What follows belongs to an exercise in optimizing a design on an open flow for small area; a production flow would make more cautious choices. Only simulation tests tie the RTL to the original design; equivalence was not proved. Not every run is shown, and edits may drop behaviour that the tests do not exercise.

==> design/flow/design.v <==
module  crc16(
  input   wire          rst,
  input   wire          clk,
  input   wire          crc_en,
  input   wire          crc_clr,
  input   wire          crc_typ,
  input   wire          crc_calcu,
  input   wire  [7:0]   crc_din,
  output  wire  [15:0]  crc_dout,
  output  wire          crc_rlt
);
reg           crc_calcu_r;
reg   [15:0]  crcdata;
wire  [7:0]   ch;
always
@(negedge rst or posedge clk)
begin
  if(~rst)
  begin
    crc_calcu_r<=1'b0;
    crcdata <= 16'hffff;
  end
  else  
  begin
    crc_calcu_r <=  crc_calcu;
    if(~crc_en | crc_clr) crcdata <=  16'hffff;
    if(crc_en & crc_calcu & ~crc_calcu_r)
    begin
      crcdata <= {ch,crcdata[15:8]}^{5'h0,ch,3'h0}^{12'h0,ch[7:4]};
    end
  end
end
assign ch = (crc_din[7:0]^crcdata[7:0])^{crc_din[3:0]^crcdata[3:0],4'h0};
assign crc_dout = (crc_typ)?crcdata:~crcdata; 
assign crc_rlt=(crc_dout==16'h0)?1'b1:1'b0;
endmodule
`timescale 1ns/1ns
module owl_trcv
#(
  parameter   CNT_WIDTH     = 8     
)
(
  input   wire                    rst       ,
  input   wire                    clk       ,
  input   wire                    owl_di    ,
  output  reg                     owl_do    ,
  output  reg                     owl_oe    ,
  output  wire  [CNT_WIDTH-1:0]   rx_bps    ,
  input   wire  [CNT_WIDTH-1:0]   bps_set   ,
  input   wire                    bsyn_en   ,
  input   wire                    fsyn_en   ,
  input   wire  [7:0]             fsyn_head ,
  input   wire                    owl_rx_en ,
  input   wire                    owl_wctrl ,
  input   wire                    owl_rctrl ,
  input   wire  [7:0]             owl_wdata ,
  output  wire  [7:0]             owl_rdata ,
  output  reg                     owl_wflag ,
  output  reg                     owl_rflag ,
  output  reg                     rxbit_err ,
  output  reg                     owl_rxsof ,
  output  reg                     owl_rxeof
);
reg     owl_di_r0;
reg     owl_di_r1;
wire    owl_di_pos;
wire    owl_di_neg;
wire    owl_di_edge;
always
@(negedge rst or posedge clk)
begin
  if(~rst)
  begin
    owl_di_r0<=1'b0;
    owl_di_r1<=1'b0;
  end
  else  
  begin
    owl_di_r0<=owl_di;
    owl_di_r1<=owl_di_r0;
  end
end
assign  owl_di_pos =  owl_di_r0  & ~owl_di_r1;
assign  owl_di_neg = ~owl_di_r0  &  owl_di_r1;
assign  owl_di_edge=  owl_di_pos |  owl_di_neg;
reg   [2:0]   pstate,nstate;
localparam    s_owl_idle          = 3'h0;
localparam    s_owl_rx_fsyn       = 3'h1;
localparam    s_owl_rx_data       = 3'h2;
localparam    s_owl_tx_bsyn       = 3'h3;
localparam    s_owl_tx_fsyn       = 3'h4;
localparam    s_owl_tx_data       = 3'h5;
localparam    s_owl_tx_eof        = 3'h6;
localparam    s_owl_tx_stop       = 3'h7;
reg   [CNT_WIDTH-1:0]   clk_cnt;
reg   [3-1:0]       qbit_cnt;
reg   [2:0]             bit_cnt;
wire  [2:0]             bit_cnt_inc;
reg   [7:0]             shift_reg;
reg   [7:0]             owl_buff;
reg                     bit_stream;
reg   [CNT_WIDTH-1:0]   owl_high_width;
reg   [CNT_WIDTH-1:0]   rx_brate_width;
reg                     owl_oe_w;
reg                     owl_do_w;
always
@(negedge rst or posedge clk)
begin
  if(~rst)
    pstate<=s_owl_idle;
  else  
    pstate<=nstate;
end
always
@(*)
begin
  nstate  = pstate;
  case(pstate)
    s_owl_idle:
      if(owl_di_edge & owl_rx_en)   nstate  = s_owl_rx_fsyn;
      else if(owl_wctrl)
      begin
        if(bsyn_en)                 nstate  = s_owl_tx_bsyn;
        else if(fsyn_en)            nstate  = s_owl_tx_fsyn;
        else                        nstate  = s_owl_tx_data;
      end
    s_owl_rx_fsyn:
      if(rxbit_err)                 nstate  = s_owl_idle;
      else if(shift_reg==fsyn_head & owl_di_pos)
                                    nstate  = s_owl_rx_data;
    s_owl_rx_data:
      if(rxbit_err)                 nstate  = s_owl_idle;
      else if((qbit_cnt==3'h4))    nstate  = s_owl_idle;
    s_owl_tx_bsyn:
      if(bit_cnt==3'h7 & (qbit_cnt==3'h2) & clk_cnt==bps_set)
                                    nstate  = s_owl_tx_fsyn;
    s_owl_tx_fsyn:
      if(bit_cnt==3'h7 & (qbit_cnt==3'h2) & clk_cnt==bps_set)
                                    nstate  = s_owl_tx_data;
    s_owl_tx_data:
      if(bit_cnt==3'h7 & (qbit_cnt==3'h2) & clk_cnt==bps_set & ~owl_wflag)
                                    nstate  = s_owl_tx_eof;
    s_owl_tx_eof:
      if(bit_cnt==3'h1 & (qbit_cnt==3'h2) & clk_cnt==bps_set)
                                    nstate  = s_owl_tx_stop;
    s_owl_tx_stop:
      if(bit_cnt==3'h3 & (qbit_cnt==3'h2) & clk_cnt==bps_set)
                                    nstate  = s_owl_idle;
  endcase
end
always
@(negedge rst or posedge clk)
begin
  if(~rst)
    clk_cnt<={CNT_WIDTH{1'b0}};
  else  
  begin
    if(pstate!=nstate)
      clk_cnt<={CNT_WIDTH{1'b0}};
    else if(pstate==s_owl_tx_bsyn | pstate==s_owl_tx_fsyn | pstate==s_owl_tx_data | pstate==s_owl_tx_eof | pstate==s_owl_tx_stop)
    begin
      if(clk_cnt==bps_set)  clk_cnt<={CNT_WIDTH{1'b0}};
      else                  clk_cnt<=clk_cnt+1'b1;
    end
    else if(pstate==s_owl_rx_fsyn)
    begin
      if(owl_di_pos | owl_di_neg)
        clk_cnt<={CNT_WIDTH{1'b0}};
      else if(clk_cnt==rx_brate_width)
        clk_cnt<={CNT_WIDTH{1'b0}};
      else
        clk_cnt<=clk_cnt+1'b1;
    end
    else if(pstate==s_owl_rx_data)
    begin
      if(owl_di_pos | owl_di_neg)
        clk_cnt<={CNT_WIDTH{1'b0}};
      else if(clk_cnt==(rx_brate_width+rx_bps))
        clk_cnt<={CNT_WIDTH{1'b0}};
      else
        clk_cnt<=clk_cnt+1'b1;
    end
  end
end
always
@(negedge rst or posedge clk)
begin
  if(~rst)
    qbit_cnt<={(3){1'b0}};
  else  
  begin
    if(pstate!=nstate)
      qbit_cnt<={(3){1'b0}};
    else if(pstate>=s_owl_rx_fsyn & pstate<s_owl_tx_bsyn)
    begin
      if(owl_di_pos) qbit_cnt<={(3){1'b0}};
      else if(owl_di_neg) qbit_cnt<=qbit_cnt+1'b1;
      else if(clk_cnt>=(rx_brate_width+rx_bps))  qbit_cnt<=qbit_cnt+1'b1;
    end
    else if(pstate==s_owl_tx_bsyn | pstate==s_owl_tx_fsyn | pstate==s_owl_tx_data | pstate==s_owl_tx_eof | pstate==s_owl_tx_stop)
    begin
      if(clk_cnt==bps_set)
      begin
        if((qbit_cnt==3'h2)) qbit_cnt<={(3){1'b0}};
        else                  qbit_cnt<=qbit_cnt+1'b1;
      end
    end
  end
end
assign  bit_cnt_inc = bit_cnt+1'b1;
always
@(negedge rst or posedge clk)
begin
  if(~rst)
    bit_cnt<=3'h0;
  else  
  begin
    if(pstate!=nstate)
      bit_cnt<=3'h0;
    else
    begin
      if(nstate==s_owl_rx_fsyn | nstate==s_owl_rx_data)
      begin
        if(owl_di_pos)  bit_cnt<=bit_cnt_inc;
      end
      else if(nstate==s_owl_tx_bsyn | nstate==s_owl_tx_fsyn | nstate==s_owl_tx_data | pstate==s_owl_tx_eof | pstate==s_owl_tx_stop)
      begin
        if((qbit_cnt==3'h2) & clk_cnt==bps_set) bit_cnt<=bit_cnt_inc;
      end
    end
  end
end
always
@(negedge rst or posedge clk)
begin
  if(~rst)
    owl_rxsof <=  1'b0;
  else  
    owl_rxsof <= (pstate==s_owl_rx_fsyn & nstate==s_owl_rx_data);
end
always
@(negedge rst or posedge clk)
begin
  if(~rst)
    owl_rxeof <=  1'b0;
  else  
  begin
    if(pstate==s_owl_rx_data & nstate!=pstate)
      owl_rxeof <=  1'b1;
    else
      owl_rxeof <=  1'b0;
  end
end
always
@(negedge rst or posedge clk)
begin
  if(~rst)
    owl_high_width <={CNT_WIDTH{1'b0}};
  else  
  begin
    if(owl_di_neg)
      owl_high_width <=clk_cnt;
  end
end
always
@(*)
begin
  rxbit_err=1'b0;
  if(pstate==s_owl_rx_fsyn | pstate==s_owl_rx_data)
  begin
    if(owl_di_edge & (clk_cnt<={{(CNT_WIDTH-2){1'b0}},2'h0})) rxbit_err=1'b1;
    if(& clk_cnt) rxbit_err=1'b1;
  end
end
always
@(negedge rst or posedge clk)
begin
  if(~rst)
    bit_stream  <=  1'b0;
  else  
  begin
    if(owl_di_pos)
    begin
      if     (owl_high_width<clk_cnt) bit_stream<=1'b1;
      else if(clk_cnt<owl_high_width) bit_stream<=1'b0;
    end
  end
end
always
@(negedge rst or posedge clk)
begin
  if(~rst)
    rx_brate_width  <={CNT_WIDTH{1'b0}};
  else  
  begin
    if(nstate==s_owl_rx_fsyn)
    begin
      if(owl_di_pos)  rx_brate_width <={CNT_WIDTH{1'b0}};
      else rx_brate_width<=rx_brate_width + 1'b1;
    end
  end
end
always
@(negedge rst or posedge clk)
begin
  if(~rst)
    shift_reg<=8'hff;
  else  
  begin
    case(nstate)
      s_owl_tx_fsyn:
        if(pstate!=s_owl_tx_fsyn)  shift_reg<=fsyn_head;
        else if((qbit_cnt==3'h2) & clk_cnt==bps_set)  shift_reg<={shift_reg[6:0],1'b0};
      s_owl_tx_data:
        if((qbit_cnt==3'h2) & clk_cnt==bps_set)
        begin
          if(bit_cnt==3'h7 & owl_wflag)
            shift_reg<=owl_buff;
          else
            shift_reg<={shift_reg[6:0],1'b0};
        end
      s_owl_rx_fsyn:
        if(owl_di_pos) shift_reg<={shift_reg[6:0],bit_stream};
      s_owl_rx_data:
        if(owl_di_pos) shift_reg<={shift_reg[6:0],bit_stream};
      default:  shift_reg<=8'h0;
    endcase
  end
end
always
@(negedge rst or posedge clk)
begin
  if(~rst)
    owl_buff<=8'hff;
  else  
  begin
    if(nstate==s_owl_idle | nstate==s_owl_tx_bsyn | nstate==s_owl_tx_fsyn | nstate==s_owl_tx_data)
    begin
      if(owl_wctrl) owl_buff<=owl_wdata;
    end
    else if(nstate==s_owl_rx_fsyn | nstate==s_owl_rx_data)
    begin
      if(bit_cnt==3'h7 & ~(| clk_cnt)) owl_buff<=shift_reg;
    end
  end
end
assign  owl_rdata=owl_buff;
always
@(negedge rst or posedge clk)
begin
  if(~rst)
  begin
    owl_rflag<=1'b0;
    owl_wflag<=1'b0;
  end
  else  
  begin
    if(owl_rctrl) owl_rflag<=1'b0;
    if(nstate==s_owl_idle | nstate==s_owl_tx_bsyn | nstate==s_owl_tx_fsyn | nstate==s_owl_tx_data)
    begin
      if(nstate==s_owl_tx_data & bit_cnt==3'h7 & (qbit_cnt==3'h2) & clk_cnt==bps_set) owl_wflag<=1'b0;
    end
    else if(nstate==s_owl_rx_data)
    begin
      if(bit_cnt==3'h7 & qbit_cnt=={(3){1'b0}} & ~(| clk_cnt)) owl_rflag<=1'b1;
    end
    if(owl_wctrl) owl_wflag<=1'b1;
  end
end
always
@(*)
begin
  case(pstate)
    s_owl_tx_bsyn: begin owl_oe_w=1'b1;  owl_do_w=((qbit_cnt==3'h0));end
    s_owl_tx_fsyn: begin owl_oe_w=1'b1;  owl_do_w=(shift_reg[7])?((qbit_cnt==3'h0)):((qbit_cnt<=3'h1));  end
    s_owl_tx_data: begin owl_oe_w=1'b1;  owl_do_w=(shift_reg[7])?((qbit_cnt==3'h0)):((qbit_cnt<=3'h1));  end
    s_owl_tx_eof:  begin owl_oe_w=1'b1;  owl_do_w=((qbit_cnt==3'h0));end
    default:       begin owl_oe_w=1'b0;  owl_do_w=1'b0;            end
  endcase
end
always
@(negedge rst or posedge clk)
begin
  if(~rst)
  begin
    owl_oe  <=  1'b0;
    owl_do  <=  1'b0;
  end
  else  
  begin
    owl_oe  <=  owl_oe_w;
    owl_do  <=  owl_do_w;
  end
end
assign  rx_bps  = rx_brate_width[CNT_WIDTH-1:1]-rx_brate_width[CNT_WIDTH-1:2]+1'b1;
endmodule
`timescale 1ns/1ns
module owl_ctrl
#(
  parameter   CNT_WIDTH     = 12      
)
(
  input   wire          rst         ,
  input   wire          clk         ,
  input   wire          clk_sel     ,
  input   wire          owl_di_w    ,
  output  wire          owl_do_w    ,
  output  wire          owl_oe_w    ,
  input   wire          sfr_ready   ,
  input   wire  [7:0]   sfr_rdata   ,
  output  reg   [7:0]   sfr_wdata   ,
  output  reg   [5:0]   sfr_addrs   ,
  output  reg           sfr_rctrl   ,
  output  reg           sfr_wctrl
);
localparam    s_owl_idle      = 4'h0;
localparam    s_owl_rx_cmd    = 4'h1;
localparam    s_owl_rx_size   = 4'h2;
localparam    s_owl_rx_data   = 4'h3;
localparam    s_owl_rx_crc1   = 4'h4;
localparam    s_owl_rx_crc0   = 4'h5;
localparam    s_owl_rx_eof    = 4'h6;
localparam    s_owl_rx2tx     = 4'h7;
localparam    s_owl_tx_start  = 4'h8;
localparam    s_owl_tx_fsyn   = 4'h9;
localparam    s_owl_tx_data   = 4'ha;
localparam    s_owl_tx_wait   = 4'hb;
localparam    s_owl_tx_crc1   = 4'hc;
localparam    s_owl_tx_crc0   = 4'hd;
localparam    s_owl_tx_eof    = 4'he;
localparam    s_owl_rx_ovf    = 4'hf;
reg   [3:0]           pstate,nstate;
reg   [CNT_WIDTH-1:0] clk_cnt   ;
reg                   cmd_reg   ;
reg   [5:0]           addr_reg  ;
reg   [5:0]           size_reg  ;
reg   [5:0]           byte_cnt  ;
reg   [7:0]           wdata_reg ;
wire  [CNT_WIDTH-1:0] rx_bps    ;
reg   [CNT_WIDTH-1:0] bps_set   ;
wire                  bsyn_en   ;
wire                  fsyn_en   ;
wire  [7:0]           fsyn_head ;
wire                  owl_rx_en ;
reg                   owl_wctrl ;
reg                   owl_rctrl ;
reg   [7:0]           owl_wdata ;
wire  [7:0]           owl_rdata ;
wire                  owl_wflag ;
wire                  owl_rflag ;
wire                  owl_bterr ;
wire                  owl_rxsof ;
wire                  owl_rxeof ;
reg                   crc_clr   ;
reg                   crc_calcu ;
reg   [7:0]           crc_din   ;
wire  [15:0]          crc_dout  ;
wire                  crc_rlt   ;
reg                   rxcrc_err ;
reg                   rxcmd_err ;
reg                   rxbit_err ;
reg                   rxovf_err ;
always
@(negedge rst or posedge clk)
begin
  if(~rst)
    pstate<=s_owl_idle;
  else  
    pstate<=nstate;
end
always
@(*)
begin
  nstate  = pstate;
  case(pstate)
    s_owl_idle:     if(owl_rxsof)             nstate  = s_owl_rx_cmd  ;
    s_owl_rx_cmd:   if(& clk_cnt)             nstate  = s_owl_rx_ovf  ;
                    else if(owl_rflag)        nstate  = s_owl_rx_size ;
    s_owl_rx_size:  if(& clk_cnt)             nstate  = s_owl_rx_ovf  ;
                    else if(owl_rflag)
                    begin
                      if(cmd_reg)             nstate  = s_owl_rx_data ;
                      else                    nstate  = s_owl_rx_crc1 ;
                    end
    s_owl_rx_data:  if(& clk_cnt)             nstate  = s_owl_rx_ovf  ;
                    else if(owl_rflag)        nstate  = s_owl_rx_crc1 ;
    s_owl_rx_crc1:  if(& clk_cnt)             nstate  = s_owl_rx_ovf  ;
                    else if(owl_rflag)        nstate  = s_owl_rx_crc0 ;
    s_owl_rx_crc0:  if(& clk_cnt)             nstate  = s_owl_rx_ovf  ;
                    else if(owl_rflag)        nstate  = s_owl_rx_eof  ;
    s_owl_rx_eof:   if(& clk_cnt)             nstate  = s_owl_rx_ovf  ;
                    else if(owl_rxeof)        nstate  = s_owl_rx2tx   ;
    s_owl_rx_ovf:   if(clk_cnt==rx_bps)       nstate  = s_owl_rx2tx   ;
    s_owl_rx2tx:    if(rxcrc_err | rxcmd_err | rxbit_err | rxovf_err)
                                              nstate  = s_owl_idle;
                    else if(clk_cnt==rx_bps)  nstate  = s_owl_tx_start;
    s_owl_tx_start: if(sfr_ready)             nstate  = s_owl_tx_fsyn ;
    s_owl_tx_fsyn:  if(~owl_wflag)
                    begin
                      if(cmd_reg)             nstate  = s_owl_tx_crc1 ;
                      else                    nstate  = s_owl_tx_data ;
                    end
    s_owl_tx_data:                            nstate  = s_owl_tx_wait ;
    s_owl_tx_wait:  if(~owl_wflag)
                    begin
                      if(byte_cnt==size_reg)  nstate  = s_owl_tx_crc1 ;
                      else                    nstate  = s_owl_tx_data ;
                    end
    s_owl_tx_crc1:  if(~owl_wflag)            nstate  = s_owl_tx_crc0 ;
    s_owl_tx_crc0:  if(~owl_wflag)            nstate  = s_owl_tx_eof  ;
    s_owl_tx_eof:   if(clk_cnt==12'h010)      nstate  = s_owl_idle    ;
  endcase
end
always
@(negedge rst or posedge clk)
begin
  if(~rst)
    clk_cnt<={CNT_WIDTH{1'b0}};
  else  
  begin
    if(pstate!=nstate)
      clk_cnt<={CNT_WIDTH{1'b0}};
    else
      clk_cnt<=clk_cnt+1'b1;
  end
end
always
@(negedge rst or posedge clk)
begin
  if(~rst)
  begin
    rxcrc_err <=  1'b0;
    rxcmd_err <=  1'b0;
    rxbit_err <=  1'b0;
    rxovf_err <=  1'b0;
  end
  else  
  begin
    if(pstate==s_owl_rx_eof & clk_cnt=={CNT_WIDTH{1'b0}}) rxcrc_err <=  ~crc_rlt;
    if(pstate==s_owl_rx_ovf)  rxovf_err <=  1'b1;
    if(owl_bterr)             rxbit_err <=  1'b1;
    if(pstate==s_owl_tx_eof | pstate==s_owl_idle)
    begin
      rxbit_err <=  1'b0;
      rxovf_err <=  1'b0;
      rxcrc_err <=  1'b0;
    end
  end
end
always
@(negedge rst or posedge clk)
begin
  if(~rst)
  begin
    cmd_reg     <=  1'b0;
    addr_reg    <=  6'h0;
    size_reg    <=  6'h0;
    byte_cnt    <=  6'h0;
    wdata_reg   <=  8'h0;
  end
  else  
  begin
    if(pstate==s_owl_rx_cmd   & pstate!=nstate) {cmd_reg,addr_reg}  <=  {owl_rdata[7],owl_rdata[5:0]};
    if(pstate==s_owl_rx_size  & pstate!=nstate) size_reg            <=  owl_rdata[5:0];
    if(pstate==s_owl_rx_data  & pstate!=nstate) wdata_reg           <=  owl_rdata;
    if(pstate==s_owl_rx_eof   & pstate!=nstate) byte_cnt            <=  6'h0;
    if(pstate==s_owl_tx_data  & pstate!=nstate)
    begin
                                                byte_cnt            <=  byte_cnt+1'b1;
                                                addr_reg            <=  addr_reg+1'b1;
    end
    if(pstate==s_owl_tx_eof   & pstate!=nstate)
    begin                                       cmd_reg             <=  1'b0;
                                                addr_reg            <=  6'h0;
                                                size_reg            <=  6'h0;
                                                byte_cnt            <=  6'h0;
    end
  end
end
always
@(*)
begin
  sfr_addrs = addr_reg;
  sfr_wdata = wdata_reg;
  sfr_wctrl = 1'b0;
  sfr_rctrl = ~cmd_reg;
  if(pstate==s_owl_rx_eof & ~(| clk_cnt))  sfr_wctrl = (crc_rlt & cmd_reg);
end
assign    bsyn_en   = 1'b1;
assign    fsyn_en   = 1'b1;
assign    fsyn_head = 8'h1d;
assign    owl_rx_en = 1'b1;
always
@(*)
begin
  bps_set   = rx_bps;
  if(clk_sel  & rx_bps<=12'h040)  bps_set = 12'h040;
end
always
@(*)
begin
  owl_wctrl = 1'b0;
  owl_wdata = 8'h0;
  owl_rctrl = 1'b0;
  case(nstate)
    s_owl_rx_size:  owl_rctrl = 1'b1;
    s_owl_rx_data:  owl_rctrl = 1'b1;
    s_owl_rx_crc1:  owl_rctrl = 1'b1;
    s_owl_rx_crc0:  owl_rctrl = 1'b1;
    s_owl_rx_eof:   owl_rctrl = 1'b1;
    s_owl_tx_fsyn:  if(pstate!=nstate) begin owl_wctrl = 1'b1; owl_wdata = {1'b1,rxovf_err,3'h0,rxcrc_err,rxcmd_err,rxbit_err};  end
    s_owl_tx_data:  if(pstate!=nstate) begin owl_wctrl = ~owl_wflag; owl_wdata = sfr_rdata;  end
    s_owl_tx_crc1:  if(pstate!=nstate) begin owl_wctrl = 1'b1; owl_wdata = crc_dout[7:0]; end
    s_owl_tx_crc0:  if(pstate!=nstate) begin owl_wctrl = 1'b1; owl_wdata = crc_dout[15:8];  end
    default:        ;
  endcase
end
owl_trcv
#(  .CNT_WIDTH(CNT_WIDTH) )
u_owl(
  .rst        (rst        ),
  .clk        (clk        ),
  .owl_di     (owl_di_w   ),
  .owl_do     (owl_do_w   ),
  .owl_oe     (owl_oe_w   ),
  .rx_bps     (rx_bps     ),
  .bps_set    (bps_set    ),
  .bsyn_en    (bsyn_en    ),
  .fsyn_en    (fsyn_en    ),
  .fsyn_head  (fsyn_head  ),
  .owl_rx_en  (owl_rx_en  ),
  .owl_wctrl  (owl_wctrl  ),
  .owl_rctrl  (owl_rctrl  ),
  .owl_wdata  (owl_wdata  ),
  .owl_rdata  (owl_rdata  ),
  .owl_wflag  (owl_wflag  ),
  .owl_rflag  (owl_rflag  ),
  .rxbit_err  (owl_bterr  ),
  .owl_rxsof  (owl_rxsof  ),
  .owl_rxeof  (owl_rxeof  )
);
always
@(*)
begin
  crc_clr   = 1'b0;
  crc_calcu = 1'b0;
  crc_din   = 8'h0;
  if(pstate!=nstate)
  begin
    case(pstate)
      s_owl_rx_cmd:   begin   crc_calcu = 1'b1; crc_din = owl_rdata;  end
      s_owl_rx_size:  begin   crc_calcu = 1'b1; crc_din = owl_rdata;  end
      s_owl_rx_data:  begin   crc_calcu = 1'b1; crc_din = owl_rdata;  end
      s_owl_rx_crc1:  begin   crc_calcu = 1'b1; crc_din = owl_rdata;  end
      s_owl_rx_crc0:  begin   crc_calcu = 1'b1; crc_din = owl_rdata;  end
      s_owl_rx_eof :  begin   crc_clr   = 1'b1;                       end
      s_owl_tx_start: begin   crc_calcu = 1'b1; crc_din = owl_wdata;  end
      s_owl_tx_data:  begin   crc_calcu = 1'b1; crc_din = owl_wdata;  end
      s_owl_tx_eof:   begin   crc_clr   = 1'b1;                       end
    endcase
  end
end
crc16   u_crc(
  .rst        (rst        ),
  .clk        (clk        ),
  .crc_en     (1'b1       ),
  .crc_clr    (crc_clr    ),
  .crc_typ    (1'b1       ),
  .crc_calcu  (crc_calcu  ),
  .crc_din    (crc_din    ),
  .crc_dout   (crc_dout   ),
  .crc_rlt    (crc_rlt    )
);
endmodule
==> design/flow/run.sh <==
#!/bin/bash
# synth_recipe.tcl (not shown) runs the flow's synth.tcl, then flattens the netlist and writes it again
# the make line also repeats each setting of config.mk as NAME=value (left out here)
make -C /OpenROAD-flow-scripts/flow DESIGN_CONFIG=/design/flow/config.mk WORK_HOME=/design/flow/orfs CLKGATE_MAP_FILE= SYNTH_SCRIPT=/design/flow/synth_recipe.tcl finish
==> design/flow/config.mk <==
export PLATFORM = sky130hd
export DESIGN_NAME = owl_ctrl
export DESIGN_NICKNAME = owl_ctrl
export VERILOG_FILES = /design/flow/design.v
export SDC_FILE = /design/flow/constraint.sdc
export NUM_CORES = 4
export LEC_CHECK = 0
export CAP_MARGIN = 20
export CORE_MARGIN = 2
export CORE_UTILIZATION = 40
export SLEW_MARGIN = 20
==> design/flow/constraint.sdc <==
create_clock -name core_clock -period 10.0 [get_ports {clk}]
set_input_delay 2.0000 -clock core_clock [delete_from_list [all_inputs] [get_ports {clk}]]
set_output_delay 2.0000 -clock core_clock [all_outputs]
set_load 0.01 [all_outputs]
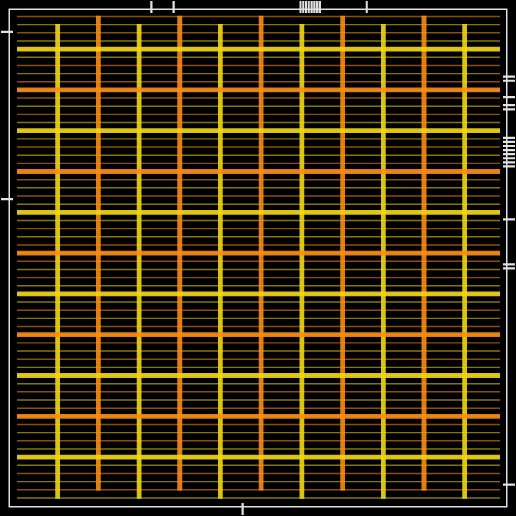
(run_1/floorplan.png)
(3 px per µm) Pins as bars on the die edge.
colour	net
orange	VDD
yellow	VSS
rows	59
signal pins	31
met1 rails	60
core area: 0.0258 mm²
die span in y: 165 µm

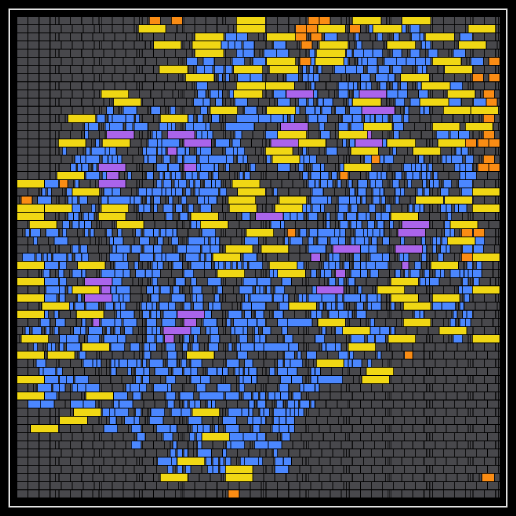
(run_1/class_map.png)
(3 px per µm) Fill, decap, tap and diode cells in grey.
colour	class	cells	share of their area
blue	remaining logic cells	997	61%
yellow	registers	133	30%
orange	remaining buffers and delay cells	35	3.0%
purple	clock drivers and dummy loads	32	5.6%
post-route cell area: 0.0116 mm²
post-layout util: 44.8%
sequential cell area share: 29.1%
row cnt: 59

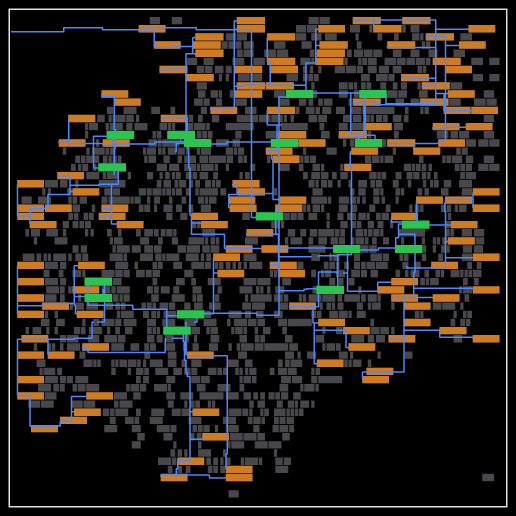
(run_1/clock_wires.png)
(3 px per µm)
[green] clock-net drivers | count: 17
[blue] clock wires | length: 2140 µm
[orange] flip-flops | count: 133
routed clock nets	18
clk latency of the worst-skew pair: 0.43 ns

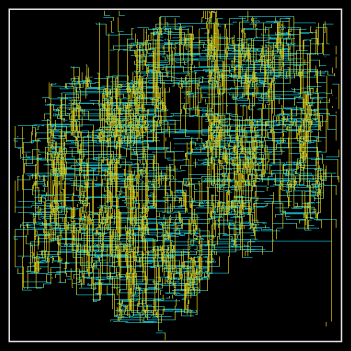
(run_1/layers.png)
(2 px per µm) Only two layers are drawn.
colour	layer	wire length
yellow	M2	13100 µm
cyan	M1	13200 µm
GRT Overall Usage: 20.8%
drt total wl: 27.9 mm
post-DR wirelength/cell: 18.2 µm
DR vias: 8802

[run 1: final cells by class]
| class | instances | area share (%) |
|---|---|---|
| multi-input combinational | 935 | 56.9 |
| sequential | 133 | 29.1 |
| clock buffer | 21 | 4.35 |
| tap | 335 | 3.62 |
| timing repair buffer | 35 | 2.93 |
| inverter | 62 | 2.12 |
| clock inverter | 11 | 1.04 |
[run 1: layout by cell type (no fill, tap or decap), drive strengths merged, types with 36 or more instances in the layout]
cell   instances
mux2          41
xnor2         53
a21oi         69
inv           70
nand3         36
nand2         93
xor2          42
o21ai         83
nor2         111
ha            80
dfrtp        101
[run 1: final timing paths]
check	endpoint	slack, ns	cells past startpoint
max	u_owl.owl_buff[1]	3.76	19
min	u_owl.owl_di_r1	0.41	0
max reg2reg	u_owl.owl_buff[1]	3.76	19
min reg2reg	u_owl.owl_di_r1	0.41	0
max in group asynchronous	u_owl.owl_do	7.19	2
min in group asynchronous	byte_cnt[2]	1.64	1
[run 1: metrics by stage]
stage | worst slack, ns | utilization (%) | area (µm²)
detailed placement | 3.54 | 42.4 | 11000
CTS | 3.73 | 44.8 | 11600
global placement | 3.70 | 42.4 | 11000
floorplan | 4.77 | - | 10400
finish | 3.76 | 44.8 | 11600
global route | 3.17 | 44.8 | 11600
[run 1: routing by layer]
layer / vias to the layer above / GRT usage (%)
li1: 4270 / -
met1: 4287 / 28.8
met2: 210 / 33.8
met3: 35 / 3.57
met4: 0 / 5.25
met5: - / 0
[run 1: cell families after synthesis]
kind of cell / synth area share (%)
muxes: 5.62
xor gates and xnor gates: 8.85
buffers and inverters: 4.43
AOI/OAI and AO/OA: 18.5
and+or+nand+nor: 20.5
DFF: 32.3
adders and majority gates: 9.80
[run 1: worst reg2reg max path, stage by stage (launching register included)]
cell	delay [ns]
dfrtp_1	0.47
inv_1	0.12
ha_1	0.30
inv_1	0.06
ha_1	0.17
inv_1	0.06
fa_1	0.39
nand2b_1	0.22
a211oi_2	0.46
or4_4	0.23
nand3_2	0.10
xnor2_1	0.15
or4_4	0.58
o21ai_4	0.68
a21oi_1	0.17
a31oi_2	0.62
nor2_2	0.12
a311oi_4	0.55
mux2_2	0.41
mux2_1	0.29
==> metrics.md, run 1 <==
| Metric | Value |
|---|---|
| Max Cap Violations | `0` |
| RSZ-0062 raised after global routing | `no` |
| CP max-delay cell | `o21ai_4` |
| Yosys reg bits | `133` |
| Footprint of the multi-input gates | `0.00659 mm²` |
| # DRC | `0` |
| Largest delay share family, worst path | `compound AO/OA/AOI/OAI gates` |
| Clock transition at path regs | `0.06 ns` |
| Share of cells above drive strength 1 | `11.0%` |
| WP data arrival | `6.59 ns` |
| Max reg flops | `16` |
| Post-route antenna net violation count | `0` |
| Seq/Total Area, Yosys | `32.3%` |
| Max frequency | `160 MHz` |
| CP most frequent cell | `inv_1` |
| Number of enable flip-flop cells after synthesis | `0` |
| Worst EP required | `10.35 ns` |
| Non-Filler Instances | `1532` |
| N_diodes | `0` |
| Metal-1 WL | `13.2 mm` |
| Crit-path cells | `inv_1 -> ha_1 -> inv_1 -> ha_1 -> inv_1 -> fa_1 -> nand2b_1 -> a211oi_2 -> or4_4 -> nand3_2 -> xnor2_1 -> or4_4 -> o21ai_4 -> a21oi_1 -> a31oi_2 -> nor2_2 -> a311oi_4 -> mux2_2 -> mux2_1` |
| CP max stage delay | `0.68 ns` |
| DP Wirelength | `20.3 mm` |
| Critical path type | `register to register` |
| Number of global-route vias before repair | `8414` |
| Worst Skew | `0.0141 ns` |
| Synth Flop Type | `dfrtp_1` |
| Crit path buf inv count | `3` |
| Mapped Avg Cell Area | `8.80 µm²` |
| Chip Width | `165 µm` |
| Hold Slack | `0.411 ns` |
| Synth cell types | `85` |
| Leading area contributor after synthesis | `dfrtp_1` |
| Starting Density | `40.3%` |
| Pins Over Slew Limit | `0` |
| Outcome | `timing/DRC/antenna clean` |
| Synth top area cells | `dfrtp_1, ha_1, dfstp_2, xnor2_1, nor2_1` |
| Critical Path End Type | `register` |
| CTS tree | `yes` |
| PortBufs | `30` |
| Initial DRC count | `688` |
| Largest net degree at the start of global routing | `82` |
| CTS root buffer | `clkbuf_16` |
| Async S/R FF share, synth | `100%` |
| DIE AREA | `0.0273 mm²` |
| First-pass GRT wire length | `44.8 mm` |
| Top-count cell post-synth | `nor2_1` |
| Sink Count | `133` |
| Worst setup path start | `u_owl.rx_brate_width[2]` |
| Worst hold path class | `register to register` |
| Met3 WL | `1.16 mm` |
| Nets | `1278` |
| Num CTS Buffers | `17` |
| Uppermost routed layer | `met4` |
| Tcrit/Tclk final | `62.4%` |
| Routability cong. | `0.897` |
| Initial antenna violation count | `0` |
| Synthesis-to-layout area growth | `11.2%` |
| Hold buffers post-CTS | `0` |
| R2R Path Start | `u_owl.rx_brate_width[2]` |
| DRT Pass-1 Iters | `5` |
| Sequential Area | `0.00337 mm²` |
| Met2 wire len | `13.1 mm` |
| Final Hold Viols | `0` |
| Fill cells | `2547` |
| Synth Warn # | `3` |
| Final setup viols | `0` |
| Critical Path Source Type | `register` |
| Synth cell count leaders | `nor2_1, dfrtp_1, nand2_1` |
==> run 1 -> run 2 <==
--- a/design/flow/config.mk
+++ b/design/flow/config.mk
@@ -6,6 +6,7 @@
 export NUM_CORES = 4
 export LEC_CHECK = 0
+export ABC_AREA = 1
 export CAP_MARGIN = 20
 export CORE_MARGIN = 2
-export CORE_UTILIZATION = 40
+export CORE_UTILIZATION = 60
 export SLEW_MARGIN = 20
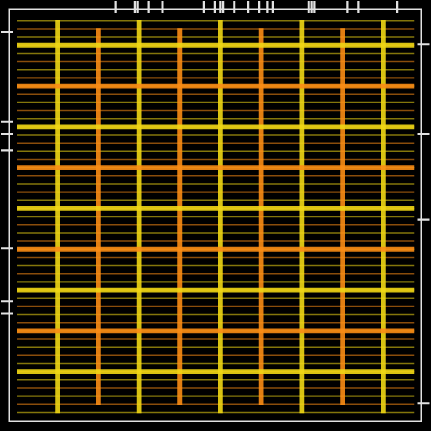
(run_2/floorplan.png)
(3 px per µm) Pins as bars on the die edge.
colour	net
yellow	VSS
orange	VDD
met5 straps	9
rows	48
die span in y: 137 µm
Chip Width: 137 µm
core area: 0.0173 mm²

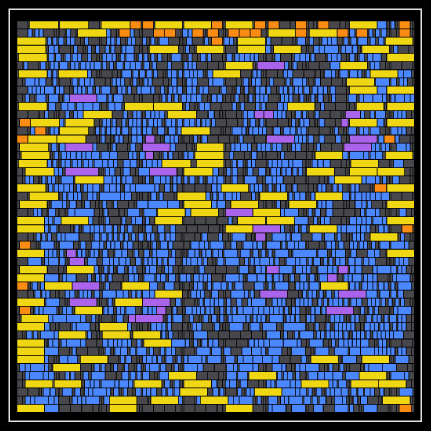
(run_2/class_map.png)
(3 px per µm) Fill, decap, tap and diode cells in grey.
colour	class	cells	share of their area
yellow	registers	133	30%
orange	remaining buffers and delay cells	31	2.7%
purple	clock drivers and dummy loads	32	5.1%
blue	remaining logic cells	1354	63%
post-layout util: 67.4%
row cnt: 48
post-route cell area: 0.0117 mm²
sequential cell area share: 28.9%

==> run 2 against run 1 <==
Compared with the run above: via count rose by 20%; synthesized area rose by 1.7%; worst setup slack improved by 0.46 ns; sequential share of layout area fell by 0.21 points; maximum frequency rose by 8.0%; still clean on timing, DRC and antenna; critical path depth rose by 11; final cell count rose by 16%; routed wire length rose by 12%; final area rose by 0.71%; critical endpoint is now u_owl.clk_cnt[9].
==> metrics.md, run 2 <==
| Metric | Value |
|---|---|
| Post-route antenna net violation count | `0 (unchanged)` |
| Max frequency | `173 MHz (was 160 MHz)` |
| DP Worst Slack | `4.27 ns (was 3.54 ns)` |
| CTS tree | `yes (unchanged)` |
| Non-Filler Instances | `1775 (was 1532)` |
| WP data arrival | `6.07 ns (was 6.59 ns)` |
| Max Cap Violations | `0 (unchanged)` |
| Async S/R FF share, synth | `100% (unchanged)` |
| Starting Density | `61.2% (was 40.3%)` |
| RSZ-0062 raised after global routing | `no (unchanged)` |
| Worst hold path class | `register to register (unchanged)` |
| Num CTS Buffers | `17 (unchanged)` |
| Seq/Total Area, Yosys | `31.8% (was 32.3%)` |
| Worst EP required | `10.30 ns (was 10.35 ns)` |
| Final setup viols | `0 (unchanged)` |
| Largest net degree at the start of global routing | `83 (was 82)` |
| Synth top area cells | `dfrtp_1, nand2_1, ha_1, dfstp_2, inv_1 (was dfrtp_1, ha_1, dfstp_2, xnor2_1, nor2_1)` |
| Most frequent cells in the layout | `nand2_1, inv_1, nand3_1, nor2_1, dfrtp_1 (was nor2_1, dfrtp_1, nand2_1, ha_1, o21ai_0)` |
| Tcrit/Tclk final | `57.8% (was 62.4%)` |
| Synth cell types | `54 (was 85)` |
| Outcome | `timing/DRC/antenna clean (unchanged)` |
| Number of global-route vias before repair | `9868 (was 8414)` |
| CTS root buffer | `clkbuf_16 (unchanged)` |
| GRT overflow | `0 (unchanged)` |
| Critical path type | `register to register (unchanged)` |
| Share of cells above drive strength 1 | `8.45% (was 11.0%)` |
| Routability cong. | `1.00 (was 0.897)` |
| Synthesis-to-layout area growth | `10.1% (was 11.2%)` |
| CP max stage delay | `0.52 ns (was 0.68 ns)` |
| R2R Path Start | `u_owl.rx_brate_width[2] (unchanged)` |
| N_diodes | `0 (unchanged)` |
| Hold buffers post-CTS | `0 (unchanged)` |
| Top-count cell post-synth | `nand2_1 (was nor2_1)` |
| Hold Slack | `0.420 ns (was 0.411 ns)` |
| Initial DRC count | `1028 (was 688)` |
| Sink Count | `133 (unchanged)` |
| Drt total wl | `31.2 mm (was 27.9 mm)` |
| Worst Skew | `0.0140 ns (was 0.0141 ns)` |
| Nets | `1631 (was 1278)` |
| DR vias | `10500 (was 8802)` |
| Synth cell count leaders | `nand2_1, inv_1, nand3_1 (was nor2_1, dfrtp_1, nand2_1)` |
| Max reg flops | `16 (unchanged)` |
| Synth Flop Type | `dfrtp_1 (unchanged)` |
| Post-DR wirelength/cell | `17.6 µm (was 18.2 µm)` |
| Commonest non-fill, non-tap cell in the layout | `nand2_1 (was nor2_1)` |
| Final Hold Viols | `0 (unchanged)` |
| Critical Path Source Type | `register (unchanged)` |
| First-pass GRT wire length | `50.3 mm (was 44.8 mm)` |
| Mapped Avg Cell Area | `7.03 µm² (was 8.80 µm²)` |
| Initial antenna violation count | `0 (unchanged)` |
| Leading area contributor after synthesis | `dfrtp_1 (unchanged)` |
| Pins Over Slew Limit | `0 (unchanged)` |
| CP max-delay cell | `fa_1 (was o21ai_4)` |
| PortBufs | `30 (unchanged)` |
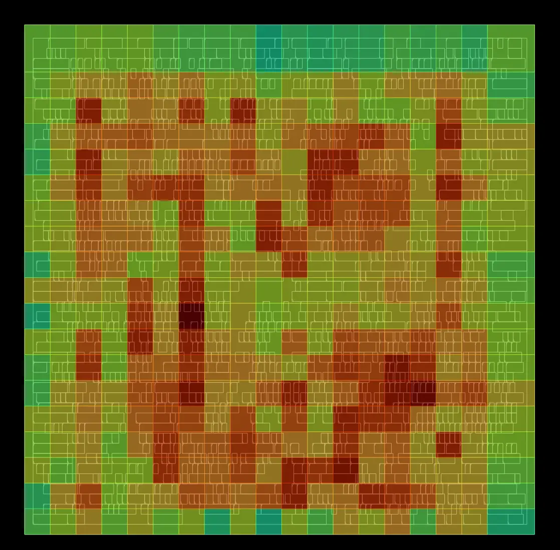
(run_2/congestion_map.png)
met3 GRT Util: 7.00%
busiest layer in global routing: met2
met2 Use GR: 53.0%
GRT Overall Usage: 34.6%

## run 2: changes by cell type after synthesis, moves of 15 or more
cell,previous run,this run
nand2_1,93,384
inv_1,61,204
nand3_1,35,132
xnor2_1,53,14
mux2_2,35,0
clkbuf_1,41,10
nand2_2,0,20
nand2b_1,19,0
and3_1,19,1
nor2b_1,15,0
## run 2: path summary, 6_finish.rpt
path                                      endpoint  slack (ns)  depth (start not counted)
max                               u_owl.clk_cnt[9]        4.22                         30
min                                u_owl.owl_di_r1        0.42                          0
max reg2reg                       u_owl.clk_cnt[9]        4.22                         30
min reg2reg                        u_owl.owl_di_r1        0.42                          0
max in group asynchronous                pstate[3]        7.36                          2
min in group asynchronous  u_owl.rx_brate_width[8]        1.50                          1
## run 2: cell type report
class	instances	area (µm²)
Fill cell	1616	5630
Timing Repair Buffer	31	313
Multi-Input combinational cell	1137	6300
Tap cell	225	282
Sequential cell	133	3370
Clock buffer	19	453
Inverter	217	815
Clock inverter	13	131
## run 2: through the flow
stage               area [µm²]  utilization (%)
floorplan                10600                -
global placement         11100             64.0
detailed placement       11100             64.0
CTS                      11700             67.4
global route             11700             67.4
finish                   11700             67.4
## run 2: kinds of logic (layout without fill, tap and decap cells)
group                    Yosys count  in the layout  share of synthesized area, %
flip-flops                       133            133                          31.8
buffers and inverters            237            280                          8.71
AO/OA/AOI/OAI                    234            234                          12.9
XOR/XNOR                          50             50                          4.13
AND/OR/NAND/NOR                  772            772                          32.8
adder cells (fa/ha/maj)           81             81                          9.64
## run 2: routing by layer
metal	GRT usage [%]	vias up	wire [µm]
li1	-	5084	-
met1	49.6	4928	14000
met4	9.74	0	679
met5	0	-	0
met2	53.0	450	13700
met3	7.00	61	2750
## run 2: critical path, delay by kind of cell (launching register included)
family          cells  cell delay, ns
flops               1            0.42
compound gates     11            1.99
simple gates        8            1.10
xor+xnor            1            0.08
buf+inv             5            0.40
fa+ha+maj           5            1.65
==> run 2 -> run 3 <==
--- a/design/flow/config.mk
+++ b/design/flow/config.mk
@@ -10,3 +10,6 @@
 export CORE_MARGIN = 2
 export CORE_UTILIZATION = 60
+export CTS_CLUSTER_DIAMETER = 150
+export CTS_CLUSTER_SIZE = 40
+export PLACE_DENSITY = 0.7
 export SLEW_MARGIN = 20
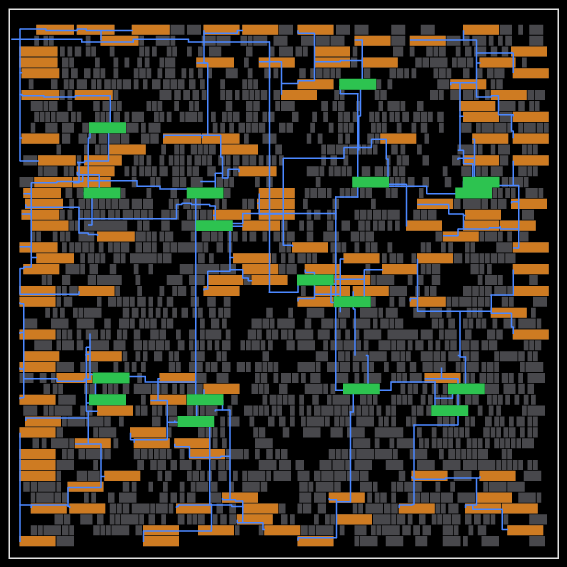
(run_3/clock_wires.png)
(4 px per µm)
[green] clock-net drivers | count: 17
[blue] clock wires | length: 1980 µm
[orange] flip-flops | count: 133
routed clock nets	18
Worst Skew: 0.0140 ns

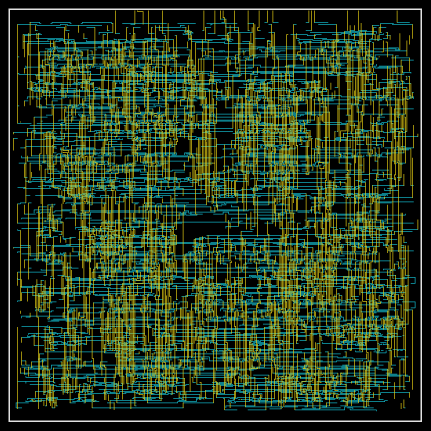
(run_3/layers.png)
(3 px per µm) Only two layers are drawn.
colour	layer	wire length
cyan	M1	14000 µm
yellow	M2	13700 µm
drt total wl: 31.2 mm
post-DR wirelength/cell: 17.6 µm
DR vias: 10500

==> run 3 against run 2 <==
Compared with the run above: still clean on timing, DRC and antenna; critical endpoint unchanged; die area is the same; clock-buffer cell count is the same; via count is the same; first-iteration DRC count is the same; synthesized cell count is the same; maximum frequency is the same; synthesized area is the same; global-route usage is the same.
==> metrics.md, run 3 <==
| Metric | Value |
|---|---|
| Outcome | `timing/DRC/antenna clean (unchanged)` |
| Sequential Area | `0.00337 mm² (unchanged)` |
| Commonest non-fill, non-tap cell in the layout | `nand2_1 (unchanged)` |
| WP data arrival | `6.07 ns (about the same)` |
| Yosys reg bits | `133 (unchanged)` |
| Tcrit/Tclk final | `57.8% (unchanged)` |
| Final Hold Viols | `0 (unchanged)` |
| Final setup viols | `0 (unchanged)` |
| Share of cells above drive strength 1 | `8.45% (unchanged)` |
| Worst r2r dst | `u_owl.clk_cnt[9] (unchanged)` |
| Synth Warn # | `3 (unchanged)` |
| CP most frequent cell | `inv_1 (unchanged)` |
| Synth Flop Type | `dfrtp_1 (unchanged)` |
| Synth Cell Area | `0.0106 mm² (unchanged)` |
| Footprint of the multi-input gates | `0.00630 mm² (unchanged)` |
| Leading area contributor after synthesis | `dfrtp_1 (unchanged)` |
| Most frequent cells in the layout | `nand2_1, inv_1, nand3_1, nor2_1, dfrtp_1 (unchanged)` |
| Max frequency | `173 MHz (unchanged)` |
| Largest net degree at the start of global routing | `83 (unchanged)` |
| Synthesis-to-layout area growth | `10.1% (unchanged)` |
| GRT overflow | `0 (unchanged)` |
| Nets | `1631 (unchanged)` |
| Crit path buf inv count | `5 (unchanged)` |
| Clk latency of the worst-skew pair | `0.43 ns (about the same)` |
| Max reg flops | `16 (unchanged)` |
| Starting Density | `61.2% (unchanged)` |
| DP Wirelength | `23.5 mm (unchanged)` |
| CP max-delay cell | `fa_1 (unchanged)` |
| Seq/Total Area, Yosys | `31.8% (unchanged)` |
| Hold Slack | `0.420 ns (unchanged)` |
| Top-count cell post-synth | `nand2_1 (unchanged)` |
| Critical Path Source Type | `register (unchanged)` |
| Synth top area cells | `dfrtp_1, nand2_1, ha_1, dfstp_2, inv_1 (unchanged)` |
| CP max stage delay | `0.52 ns (about the same)` |
| Worst hold path class | `register to register (unchanged)` |
| Synth cell count leaders | `nand2_1, inv_1, nand3_1 (unchanged)` |
| Largest delay share family, worst path | `compound AO/OA/AOI/OAI gates (unchanged)` |
| Flop2flop setup slack | `4.22 ns (about the same)` |
| Initial DRC count | `1028 (unchanged)` |
| PortBufs | `30 (unchanged)` |
| Pins Over Slew Limit | `0 (unchanged)` |
| Core area | `0.0173 mm² (unchanged)` |
| Number of global-route vias before repair | `9868 (unchanged)` |
| Post-route antenna net violation count | `0 (unchanged)` |
| CTS tree | `yes (unchanged)` |
| CTS root buffer | `clkbuf_16 (unchanged)` |
| Reg with most FFs | `u_crc.crcdata (unchanged)` |
| Number of enable flip-flop cells after synthesis | `0 (unchanged)` |
| Die span in y | `137 µm (unchanged)` |
| Row cnt | `48 (unchanged)` |
| R2R Path Start | `u_owl.rx_brate_width[2] (unchanged)` |
| Max Cap Violations | `0 (unchanged)` |
| Synth Net Count | `1601 (unchanged)` |
| Chip Width | `137 µm (unchanged)` |
| Routability cong. | `1.00 (unchanged)` |
| Hold buffers post-CTS | `0 (unchanged)` |
| N_diodes | `0 (unchanged)` |
| # DRC | `0 (unchanged)` |
| Initial antenna violation count | `0 (unchanged)` |
| Critical path type | `register to register (unchanged)` |
| R2R cell count | `30 (unchanged)` |
| Stages on the worst setup path | `30 (unchanged)` |
| Mapped Avg Cell Area | `7.03 µm² (unchanged)` |
| Worst setup path start | `u_owl.rx_brate_width[2] (unchanged)` |
| Synth cell types | `54 (unchanged)` |
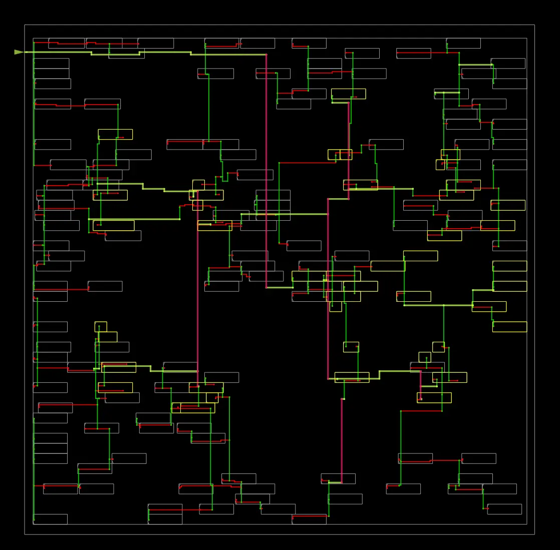
(run_3/clock_nets.png)
Num CTS Buffers: 17
clk_buf instances: 19
Sink Count: 133
Seq cells: 133

-- run 3: layout make-up --
class                      instances  area share (%)
clock inverter                    13            1.13
sequential                       133            28.9
timing repair buffer              31            2.68
tap                              225            2.41
multi-input combinational       1137            54.0
clock buffer                      19            3.88
inverter                         217            6.98
-- run 3: cells by family after synthesis --
family,count (synthesis),synth area share [%]
AO/OA/AOI/OAI,234,12.9
XOR/XNOR,50,4.13
adder cells (fa/ha/maj),81,9.64
buffers and inverters,237,8.71
flip-flops,133,31.8
AND/OR/NAND/NOR,772,32.8
-- run 3: worst min path at each step --
stage,start,endpoint,slack [ns],cells past startpoint
4_1_cts,u_owl.owl_di_r0,u_owl.owl_di_r1,0.42,0
2_1_floorplan,u_owl.owl_di_r0,u_owl.owl_di_r1,0.38,0
5_1_grt,u_owl.owl_di_r0,u_owl.owl_di_r1,0.45,0
6_report,u_owl.owl_di_r0,u_owl.owl_di_r1,0.42,0
3_5_place_dp,u_owl.owl_di_r0,u_owl.owl_di_r1,0.39,0
3_3_place_gp,u_owl.owl_di_r0,u_owl.owl_di_r1,0.39,0
-- run 3: worst reg2reg max path: cells and delay by family, from the launching register on --
kind            cells  cell delay, ns
compound gates     11            1.99
flops               1            0.42
fa+ha+maj           5            1.65
simple gates        8            1.10
xor+xnor            1            0.08
buf+inv             5            0.40
-- run 3: through the flow --
stage | util [%] | instances | setup WS (ns) | cell area (µm²)
2_1_floorplan | - | 1507 | 4.97 | 10600
3_3_place_gp | 64.0 | 1743 | 4.50 | 11100
3_5_place_dp | 64.0 | 1743 | 4.27 | 11100
4_1_cts | 67.4 | 1775 | 4.27 | 11700
5_1_grt | 67.4 | 1775 | 3.63 | 11700
6_report | 67.4 | 1775 | 4.22 | 11700
-- run 3: routing by layer --
layer | GRT usage [%] | up-vias | part of all wire (%)
met5 | 0 | - | 0
met1 | 49.6 | 4928 | 45
met2 | 53.0 | 450 | 44
met3 | 7.00 | 61 | 8.8
li1 | - | 5084 | -
met4 | 9.74 | 0 | 2.2
==> run 3 -> run 4 <==
==> design/flow/flow/run.sh (new file) <==
#!/bin/bash
# Own flow: the standard synthesis, then an area re-map of the combinational
# logic (flip-flops untouched), then the standard layout from floorplan on.
set -euo pipefail
HERE=$(pwd)
RES=$HERE/orfs/results/$FLOW_PLATFORM/owl_ctrl/base
LIB=$FLOW_HOME/platforms/sky130hd/lib/sky130_fd_sc_hd__tt_025C_1v80.lib

bash standard.sh synth > $HERE/log_1_standard_synth.log 2>&1
cp $RES/1_2_yosys.v $HERE/std_1_2_yosys.v

REMAP_LIB=$LIB REMAP_NET=$HERE/std_1_2_yosys.v REMAP_OUT=$HERE/remap.v \
REMAP_DONTUSE=$HERE/flow/dontuse.txt REMAP_ABC=$HERE/flow/area.abc REMAP_STAT=$HERE/remap_stat.txt \
  yosys -c $HERE/flow/remap.tcl > $HERE/log_2_remap.log 2>&1

# prove the re-mapped netlist equals the standard one before using it
yosys -p "read_liberty -ignore_miss_func $LIB; read_verilog $HERE/std_1_2_yosys.v; rename $FLOW_TOP gold; \
  read_verilog $HERE/remap.v; rename $FLOW_TOP gate; flatten gold gate; async2sync; \
  rename -hide gold/w:_* gate/w:_*; opt_clean -purge; \
  equiv_make gold gate eq; hierarchy -top eq; equiv_simple; equiv_induct; equiv_status -assert" > $HERE/log_3_equiv.log 2>&1

cp $HERE/remap.v $RES/1_2_yosys.v
rm -f $RES/1_synth.odb
bash standard.sh > $HERE/log_4_standard_layout.log 2>&1
test -f out/final.def
==> design/flow/flow/area.abc (new file) <==
strash
&get -n
&deepsyn -T 60
&put
dch -f
amap
topo
==> design/flow/flow/dontuse.txt (new file) <==
-dont_use sky130_fd_sc_hd__lpflow_bleeder_1 -dont_use sky130_fd_sc_hd__lpflow_clkbufkapwr_1 -dont_use sky130_fd_sc_hd__lpflow_clkbufkapwr_16 -dont_use sky130_fd_sc_hd__lpflow_clkbufkapwr_2 -dont_use sky130_fd_sc_hd__lpflow_clkbufkapwr_4 -dont_use sky130_fd_sc_hd__lpflow_clkbufkapwr_8 -dont_use sky130_fd_sc_hd__lpflow_clkinvkapwr_1 -dont_use sky130_fd_sc_hd__lpflow_clkinvkapwr_16 -dont_use sky130_fd_sc_hd__lpflow_clkinvkapwr_2 -dont_use sky130_fd_sc_hd__lpflow_clkinvkapwr_4 -dont_use sky130_fd_sc_hd__lpflow_clkinvkapwr_8 -dont_use sky130_fd_sc_hd__lpflow_decapkapwr_12 -dont_use sky130_fd_sc_hd__lpflow_decapkapwr_3 -dont_use sky130_fd_sc_hd__lpflow_decapkapwr_4 -dont_use sky130_fd_sc_hd__lpflow_decapkapwr_6 -dont_use sky130_fd_sc_hd__lpflow_decapkapwr_8 -dont_use sky130_fd_sc_hd__lpflow_inputiso0n_1 -dont_use sky130_fd_sc_hd__lpflow_inputiso0p_1 -dont_use sky130_fd_sc_hd__lpflow_inputiso1n_1 -dont_use sky130_fd_sc_hd__lpflow_inputiso1p_1 -dont_use sky130_fd_sc_hd__lpflow_inputisolatch_1 -dont_use sky130_fd_sc_hd__lpflow_isobufsrc_1 -dont_use sky130_fd_sc_hd__lpflow_isobufsrc_16 -dont_use sky130_fd_sc_hd__lpflow_isobufsrc_2 -dont_use sky130_fd_sc_hd__lpflow_isobufsrc_4 -dont_use sky130_fd_sc_hd__lpflow_isobufsrc_8 -dont_use sky130_fd_sc_hd__lpflow_isobufsrckapwr_16 -dont_use sky130_fd_sc_hd__lpflow_lsbuf_lh_hl_isowell_tap_1 -dont_use sky130_fd_sc_hd__lpflow_lsbuf_lh_hl_isowell_tap_2 -dont_use sky130_fd_sc_hd__lpflow_lsbuf_lh_hl_isowell_tap_4 -dont_use sky130_fd_sc_hd__lpflow_lsbuf_lh_isowell_4 -dont_use sky130_fd_sc_hd__lpflow_lsbuf_lh_isowell_tap_1 -dont_use sky130_fd_sc_hd__lpflow_lsbuf_lh_isowell_tap_2 -dont_use sky130_fd_sc_hd__lpflow_lsbuf_lh_isowell_tap_4 -dont_use sky130_fd_sc_hd__probe_p_8 -dont_use sky130_fd_sc_hd__probec_p_8 
==> design/flow/flow/remap.tcl (new file) <==
# Re-map the combinational logic of the standard synthesis netlist for area.
# The flip-flops are kept as they are (same instances, names and cell types).
set lib $::env(REMAP_LIB)
set net $::env(REMAP_NET)
set out $::env(REMAP_OUT)
set dontuse [string trim [read [open $::env(REMAP_DONTUSE)]]]
yosys read_liberty -ignore_miss_func $lib
yosys read_verilog $net
yosys hierarchy -top $::env(FLOW_TOP)
yosys setattr -mod -set keep_hierarchy 1 sky130_fd_sc_hd__df*
yosys flatten
yosys rename -hide w:*.*
yosys opt_clean -purge
yosys abc -liberty $lib {*}$dontuse -script $::env(REMAP_ABC)
yosys rename -hide w:*.*
yosys splitnets
yosys opt_clean -purge
yosys tee -o $::env(REMAP_STAT) stat -liberty $lib
yosys select $::env(FLOW_TOP)
yosys write_verilog -noattr -selected $out
==> design/flow/standard.sh (new file) <==
#!/bin/bash
# synth_recipe.tcl (not shown) runs the flow's synth.tcl, then flattens the netlist and writes it again
# the make line also repeats each setting of config.mk as NAME=value (left out here)
make -C /OpenROAD-flow-scripts/flow DESIGN_CONFIG=/design/flow/config.mk WORK_HOME=/design/flow/orfs CLKGATE_MAP_FILE= SYNTH_SCRIPT=/design/flow/synth_recipe.tcl "${@:-finish}"
==> design/flow/config.mk (replaced) <==
export PLATFORM = sky130hd
export DESIGN_NAME = owl_ctrl
export DESIGN_NICKNAME = owl_ctrl
export VERILOG_FILES = /design/flow/design.v
export SDC_FILE = /design/flow/constraint.sdc
export NUM_CORES = 4
export LEC_CHECK = 0
export CAP_MARGIN = 20
export CORE_MARGIN = 2
export CORE_UTILIZATION = 60
export SLEW_MARGIN = 20
removed: design/flow/run.sh
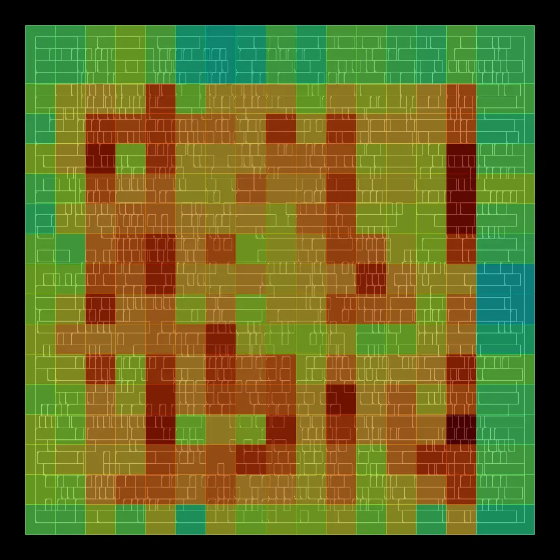
(run_4/congestion_map.png)
met2 Use GR: 46.6%
GRT Overall Usage: 33.1%

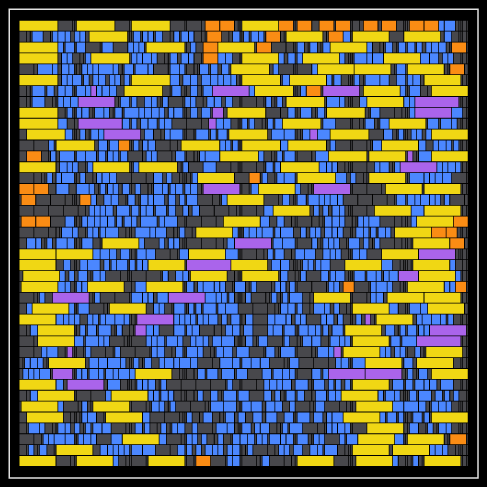
(run_4/class_map.png)
(4 px per µm) Fill, decap, tap and diode cells in grey.
colour	class	cells	share of their area
purple	clock drivers and dummy loads	32	7.2%
orange	remaining buffers and delay cells	36	4.0%
yellow	registers	133	39%
blue	remaining logic cells	845	50%
post-layout util: 70.4%
sequential cell area share: 38.2%
row cnt: 41
core area: 0.0125 mm²

==> run 4 against run 3 <==
Compared with the run above: still clean on timing, DRC and antenna; final area shrank 24%; sequential share of layout area increased by 9.3 points; synthesized cell count is 35% lower; routed wire length down 30%; core utilization is 3.0 points higher; register-to-register slack got worse by 2.3 ns; critical path depth rose by 5.
==> metrics.md, run 4 <==
| Metric | Value |
|---|---|
| Max reg flops | `16 (unchanged)` |
| Mapped Avg Cell Area | `7.81 µm² (was 7.03 µm²)` |
| Worst setup margin | `1.97 ns (was 4.22 ns)` |
| Worst setup path start | `u_owl.rx_brate_width[3] (was u_owl.rx_brate_width[2])` |
| Chip Width | `117 µm (was 137 µm)` |
| Max frequency | `124 MHz (was 173 MHz)` |
| Post-route cell area | `0.00882 mm² (was 0.0117 mm²)` |
| Worst EP required | `10.34 ns (was 10.30 ns)` |
| Critical Path End Type | `register (unchanged)` |
| R2R Path Start | `u_owl.rx_brate_width[3] (was u_owl.rx_brate_width[2])` |
| Tcrit/Tclk final | `80.3% (was 57.8%)` |
| Post-DP Area | `0.00820 mm² (was 0.0111 mm²)` |
| CTS tree | `yes (unchanged)` |
| Non-Filler Instances | `1218 (was 1775)` |
| GRT overflow | `0 (unchanged)` |
| Synth Warn # | `3 (unchanged)` |
| Nets | `1046 (was 1631)` |
| Synth Cell Area | `0.00764 mm² (was 0.0106 mm²)` |
| Hold buffers post-CTS | `0 (unchanged)` |
| Outcome | `timing/DRC/antenna clean (unchanged)` |
| Starting Density | `61.0% (was 61.2%)` |
| PortBufs | `30 (unchanged)` |
| Final setup viols | `0 (unchanged)` |
| Synth Net Count | `991 (was 1601)` |
| Commonest non-fill, non-tap cell in the layout | `nor2_1 (was nand2_1)` |
| Placed Instances | `1186 (was 1743)` |
| Routability cong. | `0.977 (was 1.00)` |
| Reg with most FFs | `u_crc.crcdata (unchanged)` |
| DRT Pass-1 Iters | `8 (was 7)` |
| DP Worst Slack | `2.26 ns (was 4.27 ns)` |
| N_diodes | `0 (unchanged)` |
| Sink Count | `133 (unchanged)` |
| DP Wirelength | `15.9 mm (was 23.5 mm)` |
| Share of cells above drive strength 1 | `6.41% (was 8.45%)` |
| Largest net degree at the start of global routing | `87 (was 83)` |
| CP most frequent cell | `clkinv_1 (was inv_1)` |
| Drt total wl | `21.7 mm (was 31.2 mm)` |
| Final Hold Viols | `0 (unchanged)` |
| # DRC | `0 (unchanged)` |
| Max Cap Violations | `0 (unchanged)` |
| Synthesis-to-layout area growth | `15.4% (was 10.1%)` |
| DR vias | `7730 (was 10500)` |
| Most frequent cells in the layout | `nor2_1, clkinv_1, dfrtp_1, o21ai_0, nand2_1 (was nand2_1, inv_1, nand3_1, nor2_1, dfrtp_1)` |
| Initial DRC count | `904 (was 1028)` |
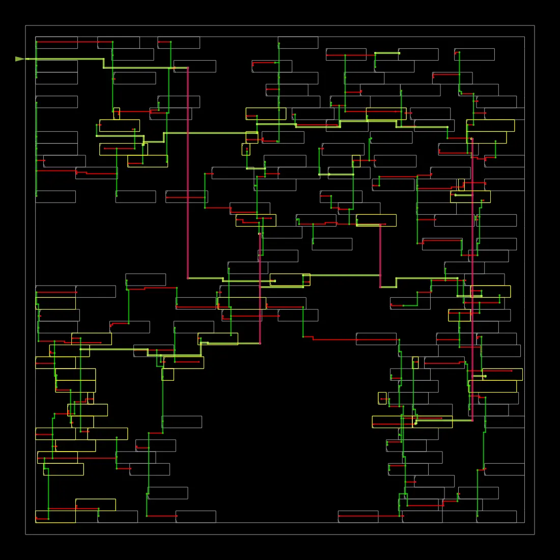
(run_4/clock_nets.png)
Worst Skew: 0.00837 ns

run 4: path summary, 6_finish.rpt:
| check | cells past startpoint | slack (ns) | end |
|---|---|---|---|
| setup / recovery | 35 | 1.97 | u_owl.shift_reg[2] |
| hold / removal | 0 | 0.40 | u_owl.owl_di_r1 |
| setup reg to reg | 35 | 1.97 | u_owl.shift_reg[2] |
| hold reg to reg | 0 | 0.40 | u_owl.owl_di_r1 |
| max in group asynchronous | 2 | 7.30 | wdata_reg[7] |
| min in group asynchronous | 1 | 1.61 | u_owl.owl_high_width[9] |
run 4: per-layer routing:
metal / wire [µm] / track usage, % / vias up
met2: 9230 / 46.6 / 385
li1: - / - / 3678
met3: 2060 / 8.70 / 29
met5: 0 / 0 / -
met1: 10100 / 50.7 / 3638
met4: 352 / 9.10 / 0
run 4: metrics by stage:
step	util [%]	hold slack [ns]
global route	70.4	0.422
finish	70.4	0.398
detailed placement	65.5	0.392
global placement	65.5	0.393
CTS	70.4	0.405
floorplan	-	0.374
run 4: worst max-delay path: cells and delay by family, from the launching register on:
family / cells / cell delay [ns]
buffers and inverters: 11 / 1.78
DFF: 1 / 0.56
and+or+nand+nor: 18 / 4.00
AOI/OAI and AO/OA: 6 / 1.64
run 4: final cells by class:
cell class | instances | area (µm²)
Clock inverter | 9 | 150
Tap cell | 172 | 215
Sequential cell | 133 | 3370
Multi-Input combinational cell | 696 | 3710
Fill cell | 1073 | 3700
Timing Repair Buffer | 36 | 347
Clock buffer | 23 | 468
Inverter | 149 | 559
==> run 4 -> run 5 <==
--- a/design/flow/config.mk
+++ b/design/flow/config.mk
@@ -8,4 +8,4 @@
 export CAP_MARGIN = 20
 export CORE_MARGIN = 2
-export CORE_UTILIZATION = 60
+export CORE_UTILIZATION = 75
 export SLEW_MARGIN = 20
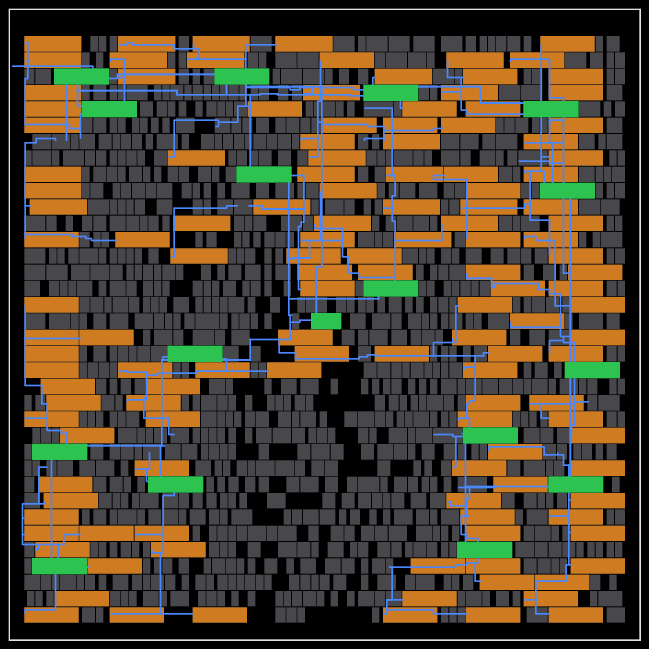
(run_5/clock_wires.png)
(6 px per µm)
[orange] flip-flops | count: 133
[green] clock-net drivers | count: 17
[blue] clock wires | length: 1610 µm
routed clock nets	18
flops lie	widely spread
Worst Skew: 0.0159 ns

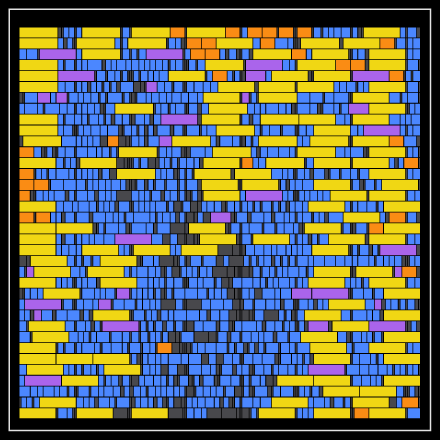
(run_5/class_map.png)
(4 px per µm) Fill, decap, tap and diode cells in grey.
colour	class	cells	share of their area
orange	remaining buffers and delay cells	34	3.9%
blue	remaining logic cells	845	50%
yellow	registers	133	40%
purple	clock drivers and dummy loads	32	6.4%
core area: 0.00982 mm²
post-route cell area: 0.00868 mm²
post-layout util: 88.4%
sequential cell area share: 38.8%

==> run 5 against run 4 <==
Compared with the run above: still clean; clock skew rose by 0.0075 ns; core utilization up 18 points; worst setup slack worse by 0.28 ns; worst hold slack gained 0.019 ns; global-route usage rose by 15 points; critical path type unchanged; largest cell class unchanged; highest routed layer unchanged.
==> metrics.md, run 5 <==
| Metric | Value |
|---|---|
| Outcome | `timing/DRC/antenna clean (unchanged)` |
| GRT Overall Usage | `47.7% (was 33.1%)` |
| Sink Count | `133 (unchanged)` |
| CP max stage delay | `0.67 ns (was 0.73 ns)` |
| Max frequency | `120 MHz (was 124 MHz)` |
| Synth Warn # | `3 (unchanged)` |
| Post-DR wirelength/cell | `21.8 µm (was 17.8 µm)` |
| Final setup viols | `0 (unchanged)` |
| Worst setup margin | `1.69 ns (was 1.97 ns)` |
| Die span in y | `105 µm (was 117 µm)` |
| GRT overflow | `0 (unchanged)` |
| Busiest layer in global routing | `met2 (was met1)` |
| Worst setup path start | `u_owl.rx_brate_width[3] (unchanged)` |
| First-pass GRT wire length | `40.8 mm (was 34.7 mm)` |
| Sequential Area | `0.00337 mm² (unchanged)` |
| Share of cells above drive strength 1 | `6.61% (was 6.41%)` |
| Synth Net Count | `991 (unchanged)` |
| CP max-delay cell | `o21ai_0 (was or4_1)` |
| Largest net degree at the start of global routing | `84 (was 87)` |
| PortBufs | `30 (unchanged)` |
| Post-route antenna net violation count | `0 (unchanged)` |
| WP data arrival | `8.77 ns (was 8.38 ns)` |
| Routability cong. | `1.01 (was 0.977)` |
| CTS root buffer | `clkbuf_8 (was clkbuf_16)` |
| Critical path type | `register to register (unchanged)` |
| CTS tree | `yes (unchanged)` |
| DP Worst Slack | `2.32 ns (was 2.26 ns)` |
| Reg with most FFs | `u_crc.crcdata (unchanged)` |
| Most frequent cells in the layout | `nor2_1, clkinv_1, dfrtp_1, o21ai_0, nand2_1 (unchanged)` |
| Commonest non-fill, non-tap cell in the layout | `nor2_1 (unchanged)` |
| Initial DRC count | `1537 (was 904)` |
| Initial antenna violation count | `0 (unchanged)` |
| Nets | `1044 (was 1046)` |
| Final Hold Viols | `0 (unchanged)` |
| N_diodes | `0 (unchanged)` |
| Fill cells | `518 (was 1073)` |
| Critical Path End Type | `register (unchanged)` |
| Number of global-route vias before repair | `7868 (was 6755)` |
| Hold buffers post-CTS | `0 (unchanged)` |
| Crit path buf inv count | `9 (was 11)` |
| R2R Path Start | `u_owl.rx_brate_width[3] (unchanged)` |
| Drt total wl | `25.7 mm (was 21.7 mm)` |
| Chip Width | `105 µm (was 117 µm)` |
| Worst hold path class | `register to register (unchanged)` |
| Largest delay share family, worst path | `simple AND/OR/NAND/NOR gates (unchanged)` |
| Footprint of the multi-input gates | `0.00371 mm² (unchanged)` |
| Max reg flops | `16 (unchanged)` |
| Row cnt | `36 (was 41)` |
| Met3 GRT Util | `16.0% (was 8.70%)` |
| Starting Density | `77.8% (was 61.0%)` |
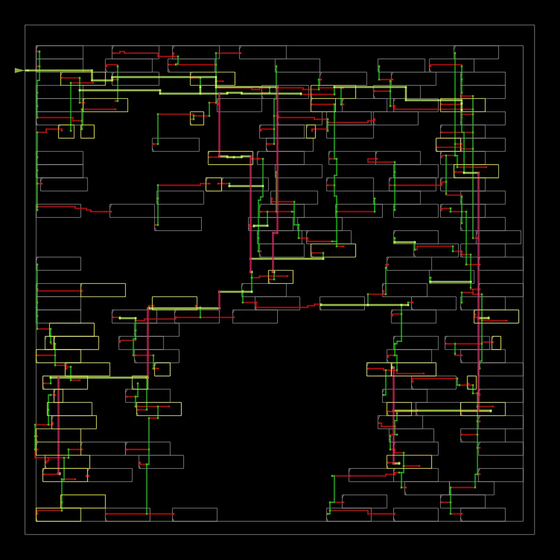
(run_5/clock_nets.png)
clk latency of the worst-skew pair: 0.56 ns
clk_buf instances: 21

[run 5: path summary, 6_finish.rpt]
| path | depth (start not counted) | slack [ns] | end |
|---|---|---|---|
| max | 36 | 1.69 | u_owl.shift_reg[4] |
| min | 0 | 0.42 | u_owl.owl_di_r1 |
| max reg2reg | 36 | 1.69 | u_owl.shift_reg[4] |
| min reg2reg | 0 | 0.42 | u_owl.owl_di_r1 |
| max in group asynchronous | 2 | 7.52 | wdata_reg[3] |
| min in group asynchronous | 1 | 1.37 | u_owl.owl_di_r0 |
[run 5: metal layers]
layer | part of all wire (%) | vias to the layer above
met5 | 0 | -
met4 | 4.9 | 0
met3 | 15 | 180
met2 | 44 | 821
met1 | 37 | 3916
li1 | - | 3655
[run 5: final cells by class]
cell class	instances	share of cell area, %
tap	133	1.92
clock buffer	21	5.40
multi-input combinational	696	42.7
sequential	133	38.8
clock inverter	11	0.865
inverter	149	6.44
timing repair buffer	34	3.86
[run 5: worst reg2reg max path: cells and delay by family (launching register included)]
kind | cells | cell delay (ns)
AO/OA/AOI/OAI | 7 | 2.17
buffers and inverters | 9 | 1.43
flip-flops | 1 | 0.55
AND/OR/NAND/NOR | 20 | 4.06
[run 5: per-stage QoR]
stage,cell area (µm²),hold WS [ns],std cells
final,8680,0.417,1177
after CTS,8680,0.408,1177
after global placement,8140,0.393,1145
after global routing,8680,0.435,1177
after floorplan,7640,0.374,978
after detailed placement,8140,0.395,1145
==> run 5 -> run 6 <==
--- a/design/flow/design.v
+++ b/design/flow/design.v
@@ -10,5 +10,4 @@
   output  wire          crc_rlt
 );
-reg           crc_calcu_r;
 reg   [15:0]  crcdata;
 wire  [7:0]   ch;
@@ -18,12 +17,10 @@
   if(~rst)
   begin
-    crc_calcu_r<=1'b0;
     crcdata <= 16'hffff;
   end
   else  
   begin
-    crc_calcu_r <=  crc_calcu;
     if(~crc_en | crc_clr) crcdata <=  16'hffff;
-    if(crc_en & crc_calcu & ~crc_calcu_r)
+    if(crc_en & crc_calcu)
     begin
       crcdata <= {ch,crcdata[15:8]}^{5'h0,ch,3'h0}^{12'h0,ch[7:4]};
@@ -184,9 +181,6 @@
 end
 always
-@(negedge rst or posedge clk)
+@(posedge clk)
 begin
-  if(~rst)
-    qbit_cnt<={(3){1'b0}};
-  else  
   begin
     if(pstate!=nstate)
@@ -196,5 +190,5 @@
       if(owl_di_pos) qbit_cnt<={(3){1'b0}};
       else if(owl_di_neg) qbit_cnt<=qbit_cnt+1'b1;
-      else if(clk_cnt>=(rx_brate_width+rx_bps))  qbit_cnt<=qbit_cnt+1'b1;
+      else if(clk_cnt==(rx_brate_width+rx_bps))  qbit_cnt<=qbit_cnt+1'b1;
     end
     else if(pstate==s_owl_tx_bsyn | pstate==s_owl_tx_fsyn | pstate==s_owl_tx_data | pstate==s_owl_tx_eof | pstate==s_owl_tx_stop)
@@ -253,9 +247,6 @@
 end
 always
-@(negedge rst or posedge clk)
+@(posedge clk)
 begin
-  if(~rst)
-    owl_high_width <={CNT_WIDTH{1'b0}};
-  else  
   begin
     if(owl_di_neg)
@@ -282,15 +273,12 @@
     if(owl_di_pos)
     begin
-      if     (owl_high_width<clk_cnt) bit_stream<=1'b1;
-      else if(clk_cnt<owl_high_width) bit_stream<=1'b0;
+      if     (owl_high_width<clk_cnt)   bit_stream<=1'b1;
+      else if(owl_high_width!=clk_cnt)  bit_stream<=1'b0;
     end
   end
 end
 always
-@(negedge rst or posedge clk)
+@(posedge clk)
 begin
-  if(~rst)
-    rx_brate_width  <={CNT_WIDTH{1'b0}};
-  else  
   begin
     if(nstate==s_owl_rx_fsyn)
@@ -302,9 +290,6 @@
 end
 always
-@(negedge rst or posedge clk)
+@(posedge clk)
 begin
-  if(~rst)
-    shift_reg<=8'hff;
-  else  
   begin
     case(nstate)
@@ -434,6 +419,5 @@
 reg                   cmd_reg   ;
 reg   [5:0]           addr_reg  ;
-reg   [5:0]           size_reg  ;
-reg   [5:0]           byte_cnt  ;
+reg   [5:0]           rem_cnt   ;
 reg   [7:0]           wdata_reg ;
 wire  [CNT_WIDTH-1:0] rx_bps    ;
@@ -457,8 +441,6 @@
 wire  [15:0]          crc_dout  ;
 wire                  crc_rlt   ;
-reg                   rxcrc_err ;
-reg                   rxcmd_err ;
+reg                   rxfrm_err ;    
 reg                   rxbit_err ;
-reg                   rxovf_err ;
 always
 @(negedge rst or posedge clk)
@@ -492,5 +474,5 @@
                     else if(owl_rxeof)        nstate  = s_owl_rx2tx   ;
     s_owl_rx_ovf:   if(clk_cnt==rx_bps)       nstate  = s_owl_rx2tx   ;
-    s_owl_rx2tx:    if(rxcrc_err | rxcmd_err | rxbit_err | rxovf_err)
+    s_owl_rx2tx:    if(rxfrm_err | rxbit_err)
                                               nstate  = s_owl_idle;
                     else if(clk_cnt==rx_bps)  nstate  = s_owl_tx_start;
@@ -504,5 +486,5 @@
     s_owl_tx_wait:  if(~owl_wflag)
                     begin
-                      if(byte_cnt==size_reg)  nstate  = s_owl_tx_crc1 ;
+                      if(rem_cnt==6'h0)       nstate  = s_owl_tx_crc1 ;
                       else                    nstate  = s_owl_tx_data ;
                     end
@@ -513,9 +495,6 @@
 end
 always
-@(negedge rst or posedge clk)
+@(posedge clk)
 begin
-  if(~rst)
-    clk_cnt<={CNT_WIDTH{1'b0}};
-  else  
   begin
     if(pstate!=nstate)
@@ -526,24 +505,16 @@
 end
 always
-@(negedge rst or posedge clk)
+@(posedge clk)
 begin
-  if(~rst)
+  if(pstate==s_owl_tx_eof | pstate==s_owl_idle)
   begin
-    rxcrc_err <=  1'b0;
-    rxcmd_err <=  1'b0;
     rxbit_err <=  1'b0;
-    rxovf_err <=  1'b0;
+    rxfrm_err <=  1'b0;
   end
-  else  
+  else
   begin
-    if(pstate==s_owl_rx_eof & clk_cnt=={CNT_WIDTH{1'b0}}) rxcrc_err <=  ~crc_rlt;
-    if(pstate==s_owl_rx_ovf)  rxovf_err <=  1'b1;
+    if(pstate==s_owl_rx_eof & clk_cnt=={CNT_WIDTH{1'b0}} & ~crc_rlt) rxfrm_err <=  1'b1;
+    if(pstate==s_owl_rx_ovf)  rxfrm_err <=  1'b1;
     if(owl_bterr)             rxbit_err <=  1'b1;
-    if(pstate==s_owl_tx_eof | pstate==s_owl_idle)
-    begin
-      rxbit_err <=  1'b0;
-      rxovf_err <=  1'b0;
-      rxcrc_err <=  1'b0;
-    end
   end
 end
@@ -555,28 +526,24 @@
     cmd_reg     <=  1'b0;
     addr_reg    <=  6'h0;
-    size_reg    <=  6'h0;
-    byte_cnt    <=  6'h0;
     wdata_reg   <=  8'h0;
   end
-  else  
+  else
   begin
     if(pstate==s_owl_rx_cmd   & pstate!=nstate) {cmd_reg,addr_reg}  <=  {owl_rdata[7],owl_rdata[5:0]};
-    if(pstate==s_owl_rx_size  & pstate!=nstate) size_reg            <=  owl_rdata[5:0];
     if(pstate==s_owl_rx_data  & pstate!=nstate) wdata_reg           <=  owl_rdata;
-    if(pstate==s_owl_rx_eof   & pstate!=nstate) byte_cnt            <=  6'h0;
-    if(pstate==s_owl_tx_data  & pstate!=nstate)
-    begin
-                                                byte_cnt            <=  byte_cnt+1'b1;
-                                                addr_reg            <=  addr_reg+1'b1;
-    end
+    if(pstate==s_owl_tx_data  & pstate!=nstate) addr_reg            <=  addr_reg+1'b1;
     if(pstate==s_owl_tx_eof   & pstate!=nstate)
     begin                                       cmd_reg             <=  1'b0;
                                                 addr_reg            <=  6'h0;
-                                                size_reg            <=  6'h0;
-                                                byte_cnt            <=  6'h0;
     end
   end
 end
 always
+@(posedge clk)
+begin
+  if(pstate==s_owl_rx_size  & pstate!=nstate) rem_cnt <=  owl_rdata[5:0];
+  if(pstate==s_owl_tx_data  & pstate!=nstate) rem_cnt <=  rem_cnt-1'b1;
+end
+always
 @(*)
 begin
@@ -609,6 +576,6 @@
     s_owl_rx_crc0:  owl_rctrl = 1'b1;
     s_owl_rx_eof:   owl_rctrl = 1'b1;
-    s_owl_tx_fsyn:  if(pstate!=nstate) begin owl_wctrl = 1'b1; owl_wdata = {1'b1,rxovf_err,3'h0,rxcrc_err,rxcmd_err,rxbit_err};  end
-    s_owl_tx_data:  if(pstate!=nstate) begin owl_wctrl = ~owl_wflag; owl_wdata = sfr_rdata;  end
+    s_owl_tx_fsyn:  if(pstate!=nstate) begin owl_wctrl = 1'b1; owl_wdata = {7'h40,rxbit_err};  end
+    s_owl_tx_data:  if(pstate!=nstate) begin owl_wctrl = 1'b1; owl_wdata = sfr_rdata;  end
     s_owl_tx_crc1:  if(pstate!=nstate) begin owl_wctrl = 1'b1; owl_wdata = crc_dout[7:0]; end
     s_owl_tx_crc0:  if(pstate!=nstate) begin owl_wctrl = 1'b1; owl_wdata = crc_dout[15:8];  end
@@ -655,6 +622,6 @@
       s_owl_rx_crc0:  begin   crc_calcu = 1'b1; crc_din = owl_rdata;  end
       s_owl_rx_eof :  begin   crc_clr   = 1'b1;                       end
-      s_owl_tx_start: begin   crc_calcu = 1'b1; crc_din = owl_wdata;  end
-      s_owl_tx_data:  begin   crc_calcu = 1'b1; crc_din = owl_wdata;  end
+      s_owl_tx_start: begin   crc_calcu = 1'b1; crc_din = {7'h40,rxbit_err};  end
+      s_owl_tx_data:  begin   crc_calcu = 1'b1; crc_din = 8'h0;  end
       s_owl_tx_eof:   begin   crc_clr   = 1'b1;                       end
     endcase
--- a/design/flow/flow/run.sh
+++ b/design/flow/flow/run.sh
@@ -14,9 +14,14 @@
   yosys -c $HERE/flow/remap.tcl > $HERE/log_2_remap.log 2>&1
 
-# prove the re-mapped netlist equals the standard one before using it
-yosys -p "read_liberty -ignore_miss_func $LIB; read_verilog $HERE/std_1_2_yosys.v; rename $FLOW_TOP gold; \
-  read_verilog $HERE/remap.v; rename $FLOW_TOP gate; flatten gold gate; async2sync; \
-  rename -hide gold/w:_* gate/w:_*; opt_clean -purge; \
-  equiv_make gold gate eq; hierarchy -top eq; equiv_simple; equiv_induct; equiv_status -assert" > $HERE/log_3_equiv.log 2>&1
+# prove the re-mapped netlist equals the standard one before using it: flip-flops are cut
+# (same instances in both), the logic between them must be equal
+python3 $HERE/flow/cutff.py $HERE/std_1_2_yosys.v $HERE/cec_gold.v
+python3 $HERE/flow/cutff.py $HERE/remap.v $HERE/cec_gate.v
+yosys -p "read_liberty -ignore_miss_func $LIB; read_verilog $HERE/cec_gold.v; rename $FLOW_TOP gold; \
+  read_verilog $HERE/cec_gate.v; rename $FLOW_TOP gate; proc; flatten gold gate; opt_clean; \
+  miter -equiv -flatten -make_assert gold gate miter; hierarchy -top miter; \
+  sat -verify -prove-asserts miter" > $HERE/log_3_equiv.log 2>&1
+test $(grep -c "sky130_fd_sc_hd__[a-z]*df\|sky130_fd_sc_hd__[a-z]*dl" $HERE/std_1_2_yosys.v) -eq \
+     $(grep -c "sky130_fd_sc_hd__[a-z]*df\|sky130_fd_sc_hd__[a-z]*dl" $HERE/remap.v)
 
 cp $HERE/remap.v $RES/1_2_yosys.v
==> design/flow/flow/cutff.py (new file) <==
#!/usr/bin/env python3
"""Turn a flat gate netlist into a purely combinational module for an equivalence check:
every flip-flop instance is removed, its output net becomes an input port ffq_<n> and its
data input an output port ffd_<n>, where <n> is the flip-flop's instance name."""
import re, sys
src = open(sys.argv[1]).read()
inst_re = re.compile(r'^\s*(sky130_fd_sc_hd__\w*df\w*)\s+(\\\S+|\w+)\s*\((.*?)\);', re.S | re.M)
ins, outs, assigns = [], [], []
def canon(n):
    return re.sub(r'[^A-Za-z0-9_]', '_', n.lstrip('\\'))
def repl(m):
    cell, name, body = m.group(1), m.group(2), m.group(3)
    pins = dict((p, v.strip() + ' ') for p, v in re.findall(r'\.(\w+)\(([^()]*)\)', body))
    c = canon(name)
    for p, v in pins.items():
        if p in ('Q', 'Q_N'):
            ins.append('ffq_%s_%s' % (p, c)); assigns.append('  assign %s = ffq_%s_%s;' % (v, p, c))
        elif p in ('CLK', 'CLK_N'):
            pass
        else:
            outs.append('ffd_%s_%s' % (p, c)); assigns.append('  assign ffd_%s_%s = %s;' % (p, c, v))
    return ''
body = inst_re.sub(repl, src)
hdr = re.search(r'module\s+(\w+)\s*\((.*?)\);', body, re.S)
ports = hdr.group(2).strip()
new_ports = ports + ''.join(', ' + x for x in ins + outs)
rest = body[hdr.end():]
end = rest.rindex('endmodule')
rest = rest[:end] + '\n'.join(assigns) + '\n' + rest[end:]
body = body[:hdr.start()] + 'module %s(%s);\n' % (hdr.group(1), new_ports) + \
    ''.join('  input %s;\n' % x for x in ins) + ''.join('  output %s;\n' % x for x in outs) + rest
open(sys.argv[2], 'w').write(body)
--- a/design/flow/flow/remap.tcl
+++ b/design/flow/flow/remap.tcl
@@ -8,5 +8,5 @@
 yosys read_verilog $net
 yosys hierarchy -top $::env(FLOW_TOP)
-yosys setattr -mod -set keep_hierarchy 1 sky130_fd_sc_hd__df*
+yosys setattr -mod -set keep_hierarchy 1 sky130_fd_sc_hd__*df* sky130_fd_sc_hd__*dl*
 yosys flatten
 yosys rename -hide w:*.*
--- a/design/flow/config.mk
+++ b/design/flow/config.mk
@@ -8,4 +8,7 @@
 export CAP_MARGIN = 20
 export CORE_MARGIN = 2
-export CORE_UTILIZATION = 75
+export CORE_UTILIZATION = 70
+export CTS_BUF_LIST = sky130_fd_sc_hd__clkbuf_4
+export CTS_CLUSTER_DIAMETER = 80
+export CTS_CLUSTER_SIZE = 30
 export SLEW_MARGIN = 20
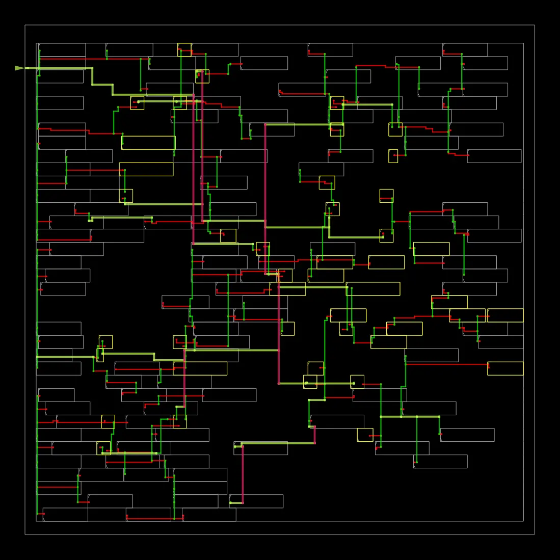
(run_6/clock_nets.png)
clk_buf instances: 18
clk latency of the worst-skew pair: 0.57 ns

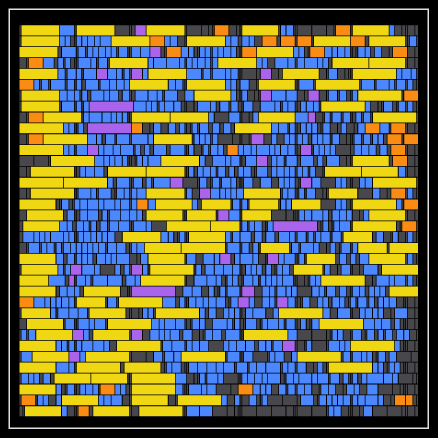
(run_6/class_map.png)
(4 px per µm) Fill, decap, tap and diode cells in grey.
colour	class	cells	share of their area
purple	clock drivers and dummy loads	32	4.3%
blue	remaining logic cells	745	49%
orange	remaining buffers and delay cells	35	4.3%
yellow	registers	125	42%
row cnt: 36
post-layout util: 80.7%
sequential cell area share: 41.4%

==> run 6 against run 5 <==
Compared with the run above: still clean on timing, DRC and antenna; non-clock buffer count grew 1; sequential cell count decreased by 8; core utilization decreased by 7.7 points.
==> metrics.md, run 6 <==
| Metric | Value |
|---|---|
| CP max stage delay | `0.73 ns (was 0.67 ns)` |
| DP Worst Slack | `1.77 ns (was 2.32 ns)` |
| Worst Skew | `0.0178 ns (was 0.0159 ns)` |
| Mapped Avg Cell Area | `8.11 µm² (was 7.81 µm²)` |
| Outcome | `timing/DRC/antenna clean (unchanged)` |
| DIE AREA | `0.0109 mm² (was 0.0110 mm²)` |
| Initial DRC count | `1204 (was 1537)` |
| Max Cap Violations | `0 (unchanged)` |
| Critical path type | `register to register (unchanged)` |
| Starting Density | `72.2% (was 77.8%)` |
| Largest net degree at the start of global routing | `71 (was 84)` |
| GRT overflow | `0 (unchanged)` |
| Synth Net Count | `883 (was 991)` |
| Largest delay share family, worst path | `simple AND/OR/NAND/NOR gates (unchanged)` |
| Routability cong. | `1.08 (was 1.01)` |
| Footprint of the multi-input gates | `0.00328 mm² (was 0.00371 mm²)` |
| Chip Width | `104 µm (was 105 µm)` |
| Sink Count | `125 (was 133)` |
| CP max-delay cell | `a2111oi_0 (was o21ai_0)` |
| CTS tree | `yes (unchanged)` |
| Critical Path Source Type | `register (unchanged)` |
| Reg with most FFs | `u_crc.crcdata (unchanged)` |
| Fill cells | `651 (was 518)` |
| PortBufs | `30 (unchanged)` |
| Synthesis-to-layout area growth | `11.8% (was 13.7%)` |
| Commonest non-fill, non-tap cell in the layout | `nor2_1 (unchanged)` |
| Pins Over Slew Limit | `0 (unchanged)` |
| Nets | `937 (was 1044)` |
| N_diodes | `0 (unchanged)` |
| Synth Warn # | `3 (unchanged)` |
| Hold buffers post-CTS | `0 (unchanged)` |
| # DRC | `0 (unchanged)` |
| GRT Overall Usage | `39.9% (was 47.7%)` |
| WP data arrival | `9.11 ns (was 8.77 ns)` |
| Num CTS Buffers | `17 (unchanged)` |
| RSZ-0062 raised after global routing | `no (unchanged)` |
| First-pass GRT wire length | `34.5 mm (was 40.8 mm)` |
| Core area | `0.00977 mm² (was 0.00982 mm²)` |
| Clock transition at path regs | `0.12 ns (was 0.06 ns)` |
| Post-route antenna net violation count | `0 (unchanged)` |
| Sequential Area | `0.00326 mm² (was 0.00337 mm²)` |
| DP Wirelength | `15.7 mm (was 16.7 mm)` |
| DRT Pass-1 Iters | `9 (was 7)` |
| Most frequent cells in the layout | `nor2_1, clkinv_1, o21ai_0, nand2_1, a21oi_1 (was nor2_1, clkinv_1, dfrtp_1, o21ai_0, nand2_1)` |
| Tcrit/Tclk final | `86.8% (was 83.1%)` |
| Drt total wl | `21.2 mm (was 25.7 mm)` |
| Crit path buf inv count | `12 (was 9)` |
| Synth Cell Area | `0.00705 mm² (was 0.00764 mm²)` |
| Worst EP required | `10.44 ns (was 10.46 ns)` |
| Hold Slack | `0.419 ns (was 0.417 ns)` |
| CTS root buffer | `clkbuf_4 (was clkbuf_8)` |
| Final setup viols | `0 (unchanged)` |
| Initial antenna violation count | `0 (unchanged)` |
| Final Hold Viols | `0 (unchanged)` |
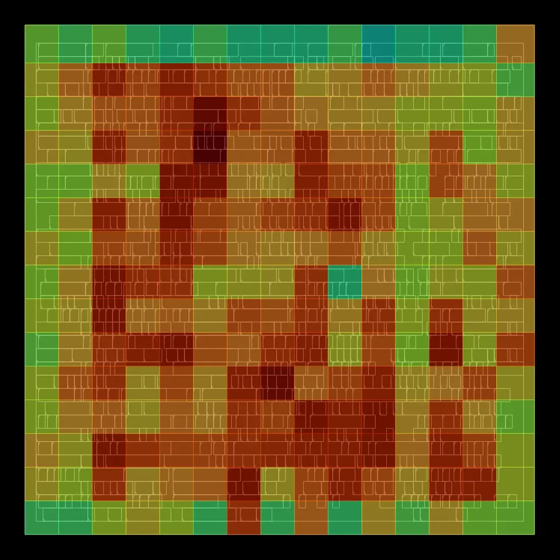
(run_6/congestion_map.png)
post-DR wirelength/cell: 19.8 µm
met2 Use GR: 59.7%
met1 usage: 55.6%

==> run 6: metrics by stage <==
step	cells	instance area [µm²]
after floorplan	870	7050
after global placement	1037	7550
after detailed placement	1037	7550
after CTS	1069	7880
after global routing	1070	7890
final	1070	7890
==> run 6: area by class of cell <==
type	instances	share of cell area, %
Timing Repair Buffer	35	4.22
Sequential cell	125	41.4
Tap cell	133	2.11
Inverter	137	6.52
Clock buffer	18	1.71
Clock inverter	14	2.46
Multi-Input combinational cell	608	41.6
==> run 6: path summary, 6_finish.rpt <==
path                                          from           endpoint  slack [ns]  cells past startpoint
max                        u_owl.rx_brate_width[3]  u_owl.owl_buff[1]        1.32                     38
min                                u_owl.owl_di_r0    u_owl.owl_di_r1        0.42                      0
max reg2reg                u_owl.rx_brate_width[3]  u_owl.owl_buff[1]        1.32                     38
min reg2reg                        u_owl.owl_di_r0    u_owl.owl_di_r1        0.42                      0
max in group asynchronous                      rst    u_owl.pstate[0]        7.76                      2
min in group asynchronous                      rst       wdata_reg[0]        1.62                      2
==> run 6: per-layer routing <==
layer	part of all wire, %	global-route usage, %	vias up
met5	0	0	-
met3	13	10.7	109
li1	-	-	3305
met4	3.4	15.6	0
met2	44	59.7	579
met1	40	55.6	3377
==> run 6 -> run 7 <==
--- a/design/flow/config.mk
+++ b/design/flow/config.mk
@@ -8,7 +8,4 @@
 export CAP_MARGIN = 20
 export CORE_MARGIN = 2
-export CORE_UTILIZATION = 70
-export CTS_BUF_LIST = sky130_fd_sc_hd__clkbuf_4
-export CTS_CLUSTER_DIAMETER = 80
-export CTS_CLUSTER_SIZE = 30
+export CORE_UTILIZATION = 60
 export SLEW_MARGIN = 20
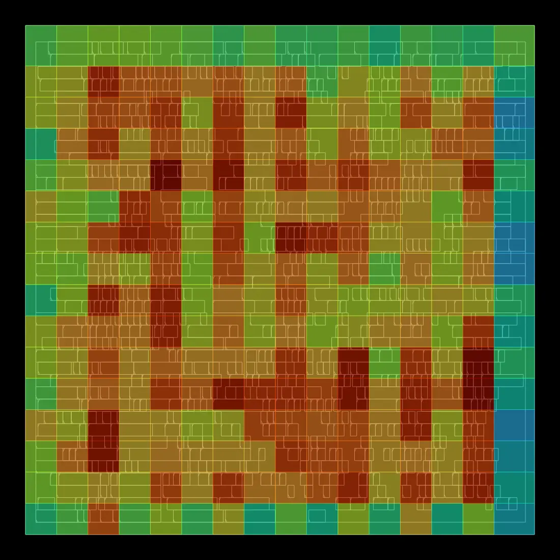
(run_7/congestion_map.png)
met2 Use GR: 48.1%
busiest layer in global routing: met1
met3 GRT Util: 8.48%
met1 usage: 50.4%
post-layout util: 71.1%

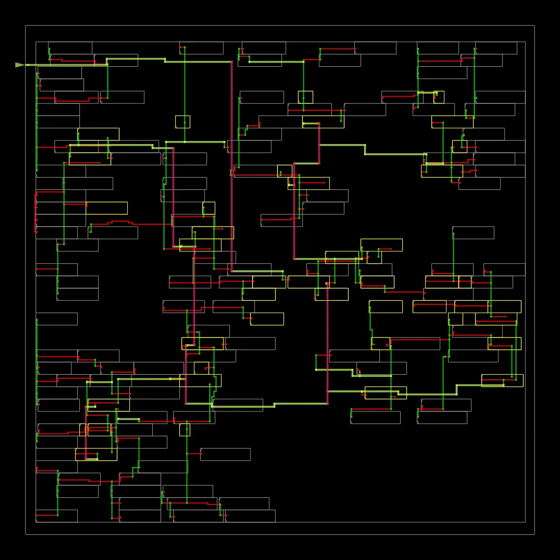
(run_7/clock_nets.png)
Sink Count: 125
Worst Skew: 0.0110 ns

==> run 7 against run 6 <==
Compared with the run above: routed wire length fell by 0.97%; critical path depth did not move; worst setup slack improved by 0.083 ns; first-iteration DRC count fell by 20%; clock skew fell by 0.0068 ns; synthesized area did not move; highest routed layer unchanged.
==> metrics.md, run 7 <==
| Metric | Value |
|---|---|
| Outcome | `timing/DRC/antenna clean (unchanged)` |
| Critical Path End Type | `register (unchanged)` |
| DIE AREA | `0.0126 mm² (was 0.0109 mm²)` |
| Largest net degree at the start of global routing | `71 (unchanged)` |
| Worst setup margin | `1.41 ns (was 1.32 ns)` |
| Io pins | `31 (unchanged)` |
| Die span in y | `112 µm (was 104 µm)` |
| # DRC | `0 (unchanged)` |
| R2R cell count | `38 (unchanged)` |
| Worst hold path class | `register to register (unchanged)` |
| Initial DRC count | `968 (was 1204)` |
| Clock Path Buffers | `2 (unchanged)` |
| Reg with most FFs | `u_crc.crcdata (unchanged)` |
| H-Tree Depth | `4 (unchanged)` |
| WP data arrival | `8.93 ns (was 9.11 ns)` |
| Drt total wl | `21.0 mm (was 21.2 mm)` |
| Post-synthesis instance total | `870 (unchanged)` |
| DRT Pass-1 Iters | `12 (was 9)` |
| Core area | `0.0115 mm² (was 0.00977 mm²)` |
| First-pass GRT wire length | `33.5 mm (was 34.5 mm)` |
| Sequential Area | `0.00326 mm² (unchanged)` |
| Via/cell ratio | `6.59 (was 6.89)` |
| Max frequency | `116 MHz (was 115 MHz)` |
| Clock transition at path regs | `0.06 ns (was 0.12 ns)` |
| Synth Warn # | `3 (unchanged)` |
| Routability cong. | `1.01 (was 1.08)` |
| Tcrit/Tclk final | `85.9% (was 86.8%)` |
| Pins Over Slew Limit | `0 (unchanged)` |
| CTS root buffer | `clkbuf_16 (was clkbuf_4)` |
| Number of global-route vias before repair | `6587 (was 6906)` |
| Final setup viols | `0 (unchanged)` |
| Critical Path Source Type | `register (unchanged)` |
| R2R Path Start | `u_owl.rx_brate_width[3] (unchanged)` |
| Slew headroom | `37.5% (was 30.0%)` |
| PortBufs | `30 (unchanged)` |
| N_diodes | `0 (unchanged)` |
| CP most frequent cell | `nor2_1 (unchanged)` |
| Starting Density | `61.5% (was 72.2%)` |
| Post-CTS Setup Repair Bufs | `0 (unchanged)` |
| Hold buffers post-CTS | `0 (unchanged)` |
| CP max-delay cell | `a2111oi_0 (unchanged)` |
| Final Hold Viols | `0 (unchanged)` |
| Max reg flops | `16 (unchanged)` |
| Worst Path Max Fanout | `14 (unchanged)` |
| Mapped Avg Cell Area | `8.11 µm² (unchanged)` |
| DR vias | `7126 (was 7370)` |
| Synth Net Count | `883 (unchanged)` |
| Max Cap Violations | `0 (unchanged)` |
| Num CTS Buffers | `17 (unchanged)` |
| Critical path type | `register to register (unchanged)` |
| Crit path capture | `u_owl.owl_buff[1] (unchanged)` |
| Resized Gates After CTS | `0 (unchanged)` |
| Commonest non-fill, non-tap cell in the layout | `nor2_1 (unchanged)` |
| Synthesis-to-layout area growth | `15.5% (was 11.8%)` |
| Initial antenna violation count | `0 (unchanged)` |
| Least-Margin Pin Slew | `0.937 ns (was 1.02 ns)` |
| RSZ-0062 raised after global routing | `no (unchanged)` |
| Nets | `938 (was 937)` |
| GRT Overall Usage | `33.8% (was 39.9%)` |
| CTS tree | `yes (unchanged)` |
| Most frequent cells in the layout | `nor2_1, clkinv_1, o21ai_0, nand2_1, a21oi_1 (unchanged)` |
| Setup TNS | `0 ns (unchanged)` |
| Post-DP Area | `0.00756 mm² (was 0.00755 mm²)` |
| Tmin final | `8.59 ns (was 8.68 ns)` |
| Worst setup path start | `u_owl.rx_brate_width[3] (unchanged)` |
| DP Wirelength | `15.5 mm (was 15.7 mm)` |
| Footprint of the multi-input gates | `0.00328 mm² (unchanged)` |
| WHS Path Cells | `0 (unchanged)` |
| DP Worst Slack | `1.64 ns (was 1.77 ns)` |
| GRT overflow | `0 (unchanged)` |
| Worst r2r dst | `u_owl.owl_buff[1] (unchanged)` |
| Synth Cell Area | `0.00705 mm² (unchanged)` |
| Post-route antenna net violation count | `0 (unchanged)` |
| CP max stage delay | `0.84 ns (was 0.73 ns)` |
| Flop2flop setup slack | `1.41 ns (was 1.32 ns)` |
| Share of cells above drive strength 1 | `6.72% (was 6.62%)` |
| Worst EP required | `10.34 ns (was 10.44 ns)` |
| Post-DR wirelength/cell | `19.5 µm (was 19.8 µm)` |
| Row cnt | `39 (was 36)` |
| Post-route cell area | `0.00815 mm² (was 0.00789 mm²)` |
| Fill cells | `864 (was 651)` |
| Chip Width | `112 µm (was 104 µm)` |
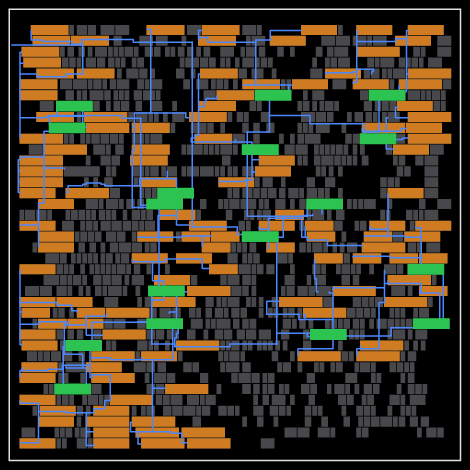
(run_7/clock_wires.png)
(4 px per µm)
[blue] clock wires | length: 1600 µm
[orange] flip-flops | count: 125
[green] clock-net drivers | count: 17
routed clock nets	18
clk latency of the worst-skew pair: 0.43 ns

run 7: final cells by class:
class	instances	area share, %
Multi-Input combinational cell	608	40.3
Sequential cell	125	40.0
Inverter	137	6.31
Clock buffer	20	5.74
Timing Repair Buffer	36	4.22
Tap cell	143	2.20
Clock inverter	12	1.23
run 7: through the flow:
step / cells / hold WS [ns]
floorplan: 870 / 0.374
global placement: 1047 / 0.387
detailed placement: 1047 / 0.405
CTS: 1079 / 0.428
global route: 1081 / 0.445
finish: 1081 / 0.419
run 7: worst min path at each step:
stage                               start              end  slack, ns
after detailed placement  u_owl.owl_di_r0  u_owl.owl_di_r1       0.41
final                     u_owl.owl_di_r0  u_owl.owl_di_r1       0.42
after global placement    u_owl.owl_di_r0  u_owl.owl_di_r1       0.39
after CTS                 u_owl.owl_di_r0  u_owl.owl_di_r1       0.43
after global routing      u_owl.owl_di_r0  u_owl.owl_di_r1       0.44
after floorplan           u_owl.owl_di_r0  u_owl.owl_di_r1       0.37
run 7: worst max-delay path: cells and delay by family, from the launching register on:
| family | cells | cell delay (ns) |
|---|---|---|
| compound gates | 6 | 2.23 |
| flops | 1 | 0.53 |
| simple gates | 20 | 3.78 |
| buf+inv | 12 | 1.96 |
run 7: layer usage:
metal	vias up	GRT usage, %	routed length [µm]
li1	3311	-	-
met1	3287	50.4	9410
met2	473	48.1	8970
met3	55	8.48	2190
met4	0	11.8	462
met5	-	0	0
==> run 7 -> run 8 <==
--- a/design/flow/flow/run.sh
+++ b/design/flow/flow/run.sh
@@ -25,4 +25,9 @@
      $(grep -c "sky130_fd_sc_hd__[a-z]*df\|sky130_fd_sc_hd__[a-z]*dl" $HERE/remap.v)
 
+# smaller port buffers than the default pick (every port still gets one), and a clock tree
+# without dummy balancing loads
+export BUFFER_PORTS_ARGS="-buffer_cell sky130_fd_sc_hd__buf_1"
+export CTS_ARGS="-sink_clustering_enable -repair_clock_nets -dont_use_dummy_load -buf_list sky130_fd_sc_hd__clkbuf_4 -sink_clustering_size 10 -sink_clustering_max_diameter 60"
+
 cp $HERE/remap.v $RES/1_2_yosys.v
 rm -f $RES/1_synth.odb
--- a/design/flow/config.mk
+++ b/design/flow/config.mk
@@ -8,4 +8,4 @@
 export CAP_MARGIN = 20
 export CORE_MARGIN = 2
-export CORE_UTILIZATION = 60
+export CORE_UTILIZATION = 70
 export SLEW_MARGIN = 20
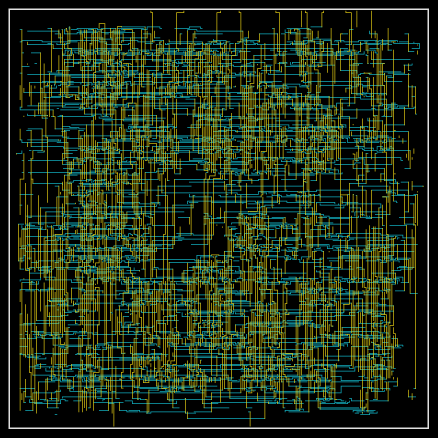
(run_8/layers.png)
(4 px per µm) Only two layers are drawn.
colour	layer	wire length
yellow	M2	8840 µm
cyan	M1	8120 µm
GRT Overall Usage: 38.5%
drt total wl: 20.4 mm

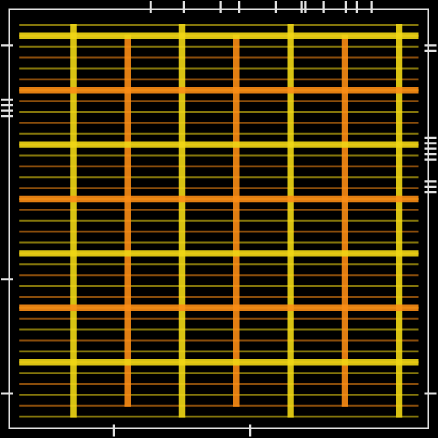
(run_8/floorplan.png)
(4 px per µm) Pins as bars on the die edge.
colour	net
yellow	VSS
orange	VDD
met5 straps	7
met4 straps	7
signal pins	31
Chip Width: 104 µm
die span in y: 104 µm
core area: 0.00977 mm²

==> run 8 against run 7 <==
Compared with the run above: via count rose by 2.0%; synthesized cell count did not move; clock-buffer cell count fell by 3; worst setup slack got worse by 0.0077 ns; critical endpoint unchanged; core utilization rose by 5.6 points; register-to-register slack barely moved; global-route usage rose by 4.7 points; largest cell class unchanged; final area fell by 8.0%.
==> metrics.md, run 8 <==
| Metric | Value |
|---|---|
| Outcome | `timing/DRC/antenna clean (unchanged)` |
| Critical Path Source Type | `register (unchanged)` |
| DP Wirelength | `15.5 mm (about the same)` |
| # DRC | `0 (unchanged)` |
| Post-route antenna net violation count | `0 (unchanged)` |
| Flop2flop setup slack | `1.40 ns (was 1.41 ns)` |
| Post-CTS Setup Repair Bufs | `0 (unchanged)` |
| Row cnt | `36 (was 39)` |
| Worst Hold End | `u_owl.owl_di_r1 (unchanged)` |
| R2R cell count | `38 (unchanged)` |
| N_diodes | `0 (unchanged)` |
| DIE AREA | `0.0109 mm² (was 0.0126 mm²)` |
| Starting Density | `72.2% (was 61.5%)` |
| Mapped Avg Cell Area | `8.11 µm² (unchanged)` |
| GRT overflow | `0 (unchanged)` |
| CTS tree | `yes (unchanged)` |
| Nets | `936 (was 938)` |
| Io pins | `31 (unchanged)` |
| Critical path type | `register to register (unchanged)` |
| R2R Path Start | `u_owl.rx_brate_width[3] (unchanged)` |
| Post-DR wirelength/cell | `19.4 µm (was 19.5 µm)` |
| Fill cells | `733 (was 864)` |
| Post-DP Area | `0.00737 mm² (was 0.00756 mm²)` |
| CP max-delay cell | `a2111oi_0 (unchanged)` |
| Hold buffers post-CTS | `0 (unchanged)` |
| Share of cells above drive strength 1 | `5.10% (was 6.72%)` |
| Largest net degree at the start of global routing | `71 (unchanged)` |
| CP max stage delay | `0.78 ns (was 0.84 ns)` |
| Min-delay src | `u_owl.owl_di_r0 (unchanged)` |
| Synthesis-to-layout area growth | `6.28% (was 15.5%)` |
| Initial antenna violation count | `0 (unchanged)` |
| Commonest non-fill, non-tap cell in the layout | `nor2_1 (unchanged)` |
| Clock transition at path regs | `0.09 ns (was 0.06 ns)` |
| Worst Path Max Fanout | `14 (unchanged)` |
| Via/cell ratio | `6.90 (was 6.59)` |
| CP most frequent cell | `nor2_1 (unchanged)` |
| Final setup viols | `0 (unchanged)` |
| Post-route cell area | `0.00750 mm² (was 0.00815 mm²)` |
| First-pass GRT wire length | `32.9 mm (was 33.5 mm)` |
| Sink Count | `125 (unchanged)` |
| Synth Warn # | `3 (unchanged)` |
| Number of global-route vias before repair | `6698 (was 6587)` |
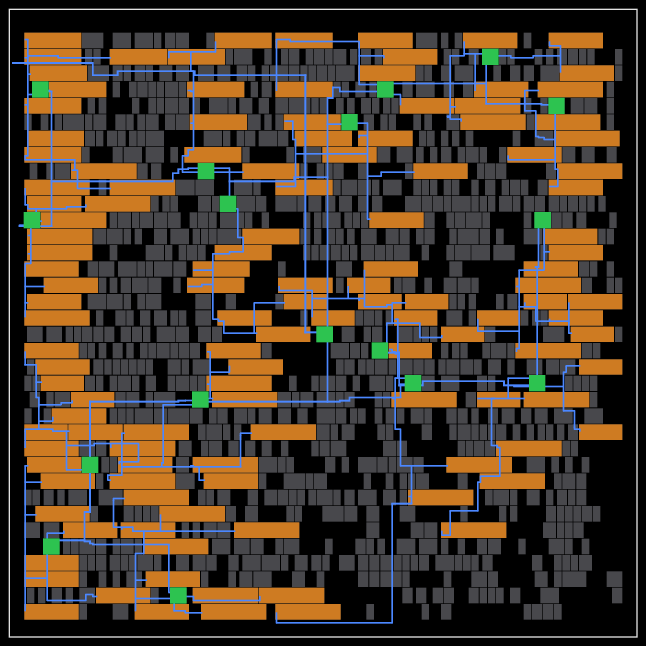
(run_8/clock_wires.png)
(6 px per µm)
[green] clock-net drivers | count: 17
[blue] clock wires | length: 1390 µm
[orange] flip-flops | count: 125
flops lie	widely spread
routed clock nets	18
clk latency of the worst-skew pair: 0.56 ns
Worst Skew: 0.0286 ns

==> run 8: how the worst max path moves through the flow <==
stage          slack [ns]                 to
2_1_floorplan        2.84  u_owl.owl_buff[1]
3_3_place_gp         2.36  u_owl.owl_buff[1]
3_5_place_dp         1.63  u_owl.owl_buff[1]
4_1_cts              1.59  u_owl.owl_buff[1]
5_1_grt              0.15  u_owl.owl_buff[1]
6_report             1.40  u_owl.owl_buff[1]
==> run 8: area by class of cell <==
| class | count | area, µm² | area share (%) |
|---|---|---|---|
| multi-input cells | 608 | 3280 | 43.8 |
| flip-flops and latches | 125 | 3260 | 43.5 |
| inverters | 137 | 514 | 6.86 |
| well taps | 133 | 166 | 2.22 |
| repair buffers | 34 | 144 | 1.92 |
| clock buffers | 17 | 128 | 1.70 |
==> run 8: critical path: cells and delay by family, from the launching register on <==
kind	cells	cell delay, ns
AO/OA/AOI/OAI	6	2.16
buffers and inverters	12	1.97
flip-flops	1	0.53
AND/OR/NAND/NOR	20	3.83
==> run 8: metal layers <==
| layer | share of wire, % | global-route usage, % | wire length (µm) | up-vias |
|---|---|---|---|---|
| met2 | 43 | 56.9 | 8840 | 560 |
| met5 | 0 | 0 | 0 | - |
| met1 | 40 | 54.2 | 8120 | 3335 |
| met3 | 14 | 10.9 | 2820 | 79 |
| li1 | - | - | - | 3297 |
| met4 | 3.1 | 14.2 | 624 | 0 |
==> run 8: per-stage QoR <==
step,cells,setup WS (ns),hold slack [ns]
after CTS,1054,1.59,0.413
after global routing,1054,0.146,0.427
after detailed placement,1037,1.63,0.393
after global placement,1037,2.36,0.386
after floorplan,870,2.84,0.374
final,1054,1.40,0.413
==> run 8 -> run 9 <==
--- a/design/flow/flow/run.sh
+++ b/design/flow/flow/run.sh
@@ -10,7 +10,19 @@
 cp $RES/1_2_yosys.v $HERE/std_1_2_yosys.v
 
-REMAP_LIB=$LIB REMAP_NET=$HERE/std_1_2_yosys.v REMAP_OUT=$HERE/remap.v \
-REMAP_DONTUSE=$HERE/flow/dontuse.txt REMAP_ABC=$HERE/flow/area.abc REMAP_STAT=$HERE/remap_stat.txt \
-  yosys -c $HERE/flow/remap.tcl > $HERE/log_2_remap.log 2>&1
+# several ABC runs with different seeds; keep the smallest result
+for seed in 1 2 3 4; do
+  printf 'strash\n&get -n\n&deepsyn -T 60 -S %s\n&put\ndch -f\namap\ntopo\n' $seed > $HERE/area_$seed.abc
+  REMAP_LIB=$LIB REMAP_NET=$HERE/std_1_2_yosys.v REMAP_OUT=$HERE/remap_$seed.v \
+  REMAP_DONTUSE=$HERE/flow/dontuse.txt REMAP_ABC=$HERE/area_$seed.abc REMAP_STAT=$HERE/remap_stat_$seed.txt \
+    yosys -c $HERE/flow/remap.tcl > $HERE/log_2_remap_$seed.log 2>&1 &
+done
+wait
+best=""; best_area=""
+for seed in 1 2 3 4; do
+  a=$(grep "Chip area for top module" $HERE/remap_stat_$seed.txt | awk '{print $NF}')
+  if [[ -n "$a" ]] && { [[ -z "$best" ]] || awk -v x=$a -v y=$best_area 'BEGIN{exit !(x<y)}'; }; then best=$seed; best_area=$a; fi
+done
+echo "best seed $best area $best_area" > $HERE/remap_choice.txt
+cp $HERE/remap_$best.v $HERE/remap.v
 
 # prove the re-mapped netlist equals the standard one before using it: flip-flops are cut
removed: design/flow/flow/area.abc
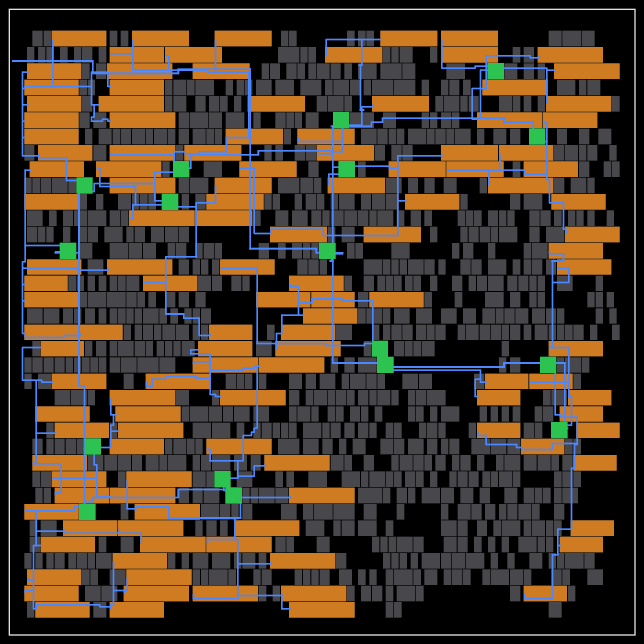
(run_9/clock_wires.png)
(6 px per µm)
[orange] flip-flops | count: 125
[green] clock-net drivers | count: 17
[blue] clock wires | length: 1440 µm
routed clock nets	18
clk latency of the worst-skew pair: 0.53 ns

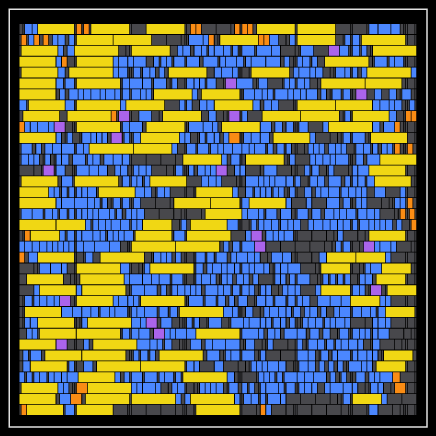
(run_9/class_map.png)
(4 px per µm) Fill, decap, tap and diode cells in grey.
colour	class	cells	share of their area
purple	clock-net drivers	17	1.8%
orange	remaining buffers and delay cells	34	2.0%
blue	remaining logic cells	737	51%
yellow	registers	125	45%
post-layout util: 76.5%
core area: 0.00973 mm²
sequential cell area share: 43.8%

==> run 9 against run 8 <==
Compared with the run above: critical endpoint is now u_owl.shift_reg[2]; largest cell class unchanged; clock-buffer cell count did not move; final area down 0.68%; highest routed layer unchanged; synthesized area down 0.66%.
==> metrics.md, run 9 <==
| Metric | Value |
|---|---|
| Outcome | `timing/DRC/antenna clean (unchanged)` |
| Sink Count | `125 (unchanged)` |
| DP Worst Slack | `2.39 ns (was 1.63 ns)` |
| Mapped Avg Cell Area | `8.13 µm² (was 8.11 µm²)` |
| PortBufs | `30 (unchanged)` |
| Routability cong. | `1.01 (was 1.06)` |
| CTS root buffer | `clkbuf_4 (unchanged)` |
| CP max stage delay | `0.60 ns (was 0.78 ns)` |
| Critical path type | `register to register (unchanged)` |
| DP Wirelength | `14.7 mm (was 15.5 mm)` |
| Row cnt | `36 (unchanged)` |
| Synth Warn # | `3 (unchanged)` |
| Critical Path End Type | `register (unchanged)` |
| Final Hold Viols | `0 (unchanged)` |
| CP most frequent cell | `nor2_1 (unchanged)` |
| Worst setup margin | `2.16 ns (was 1.40 ns)` |
| Fill cells | `696 (was 733)` |
| Worst Path Max Fanout | `15 (was 14)` |
| Tmin final | `7.84 ns (was 8.60 ns)` |
| Worst Skew | `0.0393 ns (was 0.0286 ns)` |
| Io pins | `31 (unchanged)` |
| Footprint of the multi-input gates | `0.00332 mm² (was 0.00328 mm²)` |
| WP data arrival | `7.99 ns (was 9.05 ns)` |
| Clock Path Buffers | `2 (unchanged)` |
| Critical Path Source Type | `register (unchanged)` |
| H-Tree Depth | `4 (unchanged)` |
| Initial antenna violation count | `0 (unchanged)` |
| Worst hold path class | `register to register (unchanged)` |
| # DRC | `0 (unchanged)` |
| Via/cell ratio | `6.87 (was 6.90)` |
| Least-Margin Pin Slew | `1.09 ns (was 1.13 ns)` |
| Synthesis-to-layout area growth | `6.25% (was 6.28%)` |
| Pins Over Slew Limit | `0 (unchanged)` |
| Resized Gates After CTS | `0 (unchanged)` |
| Chip Width | `104 µm (about the same)` |
| Post-route antenna net violation count | `0 (unchanged)` |
| Most frequent cells in the layout | `nor2_1, clkinv_1, o21ai_0, nand2_1, a21oi_1 (unchanged)` |
| Slew headroom | `27.0% (was 24.4%)` |
| Hold Slack | `0.447 ns (was 0.413 ns)` |
| Num CTS Buffers | `17 (unchanged)` |
| Max Cap Violations | `0 (unchanged)` |
| CTS tree | `yes (unchanged)` |
| Share of cells above drive strength 1 | `5.04% (was 5.10%)` |
| Starting Density | `72.0% (was 72.2%)` |
| N_diodes | `0 (unchanged)` |
| Setup TNS | `0 ns (unchanged)` |
| CP max-delay cell | `edfxtp_1 (was a2111oi_0)` |
| Number of global-route vias before repair | `6514 (was 6698)` |
| Largest delay share family, worst path | `compound AO/OA/AOI/OAI gates (was simple AND/OR/NAND/NOR gates)` |
| GRT overflow | `0 (unchanged)` |
| Max reg flops | `16 (unchanged)` |
| RSZ-0062 raised after global routing | `no (unchanged)` |
| Hold buffers post-CTS | `0 (unchanged)` |
| Post-CTS Setup Repair Bufs | `0 (unchanged)` |
| Commonest non-fill, non-tap cell in the layout | `nor2_1 (unchanged)` |
| First-pass GRT wire length | `31.6 mm (was 32.9 mm)` |
| Nets | `928 (was 936)` |
| Largest net degree at the start of global routing | `71 (unchanged)` |
| Clock transition at path regs | `0.12 ns (was 0.09 ns)` |
| DIE AREA | `0.0108 mm² (was 0.0109 mm²)` |
| R2R Path Start | `u_owl.rx_brate_width[3] (unchanged)` |
| Synth Cell Area | `0.00701 mm² (was 0.00705 mm²)` |
| Post-DP Area | `0.00732 mm² (was 0.00737 mm²)` |
| Max frequency | `128 MHz (was 116 MHz)` |
| Die span in y | `104 µm (about the same)` |
| Crit path buf inv count | `5 (was 12)` |
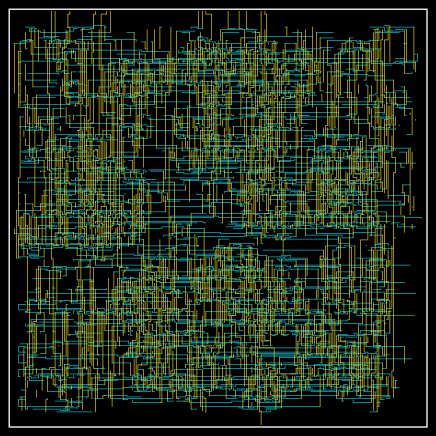
(run_9/layers.png)
(4 px per µm) Only two layers are drawn.
colour	layer	wire length
yellow	M2	8550 µm
cyan	M1	7940 µm
drt total wl: 19.7 mm
DR vias: 7183
GRT Overall Usage: 36.8%
post-DR wirelength/cell: 18.9 µm

run 9: path summary, 6_finish.rpt:
check                                      to  slack [ns]  depth (start not counted)
max                        u_owl.shift_reg[2]        2.16                         29
min                           u_owl.owl_di_r1        0.45                          0
max reg2reg                u_owl.shift_reg[2]        2.16                         29
min reg2reg                   u_owl.owl_di_r1        0.45                          0
max in group asynchronous           pstate[0]        7.73                          2
min in group asynchronous           pstate[1]        1.69                          2
run 9: layer usage:
| layer | up-vias | track usage, % | wire [µm] | part of all wire, % |
|---|---|---|---|---|
| met1 | 3277 | 51.3 | 7940 | 40 |
| met4 | 0 | 13.3 | 538 | 2.7 |
| met2 | 550 | 54.7 | 8550 | 43 |
| met5 | - | 0 | 0 | 0 |
| li1 | 3279 | - | - | - |
| met3 | 77 | 11.4 | 2720 | 14 |
run 9: final cells by class:
type                    instances  area share, %
multi-input cells             625           44.6
clock buffers                  17           1.71
well taps                     133           2.24
inverters                     112           5.65
repair buffers                 34           1.93
flip-flops and latches        125           43.8
run 9: worst register-to-register path, delay by kind of cell (launching register included):
kind                   cells  cell delay (ns)
AO/OA/AOI/OAI              9             2.89
AND/OR/NAND/NOR           15             2.65
buffers and inverters      5             1.31
flip-flops                 1             0.60
run 9: through the flow:
step,cells
CTS,1046
global route,1046
detailed placement,1029
floorplan,862
global placement,1029
finish,1046

==> notes/layouts.md <==
Pictures saved along the way, in no particular order.

Routing congestion.
panel A
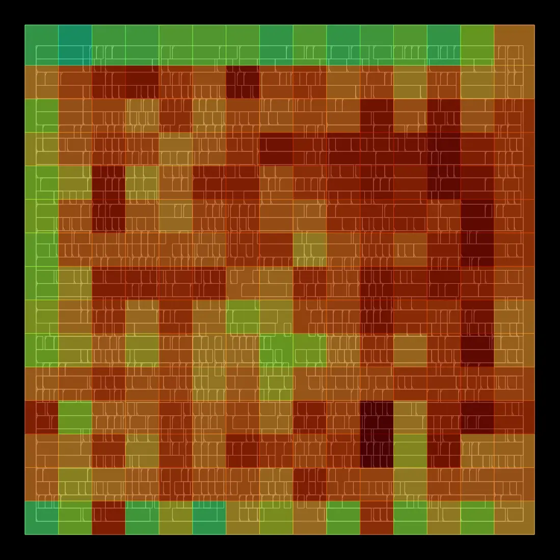
panel B
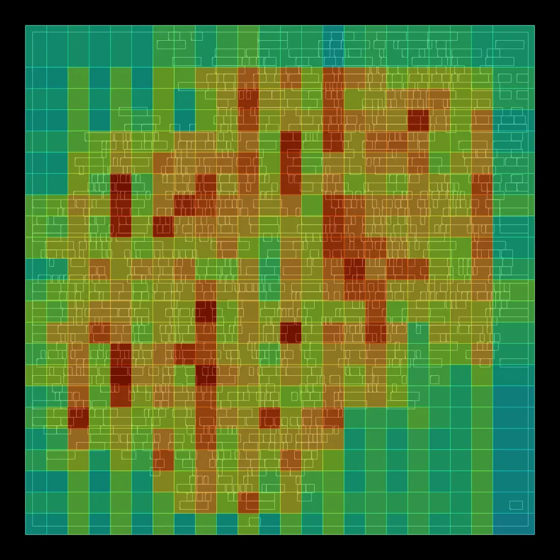
panel C
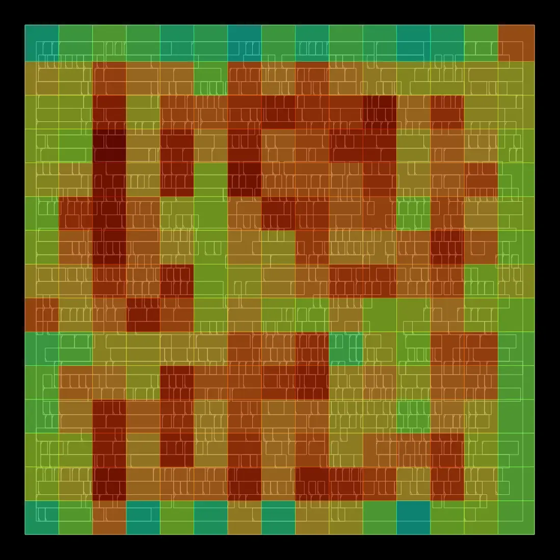
panel D
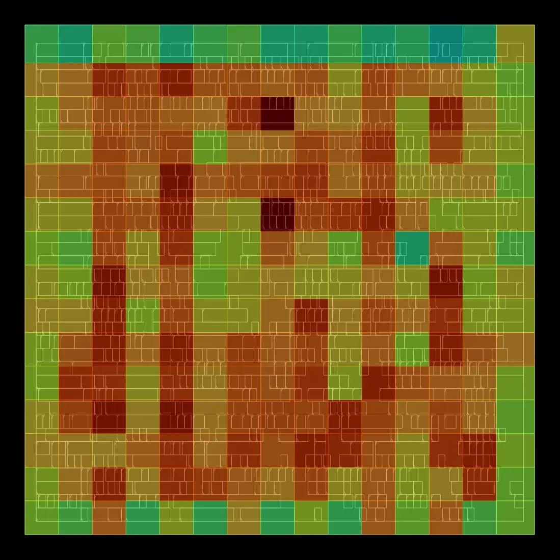
| picture | from |
|---|---|
| panel D | run 8 |
| panel B | run 1 |
| panel C | run 9 |
| panel A | run 5 |


==> screenshots <==
Clock wiring as the flow saved it.
(a)
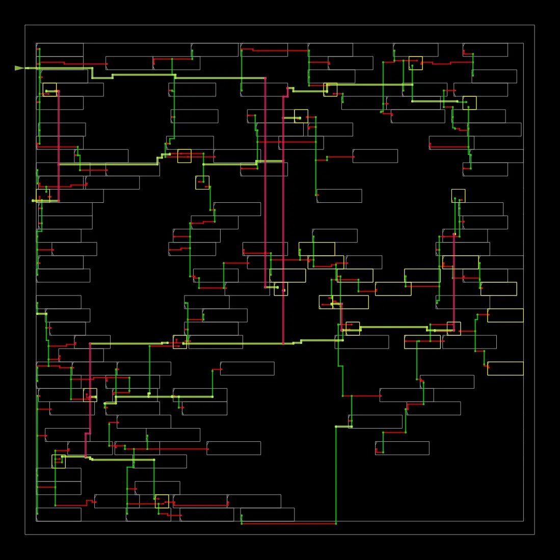
(b)
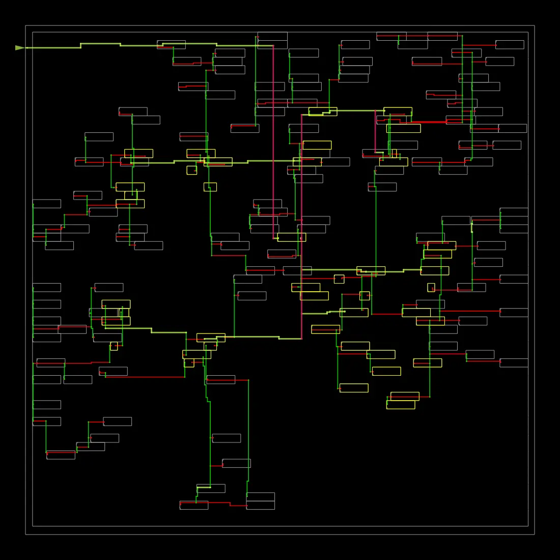
(c)
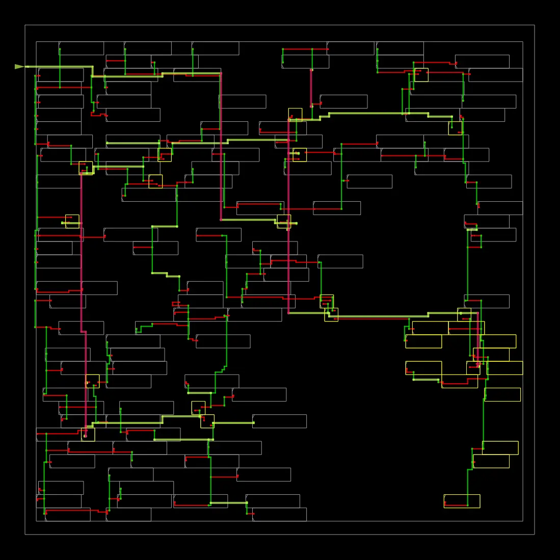
(b) -> run 1
(c) -> run 9
(a) -> run 8

==> port drivers added, routing unchanged <==
In the flow no input, the clock included, has a driving cell. The finished layouts below were timed again as built, in two steps.
Step 1: set_driving_cell puts a clkbuf_16 on clk and a buf_2 on each other input, an assumption about the parent block.
Step 2, shift: input delay + t, output delay - t, t = (earliest + latest rising clock arrival at the registers) / 2. This alone moves slack from input paths to output paths.
Slacks: ideal / step 1 / step 2; pairs: ideal / step 1.
run | t (ns) | slack for setup (ns) | pins driven straight from the clock port
run 1 | 0.468 | 3.761 / 3.761 / 3.532 | 1
run 2 | 0.473 | 4.225 / 4.225 / 4.225 | 1
run 3 | 0.473 | 4.225 / 4.225 / 4.225 | 1
run 4 | 0.472 | 1.966 / 1.966 / 1.966 | 1
run 5 | 0.588 | 1.688 / 1.688 / 1.688 | 1
run 6 | 0.592 | 1.322 / 1.322 / 1.322 | 1
run 7 | 0.472 | 1.405 / 1.405 / 1.405 | 1
run 8 | 0.581 | 1.397 / 1.397 / 1.397 | 1
run 9 | 0.547 | 2.157 / 2.157 / 2.157 | 1
After both steps setup and hold are still met in every run listed. The setup slack of run 1, which loses most, moves by 0.000 ns with the drivers and by -0.229 ns with both steps.
